Context: an optimization exercise on an open-source flow, tuned for small area and a short achievable clock period. The choices shown serve that exercise and are no tape-out recipe. Function was checked by simulation only, so behaviour that the tests miss may differ from the original. Not every run is shown, and edits may drop behaviour that the tests do not exercise. Power and IR drop assume default switching activity.

==> flow/design.v <==
module tych_ing_frm_buf (
input wire clk,
input wire rst,
input  logic          core_avl_in_valid,
input  logic [511:0]  core_avl_in_data,
input  logic          core_avl_in_sop,
input  logic          core_avl_in_eop,
input  logic [5:0]    core_avl_in_empty,
input  logic          core_avl_in_error,
output logic          core_avl_in_ready,
input  logic [3:0]    core_ingmeta_in_vs,
input  logic [1:0]    core_ingmeta_in_rcos,
input  logic        rd_ptr_update_valid,
input  logic [3:0]  rd_ptr_vs,           
input  logic [1:0]  rd_ptr_rcos,         
input  logic [15:0] rd_ptr_value,        
output logic        rd_ptr_update_ready,
output logic        ram_wr_en,           
output logic [15:0] ram_wr_addr,         
output logic [511:0] ram_wr_data,        
output logic [5:0]  ram_wr_empty,        
output logic        ram_wr_sop,          
output logic        ram_wr_eop,          
output logic        ram_wr_error         
);
localparam NUM_VS = 16;
localparam NUM_RCOS = 4;
localparam NUM_FIFOS = NUM_VS * NUM_RCOS;
localparam NUM_FIFOS_WIDTH = $clog2(NUM_FIFOS);
localparam FIFO_DEPTH = 1024;   
localparam PTR_WIDTH = 16;      
logic [PTR_WIDTH-1:0] wr_ptr [NUM_FIFOS-1:0];
logic [PTR_WIDTH-1:0] rd_ptr [NUM_FIFOS-1:0];
logic [3:0] fifo_vs;
logic [1:0] fifo_rcos;
logic [NUM_FIFOS_WIDTH-1:0] fifo_idx;   
assign fifo_vs = core_ingmeta_in_vs;
assign fifo_rcos = core_ingmeta_in_rcos;
assign fifo_idx = {fifo_vs, fifo_rcos};
logic [PTR_WIDTH-1:0] fifo_occupancy;
logic fifo_full;
logic fifo_almost_full;
assign fifo_occupancy = wr_ptr[fifo_idx] - rd_ptr[fifo_idx];
assign fifo_almost_full = (fifo_occupancy >= (FIFO_DEPTH - 8));   
assign fifo_full = (fifo_occupancy >= FIFO_DEPTH);
assign core_avl_in_ready = !fifo_almost_full && !rst;
always_ff @(posedge clk or posedge rst) begin
    if (rst) begin
        for (int i = 0; i < NUM_FIFOS; i++) begin
            wr_ptr[i] <= '0;
        end
    end else begin
        if (core_avl_in_valid && core_avl_in_ready) begin
            wr_ptr[fifo_idx] <= wr_ptr[fifo_idx] + 1'b1;
        end
    end
end
logic [5:0] rd_update_idx;
assign rd_update_idx = {rd_ptr_vs, rd_ptr_rcos};
assign rd_ptr_update_ready = 1'b1;
always_ff @(posedge clk or posedge rst) begin
    if (rst) begin
        for (int i = 0; i < NUM_FIFOS; i++) begin
            rd_ptr[i] <= '0;
        end
    end else begin
        if (rd_ptr_update_valid && rd_ptr_update_ready) begin
            rd_ptr[rd_update_idx] <= rd_ptr_value;
        end
    end
end
assign ram_wr_en = core_avl_in_valid && core_avl_in_ready;
assign ram_wr_addr = wr_ptr[fifo_idx];
assign ram_wr_data = core_avl_in_data;
assign ram_wr_empty = core_avl_in_empty;
assign ram_wr_sop = core_avl_in_sop;
assign ram_wr_eop = core_avl_in_eop;
assign ram_wr_error = core_avl_in_error;
endmodule
==> flow/run.sh <==
#!/bin/bash
# synth_recipe.tcl (not shown) runs the flow's synth.tcl, then flattens the netlist and writes it again
# the make line also repeats each setting of config.mk as NAME=value (left out here)
make -C /OpenROAD-flow-scripts/flow DESIGN_CONFIG=/design/flow/config.mk WORK_HOME=/design/flow/orfs CLKGATE_MAP_FILE= SYNTH_SCRIPT=/design/flow/synth_recipe.tcl finish
==> flow/config.mk <==
export PLATFORM = sky130hd
export DESIGN_NAME = tych_ing_frm_buf
export DESIGN_NICKNAME = tych_ing_frm_buf
export VERILOG_FILES = /design/flow/design.v
export SDC_FILE = /design/flow/constraint.sdc
export NUM_CORES = 4
export LEC_CHECK = 0
export CAP_MARGIN = 20
export CORE_MARGIN = 2
export CORE_UTILIZATION = 40
export SETUP_SLACK_MARGIN = 0.8
export SLEW_MARGIN = 20
==> flow/constraint.sdc <==
create_clock -name core_clock -period 12.0 [get_ports {clk}]
set_input_delay 2.4000 -clock core_clock [delete_from_list [all_inputs] [get_ports {clk}]]
set_output_delay 2.4000 -clock core_clock [all_outputs]
set_load 0.01 [all_outputs]
==> run notes, run 1 <==
Number of setup buffers added after CTS -> 9
R2R setup slack -> 4.02 ns
Critical path startpoint category -> primary input
Reg clk slew, reported paths -> 0.06 ns
Ports -> 1,093
Required time of the critical path -> 9.60 ns
Final setup TNS -> 0 ns
Max_cap viols -> 0
Clock network power share -> 44.5%
Worst R2R Start -> wr_ptr[21][7]$_DFFE_PP0P_
CTS buffer count -> 212
Vias in the first global route -> 67,950
IO buf count -> 49
First-pass GRT wire length -> 684.5 mm
R2R depth -> 22
Crit-path slowest cell -> or4b_2
Routability cong. -> 0.9790
Hold Path Origin -> rd_ptr[0][13]$_DFFE_PP0P_
First-pass DRT Iterations -> 6
Initial Utilization -> 40.17%
CP Max Fanout -> 20
Area Growth Syn to Fin -> 10.27%
Full die area -> 245,300 um2
Chip width -> 495.2 um
Post-synth EDFFs -> 0
Crit path to -> ram_wr_en
Fmax -> 89.54 MHz
Most used cell along the critical path -> buf_4
Post-synthesis simple-gate area fraction -> 6.096%
Clock root cell -> clkbuf_16
Sequential share of power -> 48.6%
Clock tree buffer depth -> 3
Final Cycle Share -> 93.07%
Area contributors post-synth -> dfrtp_1 53%, mux2_2 20%, a22oi_1 6.7%, mux2_4 5.9%, buf_4 4.1%
Cell count after synthesis -> 7,349
Synth warn -> 3
CP delay by family, top -> simple AND/OR/NAND/NOR gates
Sw frac -> 25.01%
Leading area contributor after synthesis -> dfrtp_1
Synth top area share -> 53.09%
Most frequent cells in the layout -> 2,048 x dfrtp_1, 1,672 x mux2_2, 858 x a22oi_1
Static leakage -> 0.05157 uW
Most common flop cell mapped by yosys -> dfrtp_1
Post-cts resize count -> 13
Asr flop ratio synth -> 100.0%
Mapped cell area -> 96,530 um2
Metal-1 WL -> 180.7 mm
Nets -> 7,507
Crit-path cells -> clkdlybuf4s18_2 > or4b_2 > nor2_4 > buf_12 > buf_4 > a22oi_1 > nand4_1 > nor4_1 > nand3_1 > o21ai_0 > ha_1 > a21o_1 > a21o_1 > a41oi_1 > o21ai_2 > a311o_1 > xnor2_1 > nor4b_4 > buf_4 > buf_4 > and2_1 > clkdlybuf4s50_1
Metal3 WL -> 98.38 mm
Cell Rows -> 180
Dpl hpwl -> 370.1 mm
Most common cell after layout, fill and taps aside -> dfrtp_1
WHS Endpoint -> rd_ptr[0][13]$_DFFE_PP0P_
Largest stage delay, worst path -> 0.91 ns
Crit path DAT -> 8.77 ns
Antenna violations before repair -> 21
Crit path kind -> in -> out
DRT iter0 DRCs -> 11,490
Compound-Gate Fraction of Synth Area -> 7.784%
Largest net degree at the start of global routing -> 196
Status -> timing/DRC/antenna clean
Hold_buf cts -> 0
Stages on the worst setup path -> 22
Most frequent cell after synthesis -> dfrtp_1
Synth Register Bits -> 2,048
Worst setup EP type -> output port
Post-synthesis mux area share -> 25.56%
Launch point of the critical path -> core_ingmeta_in_vs[3]
Synthesized-area fraction occupied by adder cells -> 0.2281%
Core ar. -> 240,300 um2
Distinct cells, synth -> 81
Max Clock Skew -> 0.06714 ns
Hold WC Path Type -> reg -> reg
Die span in y -> 495.2 um
Worst-margin pin slew -> 1.348 ns
Wire length on met2 -> 207.7 mm
CTS sink cnt -> 2,048
WP buf/inv -> 6
Regs by FF count -> rd_ptr: 1024 flops, wr_ptr: 1024 flops
Share of cells above drive strength 1 -> 43.57%
Tmin final -> 11.17 ns
[run 1: power by group through the flow]
stage	Sequential (uW)	Clock, uW	Combinational, uW
floorplan	7710	0	923
global placement	7720	0	1040
detailed placement	7740	0	1070
CTS	7610	6990	1070
global route	7660	7290	1160
finish	7630	6980	1090
[run 1: layer usage]
metal / track usage [%] / vias up
met5: 12.99 / -
met4: 26.48 / 76
met3: 29.01 / 1617
met2: 56.09 / 6524
met1: 47.88 / 36800
li1: - / 25610
[run 1: final cells by class]
cell class / instances / area (um2)
clock inverter: 75 / 1082
tap: 3185 / 3985
fill: 21530 / 133900
antenna: 7 / 17.52
sequential: 2048 / 51250
clock buffer: 321 / 6176
timing repair buffer: 519 / 4601
multi-input combinational: 4129 / 39230
inverter: 27 / 105.1
[run 1: per-stage QoR]
stage	worst slack [ns]	std cells	hold slack, ns	utilization, %	area [um2]
after floorplan	-22.50	7349	0.4706	-	96530
final	0.8315	10310	0.5006	44.30	106400
after global placement	0.06254	9887	0.4795	41.15	98890
after detailed placement	0.1610	9887	0.4864	41.16	98900
after CTS	0.8277	10290	0.5015	44.22	106300
after global routing	0.8038	10310	0.5058	44.29	106400
Run 1, IR drop over the die:
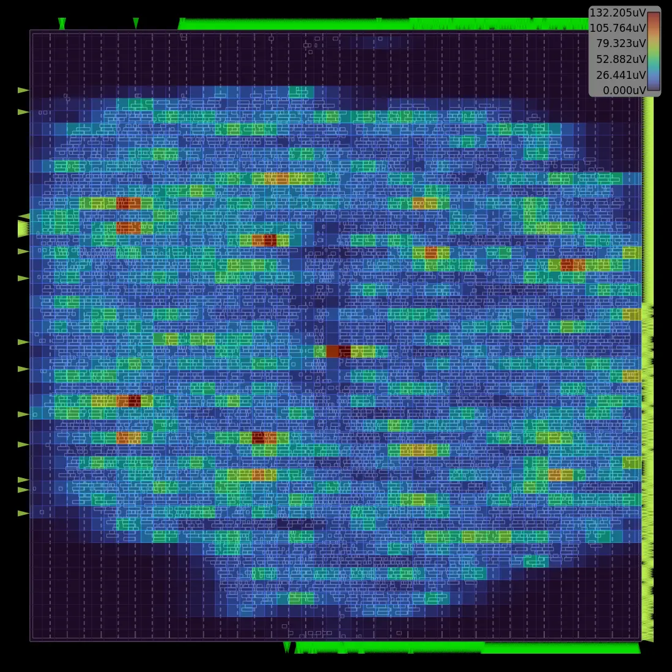
PnR Total Power: 15,700 uW
pwr/cell area: 147.5 nW/um2
P_int: 11,770 uW
NetSw: 3927 uW

Run 1, metal 2:
Cells faint in the background.
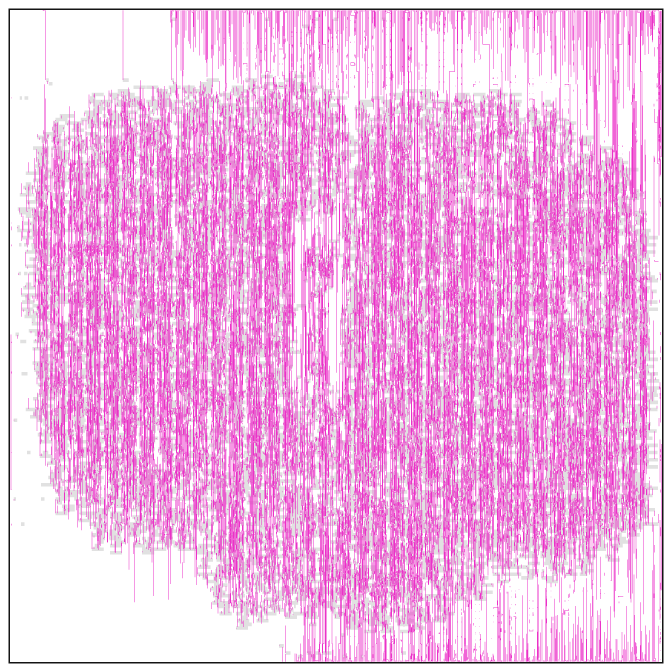
The longest straight run is 165 um. The wires run mostly vertical. The layer carries 208 mm of wire. The layer holds 39% of the routed length. 6,952 nets have wire on it.
final wirelength: 531.7 mm
met2 Use GR: 56.09%
vias: 70,630

Run 1, wiring heat map:
Bar = 100 um. The die is cut into 25 by 25 equal tiles; black is low, pale yellow is high, scaled to the fullest tile. Values are wire area over tile area, all layers added.
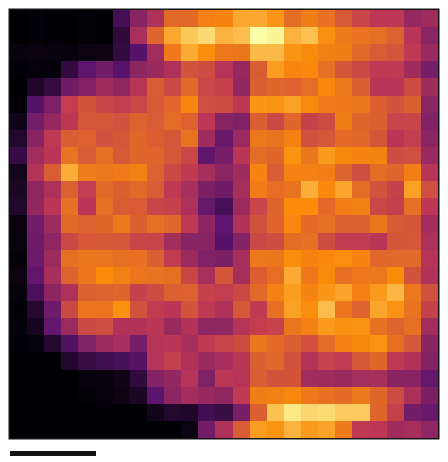
9.3% of the tiles are nearly empty. The mean over all tiles is 0.43. The emptiest ninth of the die: lower left. The fullest tile reaches 0.86. 59% of the tiles are over half the peak.
gr usage total: 42.29%
drt wl/cell: 51.57 um

Run 1, routed clock nets over the placement:
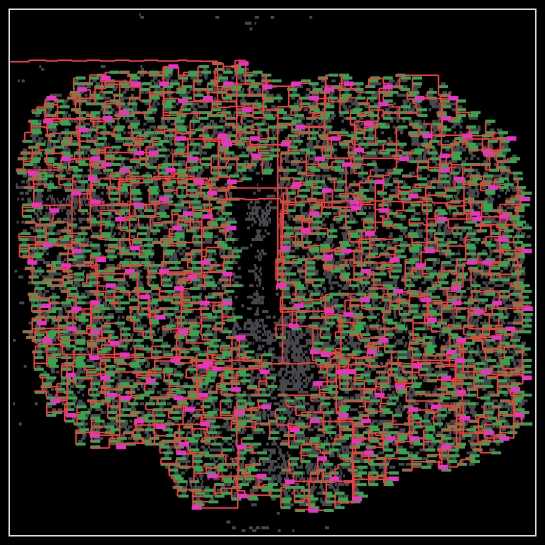

--- run 2 (changed files replaced; the others as in run 1) ---
removed: flow/run.sh
==> flow/design.v <==
module tych_ing_frm_buf (
input wire clk,
input wire rst,
input  logic          core_avl_in_valid,
input  logic [511:0]  core_avl_in_data,
input  logic          core_avl_in_sop,
input  logic          core_avl_in_eop,
input  logic [5:0]    core_avl_in_empty,
input  logic          core_avl_in_error,
output logic          core_avl_in_ready,
input  logic [3:0]    core_ingmeta_in_vs,
input  logic [1:0]    core_ingmeta_in_rcos,
input  logic        rd_ptr_update_valid,
input  logic [3:0]  rd_ptr_vs,           
input  logic [1:0]  rd_ptr_rcos,         
input  logic [15:0] rd_ptr_value,        
output logic        rd_ptr_update_ready,
output logic        ram_wr_en,           
output logic [15:0] ram_wr_addr,         
output logic [511:0] ram_wr_data,        
output logic [5:0]  ram_wr_empty,        
output logic        ram_wr_sop,          
output logic        ram_wr_eop,          
output logic        ram_wr_error         
);
localparam N = 64;
localparam WI = 29;   
localparam WJ = 17;   
logic [15:0] wr_q   [N-1:0];
logic [9:0]  lim_q  [N-1:0];
logic [N-1:0] wv_q, rv_q, full_q;
logic [5:0] idx, j;
assign idx = {core_ingmeta_in_vs, core_ingmeta_in_rcos};
assign j   = {rd_ptr_vs, rd_ptr_rcos};
logic [7:0] i_lo, i_hi, j_lo, j_hi;
tych_frm_dec8 u_dil (.a(idx[2:0]), .y(i_lo));
tych_frm_dec8 u_dih (.a(idx[5:3]), .y(i_hi));
tych_frm_dec8 u_djl (.a(j[2:0]),   .y(j_lo));
tych_frm_dec8 u_djh (.a(j[5:3]),   .y(j_hi));
logic [WI*N-1:0] ent_i;
logic [WJ*N-1:0] ent_j;
logic [WI*8-1:0] grp_i;
logic [WJ*8-1:0] grp_j;
logic [WI-1:0]   look_i;
logic [WJ-1:0]   look_j;
genvar g;
generate
  for (g = 0; g < N; g++) begin : ent
    assign ent_i[g*WI +: WI] = {full_q[g], rv_q[g], lim_q[g], wv_q[g], wr_q[g]};
    assign ent_j[g*WJ +: WJ] = {wv_q[g], wr_q[g]};
  end
  for (g = 0; g < 8; g++) begin : grp
    logic [7:0] gi_lo, gj_lo;
    tych_frm_dec8 u_dil (.a(idx[2:0]), .y(gi_lo));
    tych_frm_dec8 u_djl (.a(j[2:0]),   .y(gj_lo));
    tych_frm_sel8 #(.W(WI)) u_si (.d(ent_i[g*8*WI +: 8*WI]), .s(gi_lo), .y(grp_i[g*WI +: WI]));
    tych_frm_sel8 #(.W(WJ)) u_sj (.d(ent_j[g*8*WJ +: 8*WJ]), .s(gj_lo), .y(grp_j[g*WJ +: WJ]));
  end
endgenerate
tych_frm_sel8 #(.W(WI)) u_ti (.d(grp_i), .s(i_hi), .y(look_i));
tych_frm_sel8 #(.W(WJ)) u_tj (.d(grp_j), .s(j_hi), .y(look_j));
logic [15:0] wr_i, wr_j;
logic [9:0]  lim_i;
logic        full_i;
assign full_i = look_i[28];
assign lim_i  = look_i[26:17] & {10{look_i[27]}};
assign wr_i   = look_i[15:0] & {16{look_i[16]}};
assign wr_j   = look_j[15:0] & {16{look_j[16]}};
assign core_avl_in_ready = !full_i && !rst;
assign rd_ptr_update_ready = 1'b1;
logic wr_en, upd;
assign wr_en = core_avl_in_valid && core_avl_in_ready;
assign upd   = rd_ptr_update_valid;
logic [15:0] wr_inc;
logic        full_w;
assign wr_inc = wr_i + 16'd1;
assign full_w = ((wr_i[9:0] ^ 10'd1015) == lim_i);
function automatic logic ge16(input logic [15:0] x, input logic [15:0] c);
  logic [15:0] gt, eq;
  gt = x & ~c;
  eq = ~(x ^ c);
  for (int s = 1; s < 16; s = s * 2) begin
    for (int k = 0; k < 16; k = k + 2 * s) begin
      gt[k] = gt[k + s] | (eq[k + s] & gt[k]);
      eq[k] = eq[k + s] & eq[k];
    end
  end
  ge16 = gt[0] | eq[0];
endfunction
function automatic logic in_window(input logic [15:0] x, input logic [15:0] lo,
                                   input logic [15:0] hi);
  logic ge_lo, lt_hi;
  ge_lo = ge16(x, lo);
  lt_hi = !ge16(x, hi);
  in_window = (hi < lo) ? (ge_lo || lt_hi) : (ge_lo && lt_hi);
endfunction
logic [15:0] lo0, hi0, lo1, hi1;
assign lo0 = rd_ptr_value;
assign hi0 = rd_ptr_value + 16'd1016;
assign lo1 = rd_ptr_value - 16'd1;
assign hi1 = rd_ptr_value + 16'd1015;
logic        inc_j, full_u0, full_u1, full_u;
logic [9:0]  lim_u;
assign inc_j   = wr_en && (idx == j);
assign full_u0 = !in_window(wr_j, lo0, hi0);
assign full_u1 = !in_window(wr_j, lo1, hi1);
assign full_u  = inc_j ? full_u1 : full_u0;
assign lim_u   = (rd_ptr_value[9:0] + 10'd1015) ^ 10'd1015;
generate
  for (g = 0; g < N; g++) begin : fifo
    logic we, ue;
    assign we = wr_en && i_hi[g / 8] && i_lo[g % 8];
    assign ue = upd && j_hi[g / 8] && j_lo[g % 8];
    always_ff @(posedge clk) begin
      if (we) wr_q[g] <= wr_inc;
      if (ue) lim_q[g] <= lim_u;
    end
    always_ff @(posedge clk or posedge rst) begin
      if (rst) begin
        wv_q[g]   <= 1'b0;
        rv_q[g]   <= 1'b0;
        full_q[g] <= 1'b0;
      end else begin
        if (we) wv_q[g] <= 1'b1;
        if (ue) rv_q[g] <= 1'b1;
        if (ue) full_q[g] <= full_u;
        else if (we) full_q[g] <= full_w;
      end
    end
  end
endgenerate
assign ram_wr_en    = wr_en;
assign ram_wr_addr  = wr_i;
assign ram_wr_data  = core_avl_in_data;
assign ram_wr_empty = core_avl_in_empty;
assign ram_wr_sop   = core_avl_in_sop;
assign ram_wr_eop   = core_avl_in_eop;
assign ram_wr_error = core_avl_in_error;
endmodule
module tych_frm_dec8 (
  input  logic [2:0] a,
  output logic [7:0] y
);
  always_comb begin
    for (int k = 0; k < 8; k++) y[k] = (a == k);
  end
endmodule
module tych_frm_sel8 #(
  parameter int W = 1
) (
  input  logic [8*W-1:0] d,
  input  logic [7:0]     s,
  output logic [W-1:0]   y
);
  always_comb begin
    y = '0;
    for (int k = 0; k < 8; k++) y = y | (d[k*W +: W] & {W{s[k]}});
  end
endmodule
==> flow/flow/run.sh <==
#!/bin/bash
# Standard ORFS layout (standard.sh, with the standard synthesis),
# with two resizer settings changed: port buffers are buf_4 instead of the
# default delay-buffer cell, and timing repair may change a cell's footprint.
set -euo pipefail
bash standard.sh MATCH_CELL_FOOTPRINT=0 \
  "BUFFER_PORTS_ARGS=-buffer_cell sky130_fd_sc_hd__buf_4" finish > make_finish.log 2>&1
==> flow/standard.sh <==
#!/bin/bash
# synth_recipe.tcl (not shown) runs the flow's synth.tcl, then flattens the netlist and writes it again
# the make line also repeats each setting of config.mk as NAME=value (left out here)
make -C /OpenROAD-flow-scripts/flow DESIGN_CONFIG=/design/flow/config.mk WORK_HOME=/design/flow/orfs CLKGATE_MAP_FILE= SYNTH_SCRIPT=/design/flow/synth_recipe.tcl "${@:-finish}"
==> flow/config.mk <==
export PLATFORM = sky130hd
export DESIGN_NAME = tych_ing_frm_buf
export DESIGN_NICKNAME = tych_ing_frm_buf
export VERILOG_FILES = /design/flow/design.v
export SDC_FILE = /design/flow/constraint.sdc
export NUM_CORES = 4
export LEC_CHECK = 0
export CAP_MARGIN = 20
export CORE_MARGIN = 2
export CORE_UTILIZATION = 30
export SETUP_SLACK_MARGIN = 5
export SLEW_MARGIN = 20
export SYNTH_HIERARCHICAL = 1
export TNS_END_PERCENT = 100
Run 2, routed clock nets over the placement:
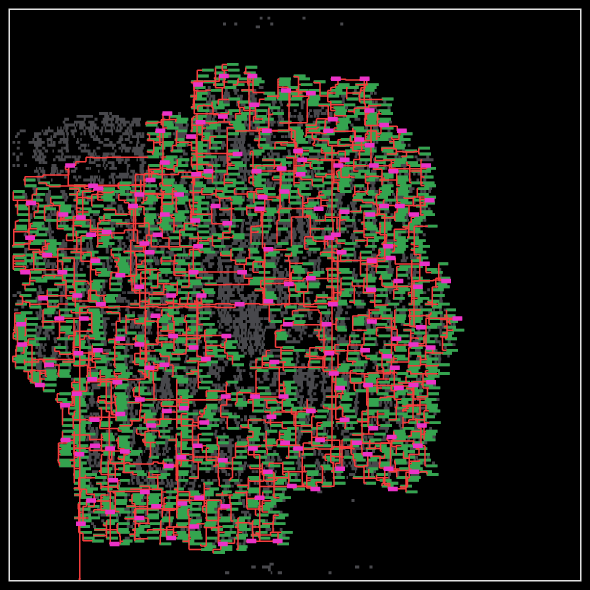
Key: clock drivers = magenta [count 192]; flip-flops = green [count 1,856]; clock wires = red [length 22.0 mm]
There are 193 routed clock nets.
clock network power share: 39.9%
Worst-Skew Late Latency: 0.88 ns
clock distribution power: 5960 uW

Run 2, register map, names as in the netlist:
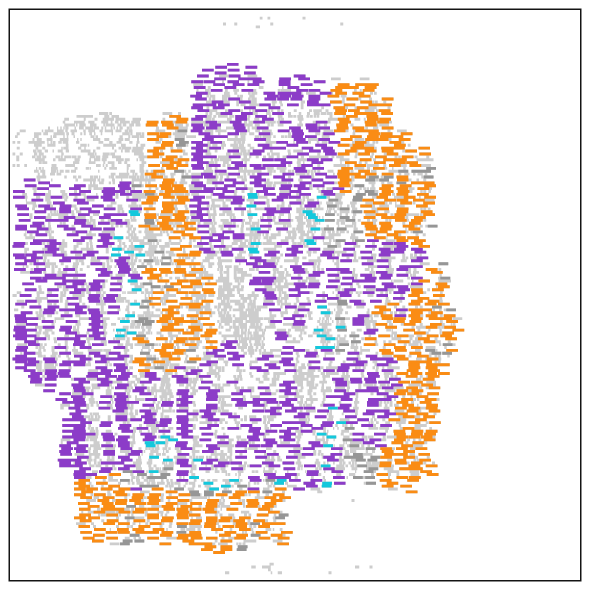
Key: `wr_q` = purple [flops 1,024]; `lim_q` = orange [flops 640]; `wv_q` = cyan [flops 64]
Another 128 sequential cells are not colored.
sequential cell area share: 57.77%
register area: 54,770 um2

Run 2, metal 2:
Cells faint in the background.
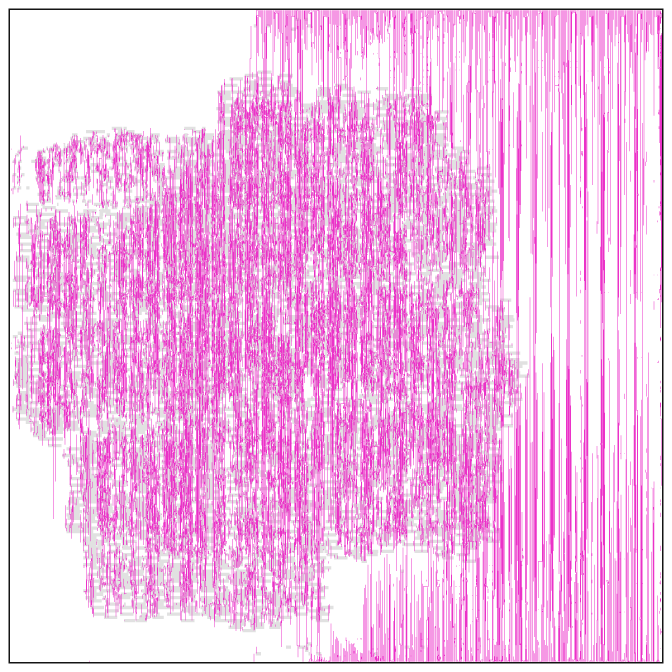
The wires run mostly vertical. The layer holds 44% of the routed length.
met2 Use GR: 46.94%
vias: 60,320
final wirelength: 461.9 mm

==> run 2 against run 1 <==
Effect of this change: cell count decreased by 6.6%; setup slack better by 3.7 ns; flip-flop and latch count decreased by 192; worst hold slack worse by 0.034 ns; clock power is 15% lower; maximum frequency is 49% higher; wire length is 13% lower; power down 4.8%; via count decreased by 15%.
==> run notes, run 2 <==
Top cells by count, synth -> 1,664 x edfxtp_1, 1,656 x a22oi_1, 525 x buf_4
Worst VDD drop -> 0.1206 mV
Static leakage -> 0.03141 uW
Chip width -> 536.7 um
Hold WC Path Type -> reg -> reg
Pwr/cell area -> 157.6 nW/um2
Register with the most flip-flops -> wr_q
Launch point of the critical path -> core_ingmeta_in_vs[0]
Most common cell after layout, fill and taps aside -> edfxtp_1
Sequential share of power -> 49.1%
Unrepaired setup endpoints after global routing -> yes
Compound-Gate Fraction of Synth Area -> 16.57%
Most frequent cells in the layout -> 1,664 x edfxtp_1, 1,519 x a22oi_1, 426 x nand4_1
Hold slack -> 0.4664 ns
TritonCTS clock tree -> yes
Mapped cell area -> 85,140 um2
Cell count after synthesis -> 5,983
Routability cong. -> 0.9886
Highest routed metal layer -> met5
CP delay by family, top -> buffers and inverters
Initial Utilization -> 30.16%
Reg clk slew, reported paths -> 0.06 ns
Dpl hpwl -> 331.3 mm
Drt wl/cell -> 47.97 um
Leading area contributor after synthesis -> edfxtp_1
Ports -> 1,093
Placed cells -> 8,979
Fmax -> 133.2 MHz
Max Clock Skew -> 0.05497 ns
Critical path startpoint category -> primary input
Area Growth Syn to Fin -> 11.34%
Most used routing layer -> met2
Worst slew margin -> 20.09%
Combinational power share -> 11.0%
Post-synth EDFFs -> 1,664
Hold Path Cell Cnt -> 1
Hold Path Origin -> rv_q[35]$_DFFE_PP0P_
Final setup TNS -> 0 ns
DRT iter0 DRCs -> 10,350
Register area share after synthesis -> 64.33%
Stages on the worst setup path -> 11
Fin. Hold Viols -> 0
Final ANT Viol Nets -> 0
R2R Path End -> wr_q[58][14]$_DFFE_PP_
Final instance area -> 94,800 um2
Clock tree buffer depth -> 3
Synth Register Bits -> 1,856
Max FFs per register -> 1,024
Worst R2R Start -> wr_q[56][7]$_DFFE_PP_
Clock root cell -> clkbuf_16
Largest stage delay, worst path -> 0.58 ns
PnR Total Power -> 14,940 uW
Worst-margin pin slew -> 1.199 ns
Regs by FF count -> wr_q: 1024 flops, lim_q: 640 flops
Main combinational cell family by area after synthesis -> compound AO/OA/AOI/OAI gates
WP buf/inv -> 5
Via density -> 6.264
Area contributors post-synth -> edfxtp_1 59%, a22oi_1 15%, dfrtp_1 5.6%, buf_4 4.6%, buf_6 3.5%
Largest net degree at the start of global routing -> 67
Distinct cells, synth -> 65
Share of cells above drive strength 1 -> 20.53%
CP Max Fanout -> 11
Post-synthesis simple-gate area fraction -> 7.659%
Placed inst area -> 84,110 um2
Post-synthesis mux area share -> 0.06172%
Max_cap viols -> 0
Tmin final -> 7.506 ns
Most frequent cell after synthesis -> edfxtp_1
XOR/XNOR Fraction of Synth Area -> 0.5863%
P_int -> 11,110 uW
Synthesized-area fraction occupied by adder cells -> 1.170%
Average size of a mapped cell -> 14.23 um2
Crit path to -> ram_wr_addr[5]
Crit-path cells -> buf_16 > clkbuf_16 > nor3b_4 > clkbuf_16 > a22oi_2 > nand4_1 > a22oi_2 > nand4_1 > nand2_2 > clkinvlp_4 > buf_6
R2R depth -> 22
Grt met1 use -> 29.35%
Gr usage total -> 30.59%
Final Max Tran Viols -> 0
Pre-CTS setup slack -> 2.590 ns
Hold_buf cts -> 0
Wire length on met2 -> 203.6 mm
Crit path DAT -> 5.11 ns
Core ar. -> 282,300 um2
Crit path kind -> in -> out
CTS sink cnt -> 1,856
Status -> timing/DRC/antenna clean
Core Util, Final -> 33.58%
Cell Rows -> 195
CTS buffer count -> 192
Total overflow reported by the global router -> 0
Fill count -> 27,160
NetSw -> 3834 uW
Final setup vio count -> 0
Met3 usage in global routing -> 24.64%
Die span in y -> 536.7 um
Vias in the first global route -> 55,390
Required time of the critical path -> 9.60 ns
WHS Endpoint -> rv_q[35]$_DFFE_PP0P_
Non-filler cells, final -> 9,629
Metal-1 WL -> 129.5 mm
Most common flop cell mapped by yosys -> edfxtp_1
Asr flop ratio synth -> 10.34%
IO buf count -> 49
R2R setup slack -> 6.61 ns
Crit-path slowest cell -> a22oi_2
Metal3 WL -> 100.2 mm
Final Cycle Share -> 62.55%
Synth warn -> 12
Sw frac -> 25.66%
Full die area -> 288,100 um2
Setup WS post-layout -> 4.494 ns
First-pass GRT wire length -> 578.9 mm
Synth top area share -> 58.69%
H-tree depth -> 4
Antenna violations before repair -> 25
Nets -> 6,322
DRC viols -> 0
Worst setup EP type -> output port
First-pass DRT Iterations -> 7
## run 2: changes by cell type in the layout (fill, tap and decap cells not counted), sizes merged, moves of 74 or more
cell,change
a22oi,+798
and3b,+74
buf,-97
dfrtp,-1856
edfxtp,+1664
mux2,-2052
nand2,-115
nand3,-212
nand4,+219
## run 2: layout make-up
type / instances / area [um2] / area share, %
diodes: 26 / 65.06 / 0.06863
well taps: 3743 / 4683 / 4.940
repair buffers: 424 / 4603 / 4.855
flip-flops and latches: 1856 / 54770 / 57.77
clock buffers: 250 / 5218 / 5.503
multi-input cells: 3113 / 24010 / 25.33
clock inverters: 112 / 1036 / 1.093
inverters: 105 / 415.4 / 0.4382
## run 2: power by group through the flow
stage | clock network, uW | registers (uW) | logic, uW
4_1_cts | 6000 | 7340 | 1490
3_3_place_gp | 0 | 7460 | 1300
5_1_grt | 6250 | 7350 | 1670
2_1_floorplan | 0 | 7450 | 951
3_5_place_dp | 0 | 7470 | 1330
6_report | 5960 | 7340 | 1640
## run 2: timing repair
item                                    4_1_cts  5_1_grt
endpoints found under the hold margin         0        0
endpoints found under the setup margin      674      311
gates cloned                                 46       18
resized for setup                           292      141
buffers inserted                            116       80
pin swaps                                    79       78
Run 2, IR drop over the die:
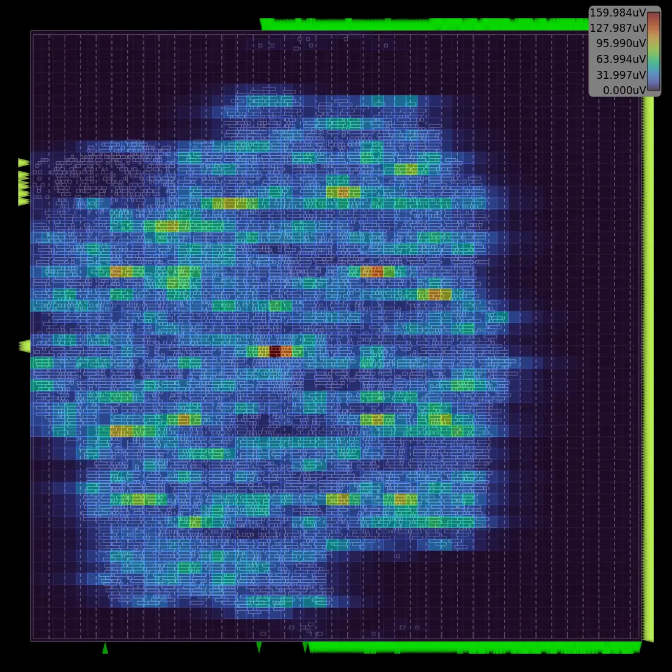

==> run 3: a larger rewrite; changed files in full <==
==> flow/design.v <==
module tych_ing_frm_buf (
input wire clk,
input wire rst,
input  logic          core_avl_in_valid,
input  logic [511:0]  core_avl_in_data,
input  logic          core_avl_in_sop,
input  logic          core_avl_in_eop,
input  logic [5:0]    core_avl_in_empty,
input  logic          core_avl_in_error,
output logic          core_avl_in_ready,
input  logic [3:0]    core_ingmeta_in_vs,
input  logic [1:0]    core_ingmeta_in_rcos,
input  logic        rd_ptr_update_valid,
input  logic [3:0]  rd_ptr_vs,           
input  logic [1:0]  rd_ptr_rcos,         
input  logic [15:0] rd_ptr_value,        
output logic        rd_ptr_update_ready,
output logic        ram_wr_en,           
output logic [15:0] ram_wr_addr,         
output logic [511:0] ram_wr_data,        
output logic [5:0]  ram_wr_empty,        
output logic        ram_wr_sop,          
output logic        ram_wr_eop,          
output logic        ram_wr_error         
);
localparam N = 64;
logic [15:0] wr_q   [N-1:0];
logic [9:0]  lim_q  [N-1:0];
logic [N-1:0] wv_q, rv_q, ok_q;
logic [5:0] idx, j;
assign idx = {core_ingmeta_in_vs, core_ingmeta_in_rcos};
assign j   = {rd_ptr_vs, rd_ptr_rcos};
logic [7:0] i_hi, j_hi, i_hi_rdy, i_hi_en;
logic       nrst, en_ok;
assign nrst  = !rst;
assign en_ok = core_avl_in_valid && !rst;
tych_frm_dec8 u_dih (.a(idx[5:3]), .m(8'hFF), .y(i_hi));
tych_frm_dec8 u_dir (.a(idx[5:3]), .m({8{nrst}}), .y(i_hi_rdy));
tych_frm_dec8 u_die (.a(idx[5:3]), .m({8{en_ok}}), .y(i_hi_en));
tych_frm_dec8 u_djh (.a(j[5:3]),   .m(8'hFF), .y(j_hi));
logic [16*8-1:0] gwr_i, gwr_j;
logic [10*8-1:0] glim_i;
logic [7:0]      gok_i;
genvar g, k;
generate
  for (g = 0; g < 8; g++) begin : grp
    logic [7:0] s_wi, s_ri, s_fi, s_wj;
    logic [16*8-1:0] d_wr;
    logic [10*8-1:0] d_lim;
    for (k = 0; k < 8; k++) begin : e
      assign d_wr[k*16 +: 16]  = wr_q[g*8 + k];
      assign d_lim[k*10 +: 10] = lim_q[g*8 + k];
    end
    tych_frm_dec8 u_dwi (.a(idx[2:0]), .m(wv_q[g*8 +: 8]), .y(s_wi));
    tych_frm_dec8 u_dri (.a(idx[2:0]), .m(rv_q[g*8 +: 8]), .y(s_ri));
    tych_frm_dec8 u_dfi (.a(idx[2:0]), .m(8'hFF),          .y(s_fi));
    tych_frm_dec8 u_dwj (.a(j[2:0]),   .m(wv_q[g*8 +: 8]), .y(s_wj));
    tych_frm_sel8 #(.W(16)) u_swi (.d(d_wr),             .s(s_wi), .y(gwr_i[g*16 +: 16]));
    tych_frm_sel8 #(.W(10)) u_sri (.d(d_lim),            .s(s_ri), .y(glim_i[g*10 +: 10]));
    tych_frm_sel8 #(.W(1))  u_sfi (.d(ok_q[g*8 +: 8]),   .s(s_fi), .y(gok_i[g]));
    tych_frm_sel8 #(.W(16)) u_swj (.d(d_wr),             .s(s_wj), .y(gwr_j[g*16 +: 16]));
  end
endgenerate
logic [15:0] wr_i, wr_j;
logic [9:0]  lim_i;
logic        wr_en, upd;
tych_frm_sel8 #(.W(16)) u_twi (.d(gwr_i),   .s(i_hi), .y(wr_i));
tych_frm_sel8 #(.W(10)) u_tri (.d(glim_i),  .s(i_hi), .y(lim_i));
tych_frm_sel8 #(.W(1))  u_tri_rdy (.d(gok_i), .s(i_hi_rdy), .y(core_avl_in_ready));
tych_frm_sel8 #(.W(1))  u_tri_en  (.d(gok_i), .s(i_hi_en),  .y(wr_en));
tych_frm_sel8 #(.W(16)) u_twj (.d(gwr_j),   .s(j_hi), .y(wr_j));
assign rd_ptr_update_ready = 1'b1;
assign upd = rd_ptr_update_valid;
logic [15:0] wr_inc;
logic        full_w;
assign wr_inc = wr_i + 16'd1;
assign full_w = ((wr_i[9:0] ^ 10'd1015) == lim_i);
function automatic logic ge16(input logic [15:0] x, input logic [15:0] c);
  logic [15:0] gt, eq;
  gt = x & ~c;
  eq = ~(x ^ c);
  for (int s = 1; s < 16; s = s * 2) begin
    for (int k = 0; k < 16; k = k + 2 * s) begin
      gt[k] = gt[k + s] | (eq[k + s] & gt[k]);
      eq[k] = eq[k + s] & eq[k];
    end
  end
  ge16 = gt[0] | eq[0];
endfunction
function automatic logic in_window(input logic [15:0] x, input logic [15:0] lo,
                                   input logic [15:0] hi);
  logic ge_lo, lt_hi;
  ge_lo = ge16(x, lo);
  lt_hi = !ge16(x, hi);
  in_window = (hi < lo) ? (ge_lo || lt_hi) : (ge_lo && lt_hi);
endfunction
logic [15:0] lo0, hi0, lo1, hi1;
assign lo0 = rd_ptr_value;
assign hi0 = rd_ptr_value + 16'd1016;
assign lo1 = rd_ptr_value - 16'd1;
assign hi1 = rd_ptr_value + 16'd1015;
logic        inc_j, full_u0, full_u1, full_u;
logic [9:0]  lim_u;
assign inc_j   = wr_en && (idx == j);
assign full_u0 = !in_window(wr_j, lo0, hi0);
assign full_u1 = !in_window(wr_j, lo1, hi1);
assign full_u  = inc_j ? full_u1 : full_u0;
assign lim_u   = (rd_ptr_value[9:0] + 10'd1015) ^ 10'd1015;
generate
  for (g = 0; g < N; g++) begin : fifo
    logic we, ue;
    assign we = wr_en && (idx == g);
    assign ue = upd && (j == g);
    always_ff @(posedge clk) begin
      if (we) wr_q[g] <= wr_inc;
      if (ue) lim_q[g] <= lim_u;
    end
    always_ff @(posedge clk or posedge rst) begin
      if (rst) begin
        wv_q[g]   <= 1'b0;
        rv_q[g]   <= 1'b0;
        ok_q[g]   <= 1'b1;
      end else begin
        if (we) wv_q[g] <= 1'b1;
        if (ue) rv_q[g] <= 1'b1;
        if (ue) ok_q[g] <= !full_u;
        else if (we) ok_q[g] <= !full_w;
      end
    end
  end
endgenerate
assign ram_wr_en    = wr_en;
assign ram_wr_addr  = wr_i;
assign ram_wr_data  = core_avl_in_data;
assign ram_wr_empty = core_avl_in_empty;
assign ram_wr_sop   = core_avl_in_sop;
assign ram_wr_eop   = core_avl_in_eop;
assign ram_wr_error = core_avl_in_error;
endmodule
module tych_frm_dec8 (
  input  logic [2:0] a,
  input  logic [7:0] m,
  output logic [7:0] y
);
  always_comb begin
    for (int k = 0; k < 8; k++) y[k] = (a == k) && m[k];
  end
endmodule
module tych_frm_sel8 #(
  parameter int W = 1
) (
  input  logic [8*W-1:0] d,
  input  logic [7:0]     s,
  output logic [W-1:0]   y
);
  always_comb begin
    y = '0;
    for (int k = 0; k < 8; k++) y = y | (d[k*W +: W] & {W{s[k]}});
  end
endmodule
==> flow/flow/run.sh <==
#!/bin/bash
# Standard ORFS layout (standard.sh, with the standard synthesis),
# with some settings changed:
#  - port buffers are buf_4 instead of the default delay-buffer cell,
#  - timing repair may change a cell's footprint,
#  - after global routing, antennas are repaired with a ratio margin
#    (flow/post_grt.tcl).
set -euo pipefail
bash standard.sh MATCH_CELL_FOOTPRINT=0 \
  "BUFFER_PORTS_ARGS=-buffer_cell sky130_fd_sc_hd__buf_4" \
  "POST_GLOBAL_ROUTE_TCL=$PWD/flow/post_grt.tcl" \
  finish > make_finish.log 2>&1
==> flow/flow/post_grt.tcl <==
# After global routing: repair antennas again with a ratio margin, so that the
# detailed routes (which run somewhat longer than the global ones) seldom
# need the antenna repair and second detailed route after detailed routing.
repair_antennas -iterations 5 -ratio_margin 25
check_placement -verbose
check_antennas
Run 3, IR drop over the die:
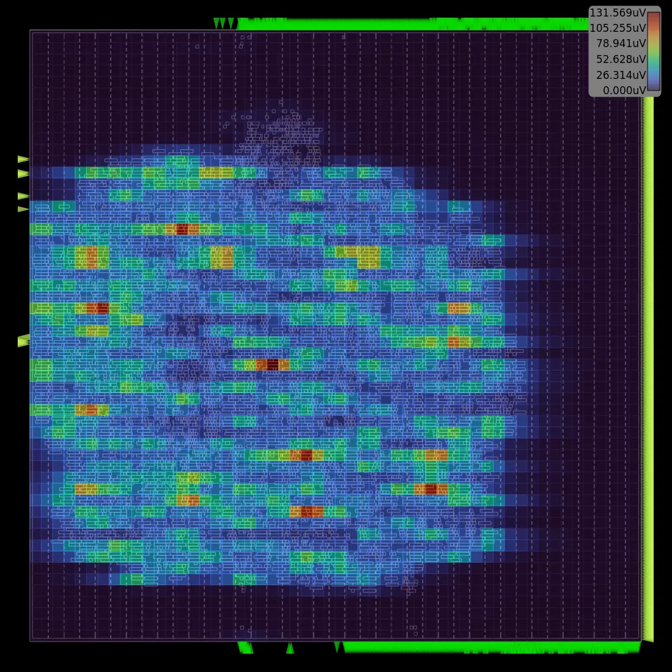
pwr/cell area: 147.8 nW/um2
PnR Total Power: 13,840 uW
P_int: 10,760 uW
NetSw: 3087 uW

Run 3, routed clock nets over the placement:
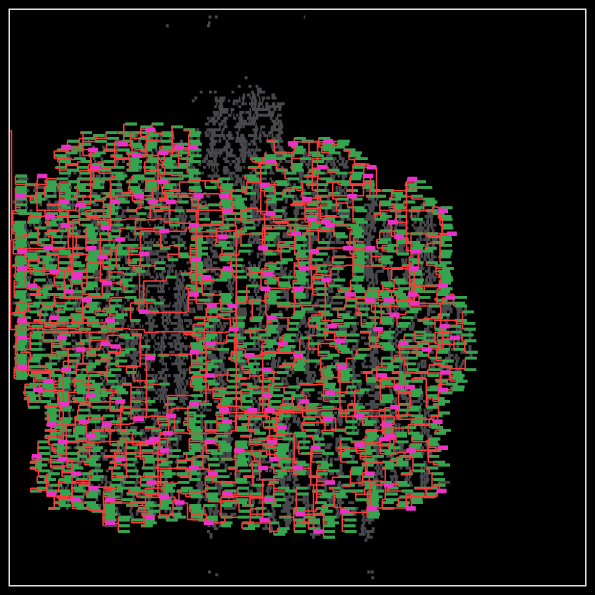
Key: clock drivers = magenta [count 189]; flip-flops = green [count 1,856]; clock wires = red [length 21.8 mm]
There are 190 routed clock nets.
Worst-Skew Late Latency: 0.86 ns
clock distribution power: 5970 uW

Run 3, metal 2:
Cells faint in the background.
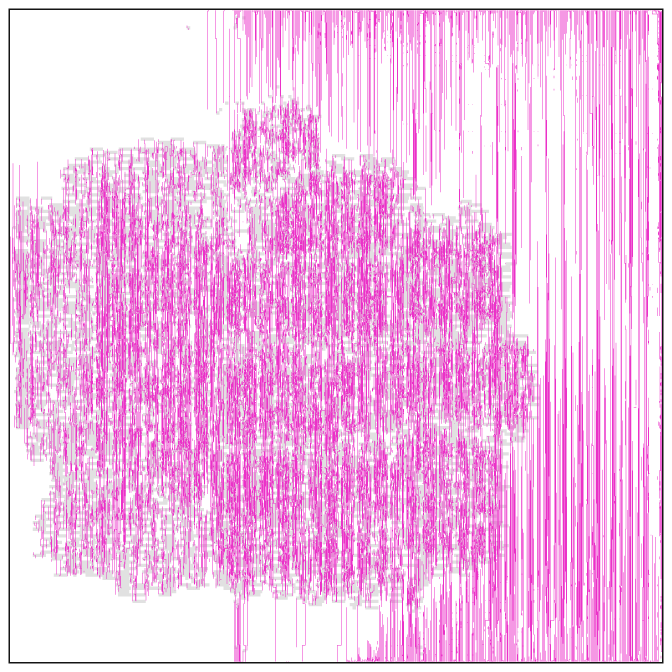
The wires run mostly vertical. 5,553 nets have wire on it. The layer carries 202 mm of wire. The longest straight run is 475 um. The layer holds 46% of the routed length.
final wirelength: 437.4 mm
vias: 58,810
met2 Use GR: 46.23%

==> run 3 against run 2 <==
Effect of this change: die area increased by 1.6%; highest routed layer unchanged; combinational power decreased by about 60%; sequential share of layout area increased by 0.79 points; still clean on timing, DRC and antenna; via count decreased by 2.5%; first-iteration DRC count increased by 0.46%; power decreased by 7.3%; critical path type unchanged; critical endpoint is now ram_wr_addr[1]; largest power group unchanged.
==> run notes, run 3 <==
TritonCTS clock tree -> yes
Area contributors post-synth -> edfxtp_1 58%, a22oi_1 13%, buf_4 4.5%, buf_6 4.2%, dfrtp_1 3.7%
Chip width -> 541.1 um
Average size of a mapped cell -> 14.50 um2
Post-synth EDFFs -> 1,664
Hold slack -> 0.4625 ns
Critical path startpoint category -> primary input
Non-filler cells, final -> 9,571
Largest stage delay, worst path -> 0.49 ns
Metal-1 WL -> 119.1 mm
Core ar. -> 287,400 um2
Post-cts resize count -> 124
Most common flop cell mapped by yosys -> edfxtp_1
Routability cong. -> 0.9657
Share of cells above drive strength 1 -> 20.93%
Synth top area share -> 57.74%
Reg clk slew, reported paths -> 0.06 ns
Clock root cell -> clkbuf_16
Asr flop ratio synth -> 10.34%
IO buf count -> 49
Die span in y -> 541.1 um
Most frequent cell after synthesis -> edfxtp_1
Placed cells -> 9,080
Max Clock Skew -> 0.04768 ns
Max FFs per register -> 1,024
Crit-path cells -> buf_16 > clkbuf_16 > and4b_4 > a22oi_1 > nand4_1 > a22oi_2 > nand4_1 > buf_6
Worst slew margin -> 17.25%
Hold_buf cts -> 0
Sequential share of power -> 52.1%
Most frequent cells in the layout -> 1,664 x edfxtp_1, 1,496 x a22oi_1, 401 x nand4_1
Via density -> 6.145
Crit-path slowest cell -> a22oi_2
WP buf/inv -> 3
Fin. Hold Viols -> 0
Final setup TNS -> 0 ns
Top cells by count, synth -> 1,664 x edfxtp_1, 1,553 x a22oi_1, 523 x buf_4
Worst VDD drop -> 0.1460 mV
Register with the most flip-flops -> wr_q
Mapped cell area -> 86,540 um2
Pre-CTS setup slack -> 3.233 ns
CTS buffer count -> 189
Crit path DAT -> 4.76 ns
Most used cell along the critical path -> nand4_1
Combinational power share -> 4.8%
Drt wl/cell -> 45.70 um
Initial Utilization -> 30.11%
Worst-margin pin slew -> 1.232 ns
Highest routed metal layer -> met5
Cell Rows -> 197
Wire length on met2 -> 202.0 mm
Metal3 WL -> 95.50 mm
Compound-Gate Fraction of Synth Area -> 15.16%
Grt met1 use -> 26.32%
Area Growth Syn to Fin -> 8.237%
Total overflow reported by the global router -> 0
Final instance area -> 93,670 um2
Main combinational cell family by area after synthesis -> compound AO/OA/AOI/OAI gates
Comb power -> 664 uW
Vias in the first global route -> 54,190
Leading area contributor after synthesis -> edfxtp_1
Max_cap viols -> 0
Final ANT Viol Nets -> 0
Ports -> 1,093
Hold WC Path Type -> reg -> reg
Distinct cells, synth -> 69
Sw frac -> 22.29%
Status -> timing/DRC/antenna clean
Synth Register Bits -> 1,856
Gr usage total -> 28.68%
Cell count after synthesis -> 5,969
Synth warn -> 13
Regs by FF count -> wr_q: 1024 flops, lim_q: 640 flops
Nets -> 6,243
Fmax -> 139.7 MHz
Core Util, Final -> 32.59%
Clock network power share -> 43.1%
Largest net degree at the start of global routing -> 73
CTS sink cnt -> 1,856
First-pass DRT Iterations -> 9
Final Max Tran Viols -> 0
Post-synthesis simple-gate area fraction -> 9.762%
Worst setup EP type -> output port
Static leakage -> 0.03219 uW
Clock tree buffer depth -> 3
Power Sequential -> 7210 uW
H-tree depth -> 4
Tmin final -> 7.160 ns
Number of setup buffers added after CTS -> 56
Register area share after synthesis -> 63.39%
Placed inst area -> 85,240 um2
Fill count -> 27,830
Final Cycle Share -> 59.67%
Most common cell after layout, fill and taps aside -> edfxtp_1
XOR/XNOR Fraction of Synth Area -> 0.6665%
Setup WS post-layout -> 4.840 ns
CP delay by family, top -> simple AND/OR/NAND/NOR gates
Post-synthesis mux area share -> 0.1619%
DRC viols -> 0
First-pass GRT wire length -> 557.4 mm
DRT iter0 DRCs -> 10,400
Full die area -> 292,800 um2
Pwr top -> sequential cells
CP Max Fanout -> 16
Dpl hpwl -> 318.4 mm
Required time of the critical path -> 9.60 ns
Crit path kind -> in -> out
Final setup vio count -> 0
Most used routing layer -> met2
Met3 usage in global routing -> 23.84%
Synthesized-area fraction occupied by adder cells -> 1.099%
## run 3: path summary, 6_finish.rpt
path                                         startpoint              endpoint  slack (ns)  cells past startpoint
worst min register to register     rv_q[59]$_DFFE_PP0P_  rv_q[59]$_DFFE_PP0P_        0.46                      1
worst min-delay path               rv_q[59]$_DFFE_PP0P_  rv_q[59]$_DFFE_PP0P_        0.46                      1
min in group asynchronous                           rst   wv_q[6]$_DFFE_PP0P_        1.77                      3
max in group asynchronous                           rst  wv_q[52]$_DFFE_PP0P_        8.66                      4
worst max register to register     wv_q[55]$_DFFE_PP0P_  ok_q[57]$_DFFE_PP1P_        6.67                     14
worst max-delay path            core_ingmeta_in_rcos[0]        ram_wr_addr[1]        4.84                      8
## run 3: cell type report
| cell class | count | area (um2) | area share (%) |
|---|---|---|---|
| clock inverters | 98 | 1061 | 1.133 |
| clock buffers | 259 | 5174 | 5.524 |
| well taps | 3781 | 4731 | 5.051 |
| multi-input cells | 3183 | 24470 | 26.13 |
| flip-flops and latches | 1856 | 54850 | 58.56 |
| inverters | 88 | 334.1 | 0.3567 |
| diodes | 10 | 25.02 | 0.02672 |
| repair buffers | 296 | 3017 | 3.221 |
Run 3, the metal 3 layer:
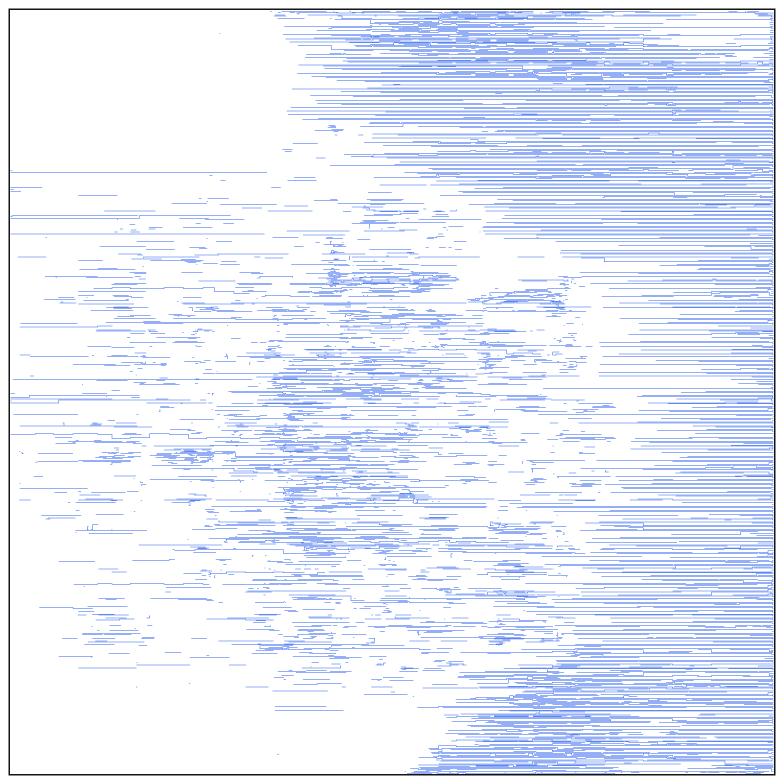

## Run 4: what changed since run 3
--- a/flow/flow/run.sh
+++ b/flow/flow/run.sh
@@ -4,4 +4,5 @@
 #  - port buffers are buf_4 instead of the default delay-buffer cell,
 #  - timing repair may change a cell's footprint,
+#  - clock tree: clkbuf_16 only, larger sink clusters, no dummy loads,
 #  - after global routing, antennas are repaired with a ratio margin
 #    (flow/post_grt.tcl).
@@ -9,4 +10,5 @@
 bash standard.sh MATCH_CELL_FOOTPRINT=0 \
   "BUFFER_PORTS_ARGS=-buffer_cell sky130_fd_sc_hd__buf_4" \
+  "CTS_ARGS=-sink_clustering_enable -repair_clock_nets -dont_use_dummy_load -buf_list sky130_fd_sc_hd__clkbuf_16 -sink_clustering_size 30 -sink_clustering_max_diameter 80" \
   "POST_GLOBAL_ROUTE_TCL=$PWD/flow/post_grt.tcl" \
   finish > make_finish.log 2>&1
Run 4, the metal 3 layer:
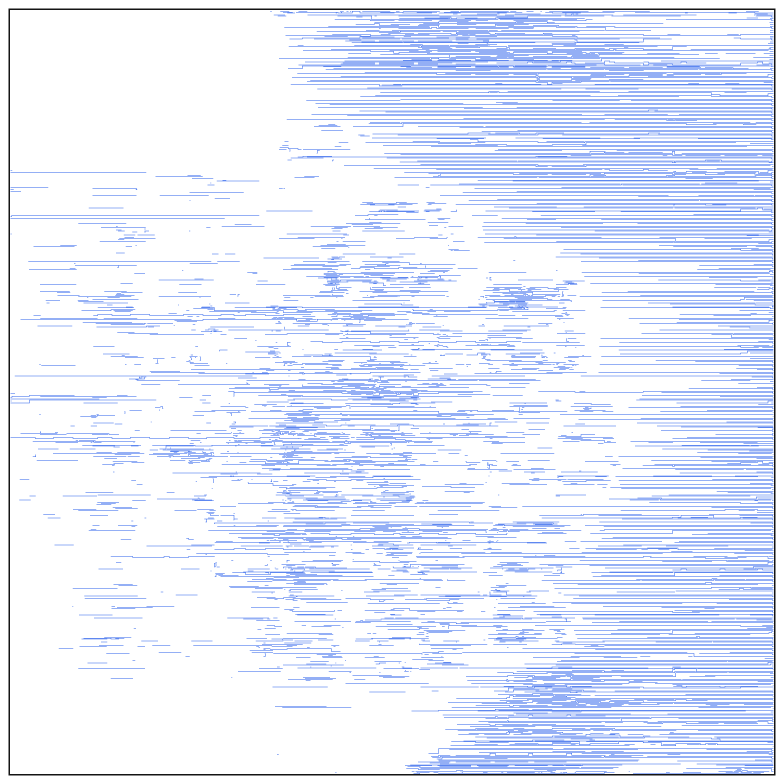
The layer carries 95.0 mm of wire. The longest straight run is 313 um. The wires run mostly horizontal. 1,477 nets have wire on it.
met3 usage in global routing: 23.13%
vias: 58,090
final wirelength: 436.6 mm

Run 4, metal 2:
Cells faint in the background.
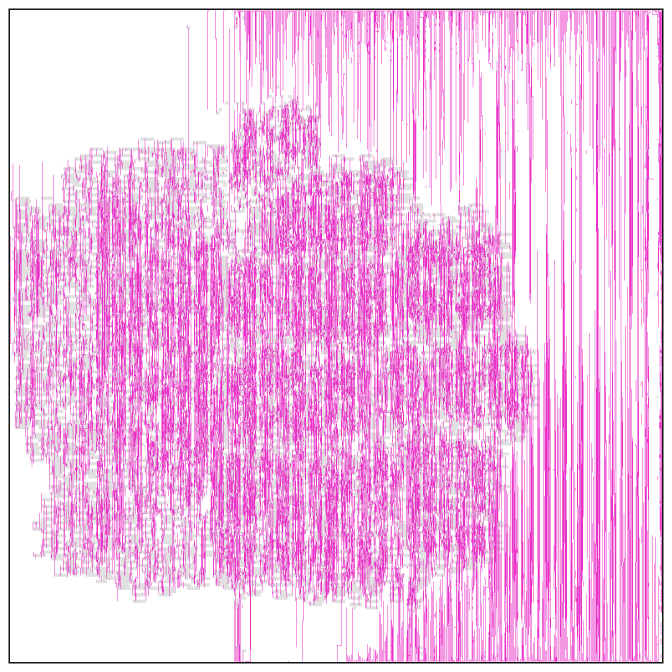
The wires run mostly vertical. The layer holds 46% of the routed length. The layer carries 202 mm of wire.
met2 Use GR: 46.12%

==> run 4 against run 3 <==
Effect of this change: still clean on timing, DRC and antenna; sequential power hardly changed; critical path depth unchanged; non-clock buffer count up 20; clock-buffer cell count decreased by 164; power down 19%; die area unchanged; synthesized cell count stayed put; clock skew rose by 0.031 ns; cell count decreased by 2.5%; utilization is 1.2 points lower; first-iteration DRC count is 1.3% higher.
==> run notes, run 4 <==
CP delay by family, top -> simple AND/OR/NAND/NOR gates
Max Clock Skew -> 0.07908 ns
Area Growth Syn to Fin -> 4.142%
Critical path startpoint category -> primary input
Launch point of the critical path -> core_ingmeta_in_rcos[1]
CTS buffer count -> 95
Placed cells -> 9,080
Most frequent cell after synthesis -> edfxtp_1
Most common flop cell mapped by yosys -> edfxtp_1
Worst setup EP type -> output port
Distinct cells, synth -> 69
WHS Endpoint -> rv_q[1]$_DFFE_PP0P_
Total overflow reported by the global router -> 0
Drt wl/cell -> 46.77 um
Most used routing layer -> met2
Pwr/cell area -> 124.9 nW/um2
Most used cell along the critical path -> nand4_1
Die span in y -> 541.1 um
Via density -> 6.223
Required time of the critical path -> 9.60 ns
WP buf/inv -> 3
Synthesized-area fraction occupied by adder cells -> 1.099%
Grt met1 use -> 26.19%
Metal-1 WL -> 118.1 mm
Compound-Gate Fraction of Synth Area -> 15.16%
Mapped cell area -> 86,540 um2
PnR Total Power -> 11,250 uW
Clock root cell -> clkbuf_16
Top cells by count, synth -> 1,664 x edfxtp_1, 1,553 x a22oi_1, 523 x buf_4
Worst VDD drop -> 0.1278 mV
Vias in the first global route -> 53,070
Area contributors post-synth -> edfxtp_1 58%, a22oi_1 13%, buf_4 4.5%, buf_6 4.2%, dfrtp_1 3.7%
Hold Path Cell Cnt -> 1
Worst-margin pin slew -> 1.240 ns
Max FFs per register -> 1,024
Post-synth EDFFs -> 1,664
Tmin final -> 7.119 ns
Synth top area share -> 57.74%
Cell Rows -> 197
Most frequent cells in the layout -> 1,664 x edfxtp_1, 1,498 x a22oi_1, 401 x nand4_1
Crit-path cells -> buf_16 > buf_12 > and4bb_4 > a22oi_1 > nand4_1 > a22oi_2 > nand4_1 > buf_6
Most common cell after layout, fill and taps aside -> edfxtp_1
Routability cong. -> 0.9657
Antenna violations before repair -> 20
Worst-Skew Late Latency -> 0.79 ns
Full die area -> 292,800 um2
R2R depth -> 14
Hold Path Origin -> rv_q[1]$_DFFE_PP0P_
Synth Register Bits -> 1,856
Hold WC Path Type -> reg -> reg
Average size of a mapped cell -> 14.50 um2
Leading area contributor after synthesis -> edfxtp_1
Placed inst area -> 85,240 um2
Max_cap viols -> 0
TritonCTS clock tree -> yes
Largest stage delay, worst path -> 0.49 ns
Final setup TNS -> 0 ns
XOR/XNOR Fraction of Synth Area -> 0.6665%
Chip width -> 541.1 um
CP Max Fanout -> 11
Register area share after synthesis -> 63.39%
R2R Path End -> ok_q[55]$_DFFE_PP1P_
Status -> timing/DRC/antenna clean
Synth warn -> 13
Worst slew margin -> 16.72%
Regs by FF count -> wr_q: 1024 flops, lim_q: 640 flops
Dpl hpwl -> 318.4 mm
Stages on the worst setup path -> 8
Main combinational cell family by area after synthesis -> compound AO/OA/AOI/OAI gates
Worst R2R Start -> wv_q[54]$_DFFE_PP0P_
Largest net degree at the start of global routing -> 73
Post-synthesis mux area share -> 0.1619%
Fill count -> 28,130
Crit path to -> ram_wr_addr[4]
First-pass GRT wire length -> 550.9 mm
Gr usage total -> 28.34%
Initial Utilization -> 30.11%
Hold_buf cts -> 0
Multi-input logic area -> 24,520 um2
Final Max Tran Viols -> 0
Share of cells above drive strength 1 -> 19.00%
Post-synthesis simple-gate area fraction -> 9.762%
Final ANT Viol Nets -> 0
Nets -> 6,174
Fmax -> 140.5 MHz
Crit-path slowest cell -> a22oi_2
Number of setup buffers added after CTS -> 64
Register with the most flip-flops -> wr_q
Highest routed metal layer -> met5
Non-filler cells, final -> 9,335
Asr flop ratio synth -> 10.34%
R2R setup slack -> 6.65 ns
Wire length on met2 -> 201.7 mm
Clock tree buffer depth -> 3
Run 4, register map, names as in the netlist:
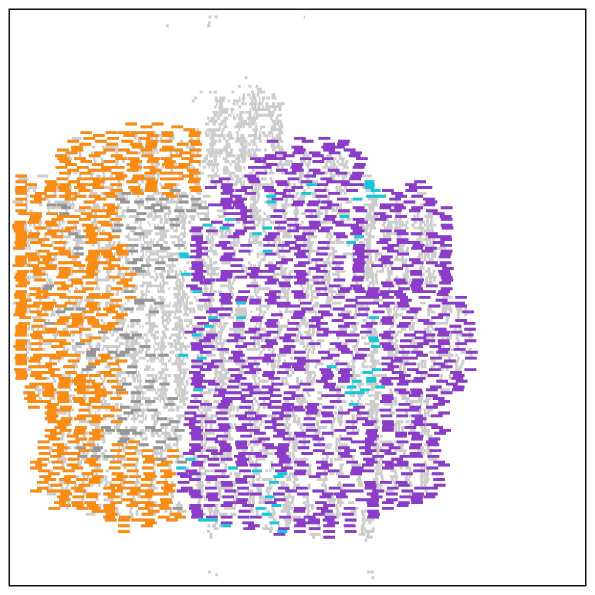
Key: `lim_q` = orange [flops 640]; `wr_q` = purple [flops 1,024]; `wv_q` = cyan [flops 64]
Another 128 sequential cells are not colored.
Power Sequential: 7200 uW
Core Util, Final: 31.36%
register area: 54,850 um2

## run 4: layout make-up
cell class | count | share of cell area [%]
tap | 3781 | 5.249
multi-input combinational | 3188 | 27.21
sequential | 1856 | 60.86
inverter | 88 | 0.3707
clock buffer | 95 | 2.638
antenna | 11 | 0.03054
timing repair buffer | 316 | 3.639
## run 4: through the flow
stage	hold slack, ns	setup WS (ns)
finish	0.4674	4.881
CTS	0.4663	4.954
detailed placement	0.4447	3.233
global placement	0.4408	3.299
floorplan	0.4250	3.241
## run 4: kinds of logic (layout without fill, tap and decap cells)
| logic type | Yosys count | count (layout) |
|---|---|---|
| flops | 1856 | 1856 |
| fa+ha+maj | 76 | 76 |
| simple gates | 1191 | 1198 |
| xor+xnor | 65 | 65 |
| buf+inv | 1012 | 499 |
| mux | 14 | 14 |
| other cells | 1 | 92 |
| compound gates | 1754 | 1754 |
## run 4: power breakdown
part	internal, uW	switching, uW
logic	219	450
registers	7150	56.9
clock network	1410	1970
## run 4: Yosys stat by module, one instance, submodules excluded, excerpt
module | cells | flops+latches | times used
tych_ing_frm_buf | 3381 | 1856 | 1
tych_frm_dec8 | 8 | 0 | 36
Run 4, routed clock nets over the placement:
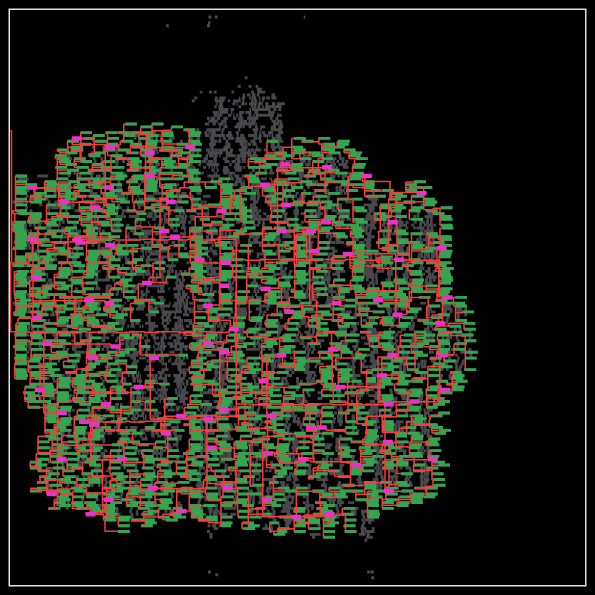

## Run 5: what changed since run 4
--- a/flow/config.mk
+++ b/flow/config.mk
@@ -8,5 +8,5 @@
 export CAP_MARGIN = 20
 export CORE_MARGIN = 2
-export CORE_UTILIZATION = 30
+export CORE_UTILIZATION = 38
 export SETUP_SLACK_MARGIN = 5
 export SLEW_MARGIN = 20
Run 5, routed clock nets over the placement:
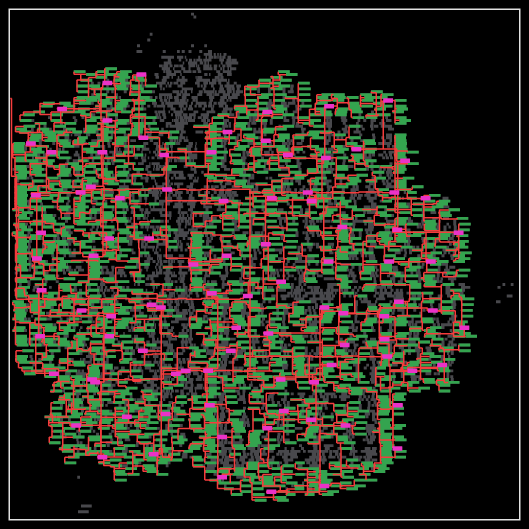
Key: flip-flops = green [count 1,856]; clock drivers = magenta [count 94]; clock wires = red [length 19,300 um]
There are 95 routed clock nets.
Worst-Skew Late Latency: 0.79 ns
clock distribution power: 3370 uW
clock network power share: 30.0%
Max Clock Skew: 0.09627 ns

Run 5, IR drop over the die:
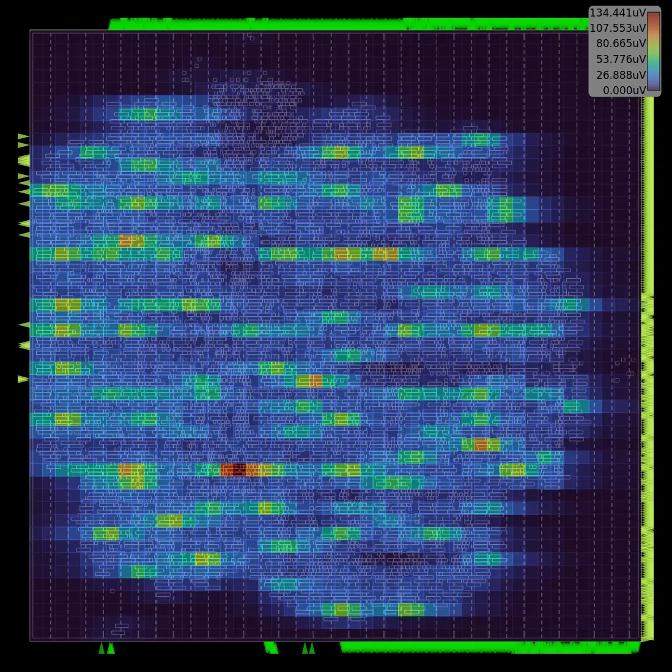
NetSw: 2453 uW
P_int: 8758 uW
PnR Total Power: 11,210 uW
pwr/cell area: 126.0 nW/um2

Run 5, the metal 3 layer:
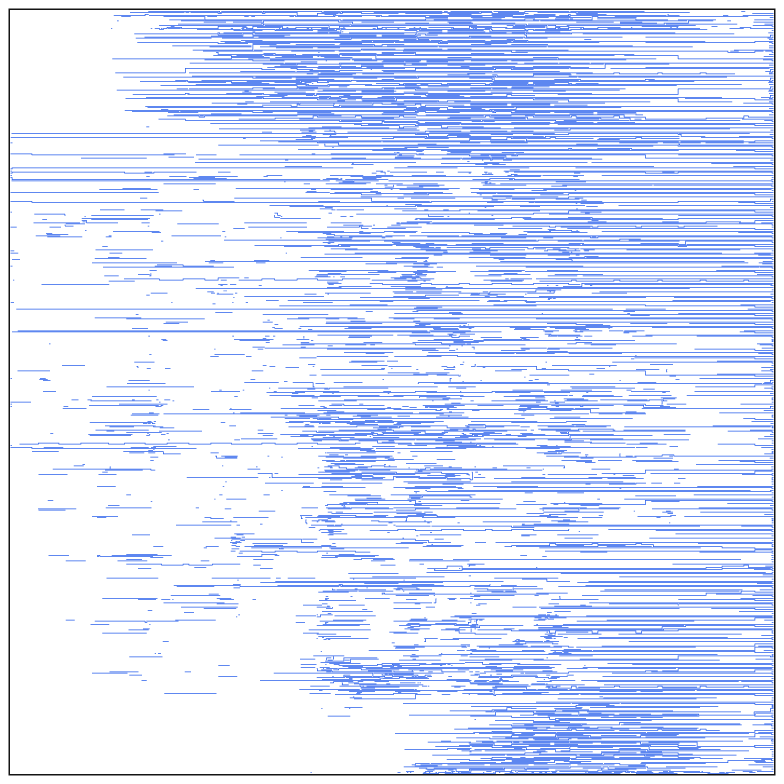
The wires run mostly horizontal. The layer carries 89.2 mm of wire. 1,373 nets have wire on it.
vias: 57,650
met3 usage in global routing: 28.23%
final wirelength: 409.8 mm

==> run 5 against run 4 <==
Effect of this change: still clean on timing, DRC and antenna; clock-buffer cell count down 1; global-route usage up 5.4 points; cell count down 8.3%; combinational power down 3.7%; critical path type unchanged; largest cell class unchanged; highest routed layer unchanged.
==> run notes, run 5 <==
Stages on the worst setup path -> 9
Vias in the first global route -> 52,680
Synth Register Bits -> 1,856
Synth warn -> 13
Worst slew margin -> 20.30%
Area contributors post-synth -> edfxtp_1 58%, a22oi_1 13%, buf_4 4.5%, buf_6 4.2%, dfrtp_1 3.7%
Register area share after synthesis -> 63.39%
Gr usage total -> 33.70%
R2R depth -> 14
Average size of a mapped cell -> 14.50 um2
Worst VDD drop -> 0.1121 mV
TritonCTS clock tree -> yes
Leading area contributor after synthesis -> edfxtp_1
Placed inst area -> 84,370 um2
Nets -> 6,169
Fin. Hold Viols -> 0
Total overflow reported by the global router -> 0
Required time of the critical path -> 9.60 ns
Final Cycle Share -> 59.51%
Core Util, Final -> 39.22%
Die span in y -> 481.2 um
Clock tree buffer depth -> 3
Hold WC Path Type -> reg -> reg
Hold Path Cell Cnt -> 1
Most common flop cell mapped by yosys -> edfxtp_1
Sequential share of power -> 64.2%
Status -> timing/DRC/antenna clean
Post-synthesis simple-gate area fraction -> 9.762%
Register with the most flip-flops -> wr_q
Compound-Gate Fraction of Synth Area -> 15.16%
Placed cells -> 8,325
Post-cts resize count -> 130
Sw frac -> 21.88%
Power Sequential -> 7200 uW
Dpl hpwl -> 292.9 mm
Worst-margin pin slew -> 1.186 ns
Distinct cells, synth -> 69
Max_cap viols -> 0
Reg clk slew, reported paths -> 0.06 ns
Worst R2R Start -> wv_q[53]$_DFFE_PP0P_
Static leakage -> 0.03044 uW
Final setup TNS -> 0 ns
First-pass DRT Iterations -> 10
Crit-path slowest cell -> a22oi_2
WP buf/inv -> 4
Routability cong. -> 0.9511
Cell count after synthesis -> 5,969
Most frequent cells in the layout -> 1,664 x edfxtp_1, 1,496 x a22oi_1, 401 x nand4_1
CP Max Fanout -> 16
Final instance area -> 88,970 um2
Multi-input logic area -> 24,440 um2
Max FFs per register -> 1,024
Launch point of the critical path -> core_ingmeta_in_rcos[0]
Worst setup EP type -> output port
Full die area -> 231,600 um2
Pwr top -> sequential cells
Crit-path cells -> buf_16 > clkbuf_16 > and4bb_4 > a22oi_2 > nand4_1 > a22oi_2 > nand4_1 > buf_6 > buf_4
Share of cells above drive strength 1 -> 18.94%
Initial Utilization -> 38.15%
Antenna violations before repair -> 18
Largest net degree at the start of global routing -> 78
R2R setup slack -> 7.01 ns
Hold Path Origin -> rv_q[16]$_DFFE_PP0P_
Via density -> 6.732
Post-synth EDFFs -> 1,664
Ports -> 1,093
Critical path startpoint category -> primary input
Crit path DAT -> 4.74 ns
Final Max Tran Viols -> 0
Final ANT Viol Nets -> 0
H-tree depth -> 3
Cell Rows -> 175
Most frequent cell after synthesis -> edfxtp_1
CTS buffer count -> 94
Top cells by count, synth -> 1,664 x edfxtp_1, 1,553 x a22oi_1, 523 x buf_4
Area Growth Syn to Fin -> 2.806%
XOR/XNOR Fraction of Synth Area -> 0.6665%
R2R Path End -> ok_q[57]$_DFFE_PP1P_
CTS sink cnt -> 1,856
Non-filler cells, final -> 8,563
Hold_buf cts -> 0
Largest stage delay, worst path -> 0.50 ns
Final setup vio count -> 0
CP delay by family, top -> simple AND/OR/NAND/NOR gates
Chip width -> 481.2 um
WHS Endpoint -> rv_q[16]$_DFFE_PP0P_
IO buf count -> 49
Regs by FF count -> wr_q: 1024 flops, lim_q: 640 flops
Number of setup buffers added after CTS -> 48
Pre-CTS setup slack -> 3.497 ns
Hold slack -> 0.4616 ns
run 5: changes by cell type in the layout (fill, tap and decap cells not counted), sizes merged:
cell / delta
clkinvlp: +1
clkbuf: -1
and4b: -1
buf: -2
and4bb: -2
diode: +5
run 5: routing by layer:
metal  global-route usage [%]  wire, um  share of wire, %  vias up
met5                    13.05      3850              0.94        -
met4                    14.07     22230               5.4       66
met3                    28.23     89170                22      767
met2                    45.40    161900                40     5034
met1                    36.77    132700                32    29020
li1                         -         -                 -    22760
run 5: logic make-up after synthesis:
logic type,count (synthesis)
adders and majority gates,76
muxes,14
buffers and inverters,1012
AOI/OAI and AO/OA,1754
DFF,1856
and+or+nand+nor,1191
other,1
xor gates and xnor gates,65
run 5: layout make-up:
cell class                      instances  share of cell area, %
Antenna cell                           16                0.04500
Timing Repair Buffer                  314                  3.569
Sequential cell                      1856                  61.66
Tap cell                             3009                  4.232
Timing Repair inverter                  1               0.005625
Multi-Input combinational cell       3185                  27.47
Inverter                               88                 0.3755
Clock buffer                           94                  2.644

[static timing again, ports no longer ideal]
Ports are ideal in the flow. The routed layouts listed here were re-timed in OpenROAD. Step 1: set_driving_cell puts a clkbuf_16 on clk and a buf_2 on each other input, an assumption about the parent block. Step 2 also shifts input and output timing later by t, the mid clock arrival at the registers, as if the neighbouring blocks saw the same clock. Three values: no drivers, after step 1, after step 2; two values: the first two.
| run | t (ns) | setup WS [ns] | worst register clock-pin slew, ns | cell pins on the clock port's net |
|---|---|---|---|---|
| run 1 | 0.990 | 0.832 / 0.780 / 0.780 | 0.07 / 0.07 | 1 |
| run 2 | 0.947 | 4.494 / 3.981 / 3.313 | 0.07 / 0.07 | 1 |
| run 3 | 0.922 | 4.840 / 4.399 / 4.066 | 0.07 / 0.07 | 1 |
| run 4 | 0.833 | 4.881 / 4.406 / 4.069 | 0.12 / 0.12 | 1 |
| run 5 | 0.834 | 4.858 / 4.381 / 4.209 | 0.12 / 0.12 | 1 |
After both steps setup and hold are still met in every run listed. The setup slack of run 2, which loses most, moves by -0.513 ns with the drivers and by -1.181 ns with both steps.
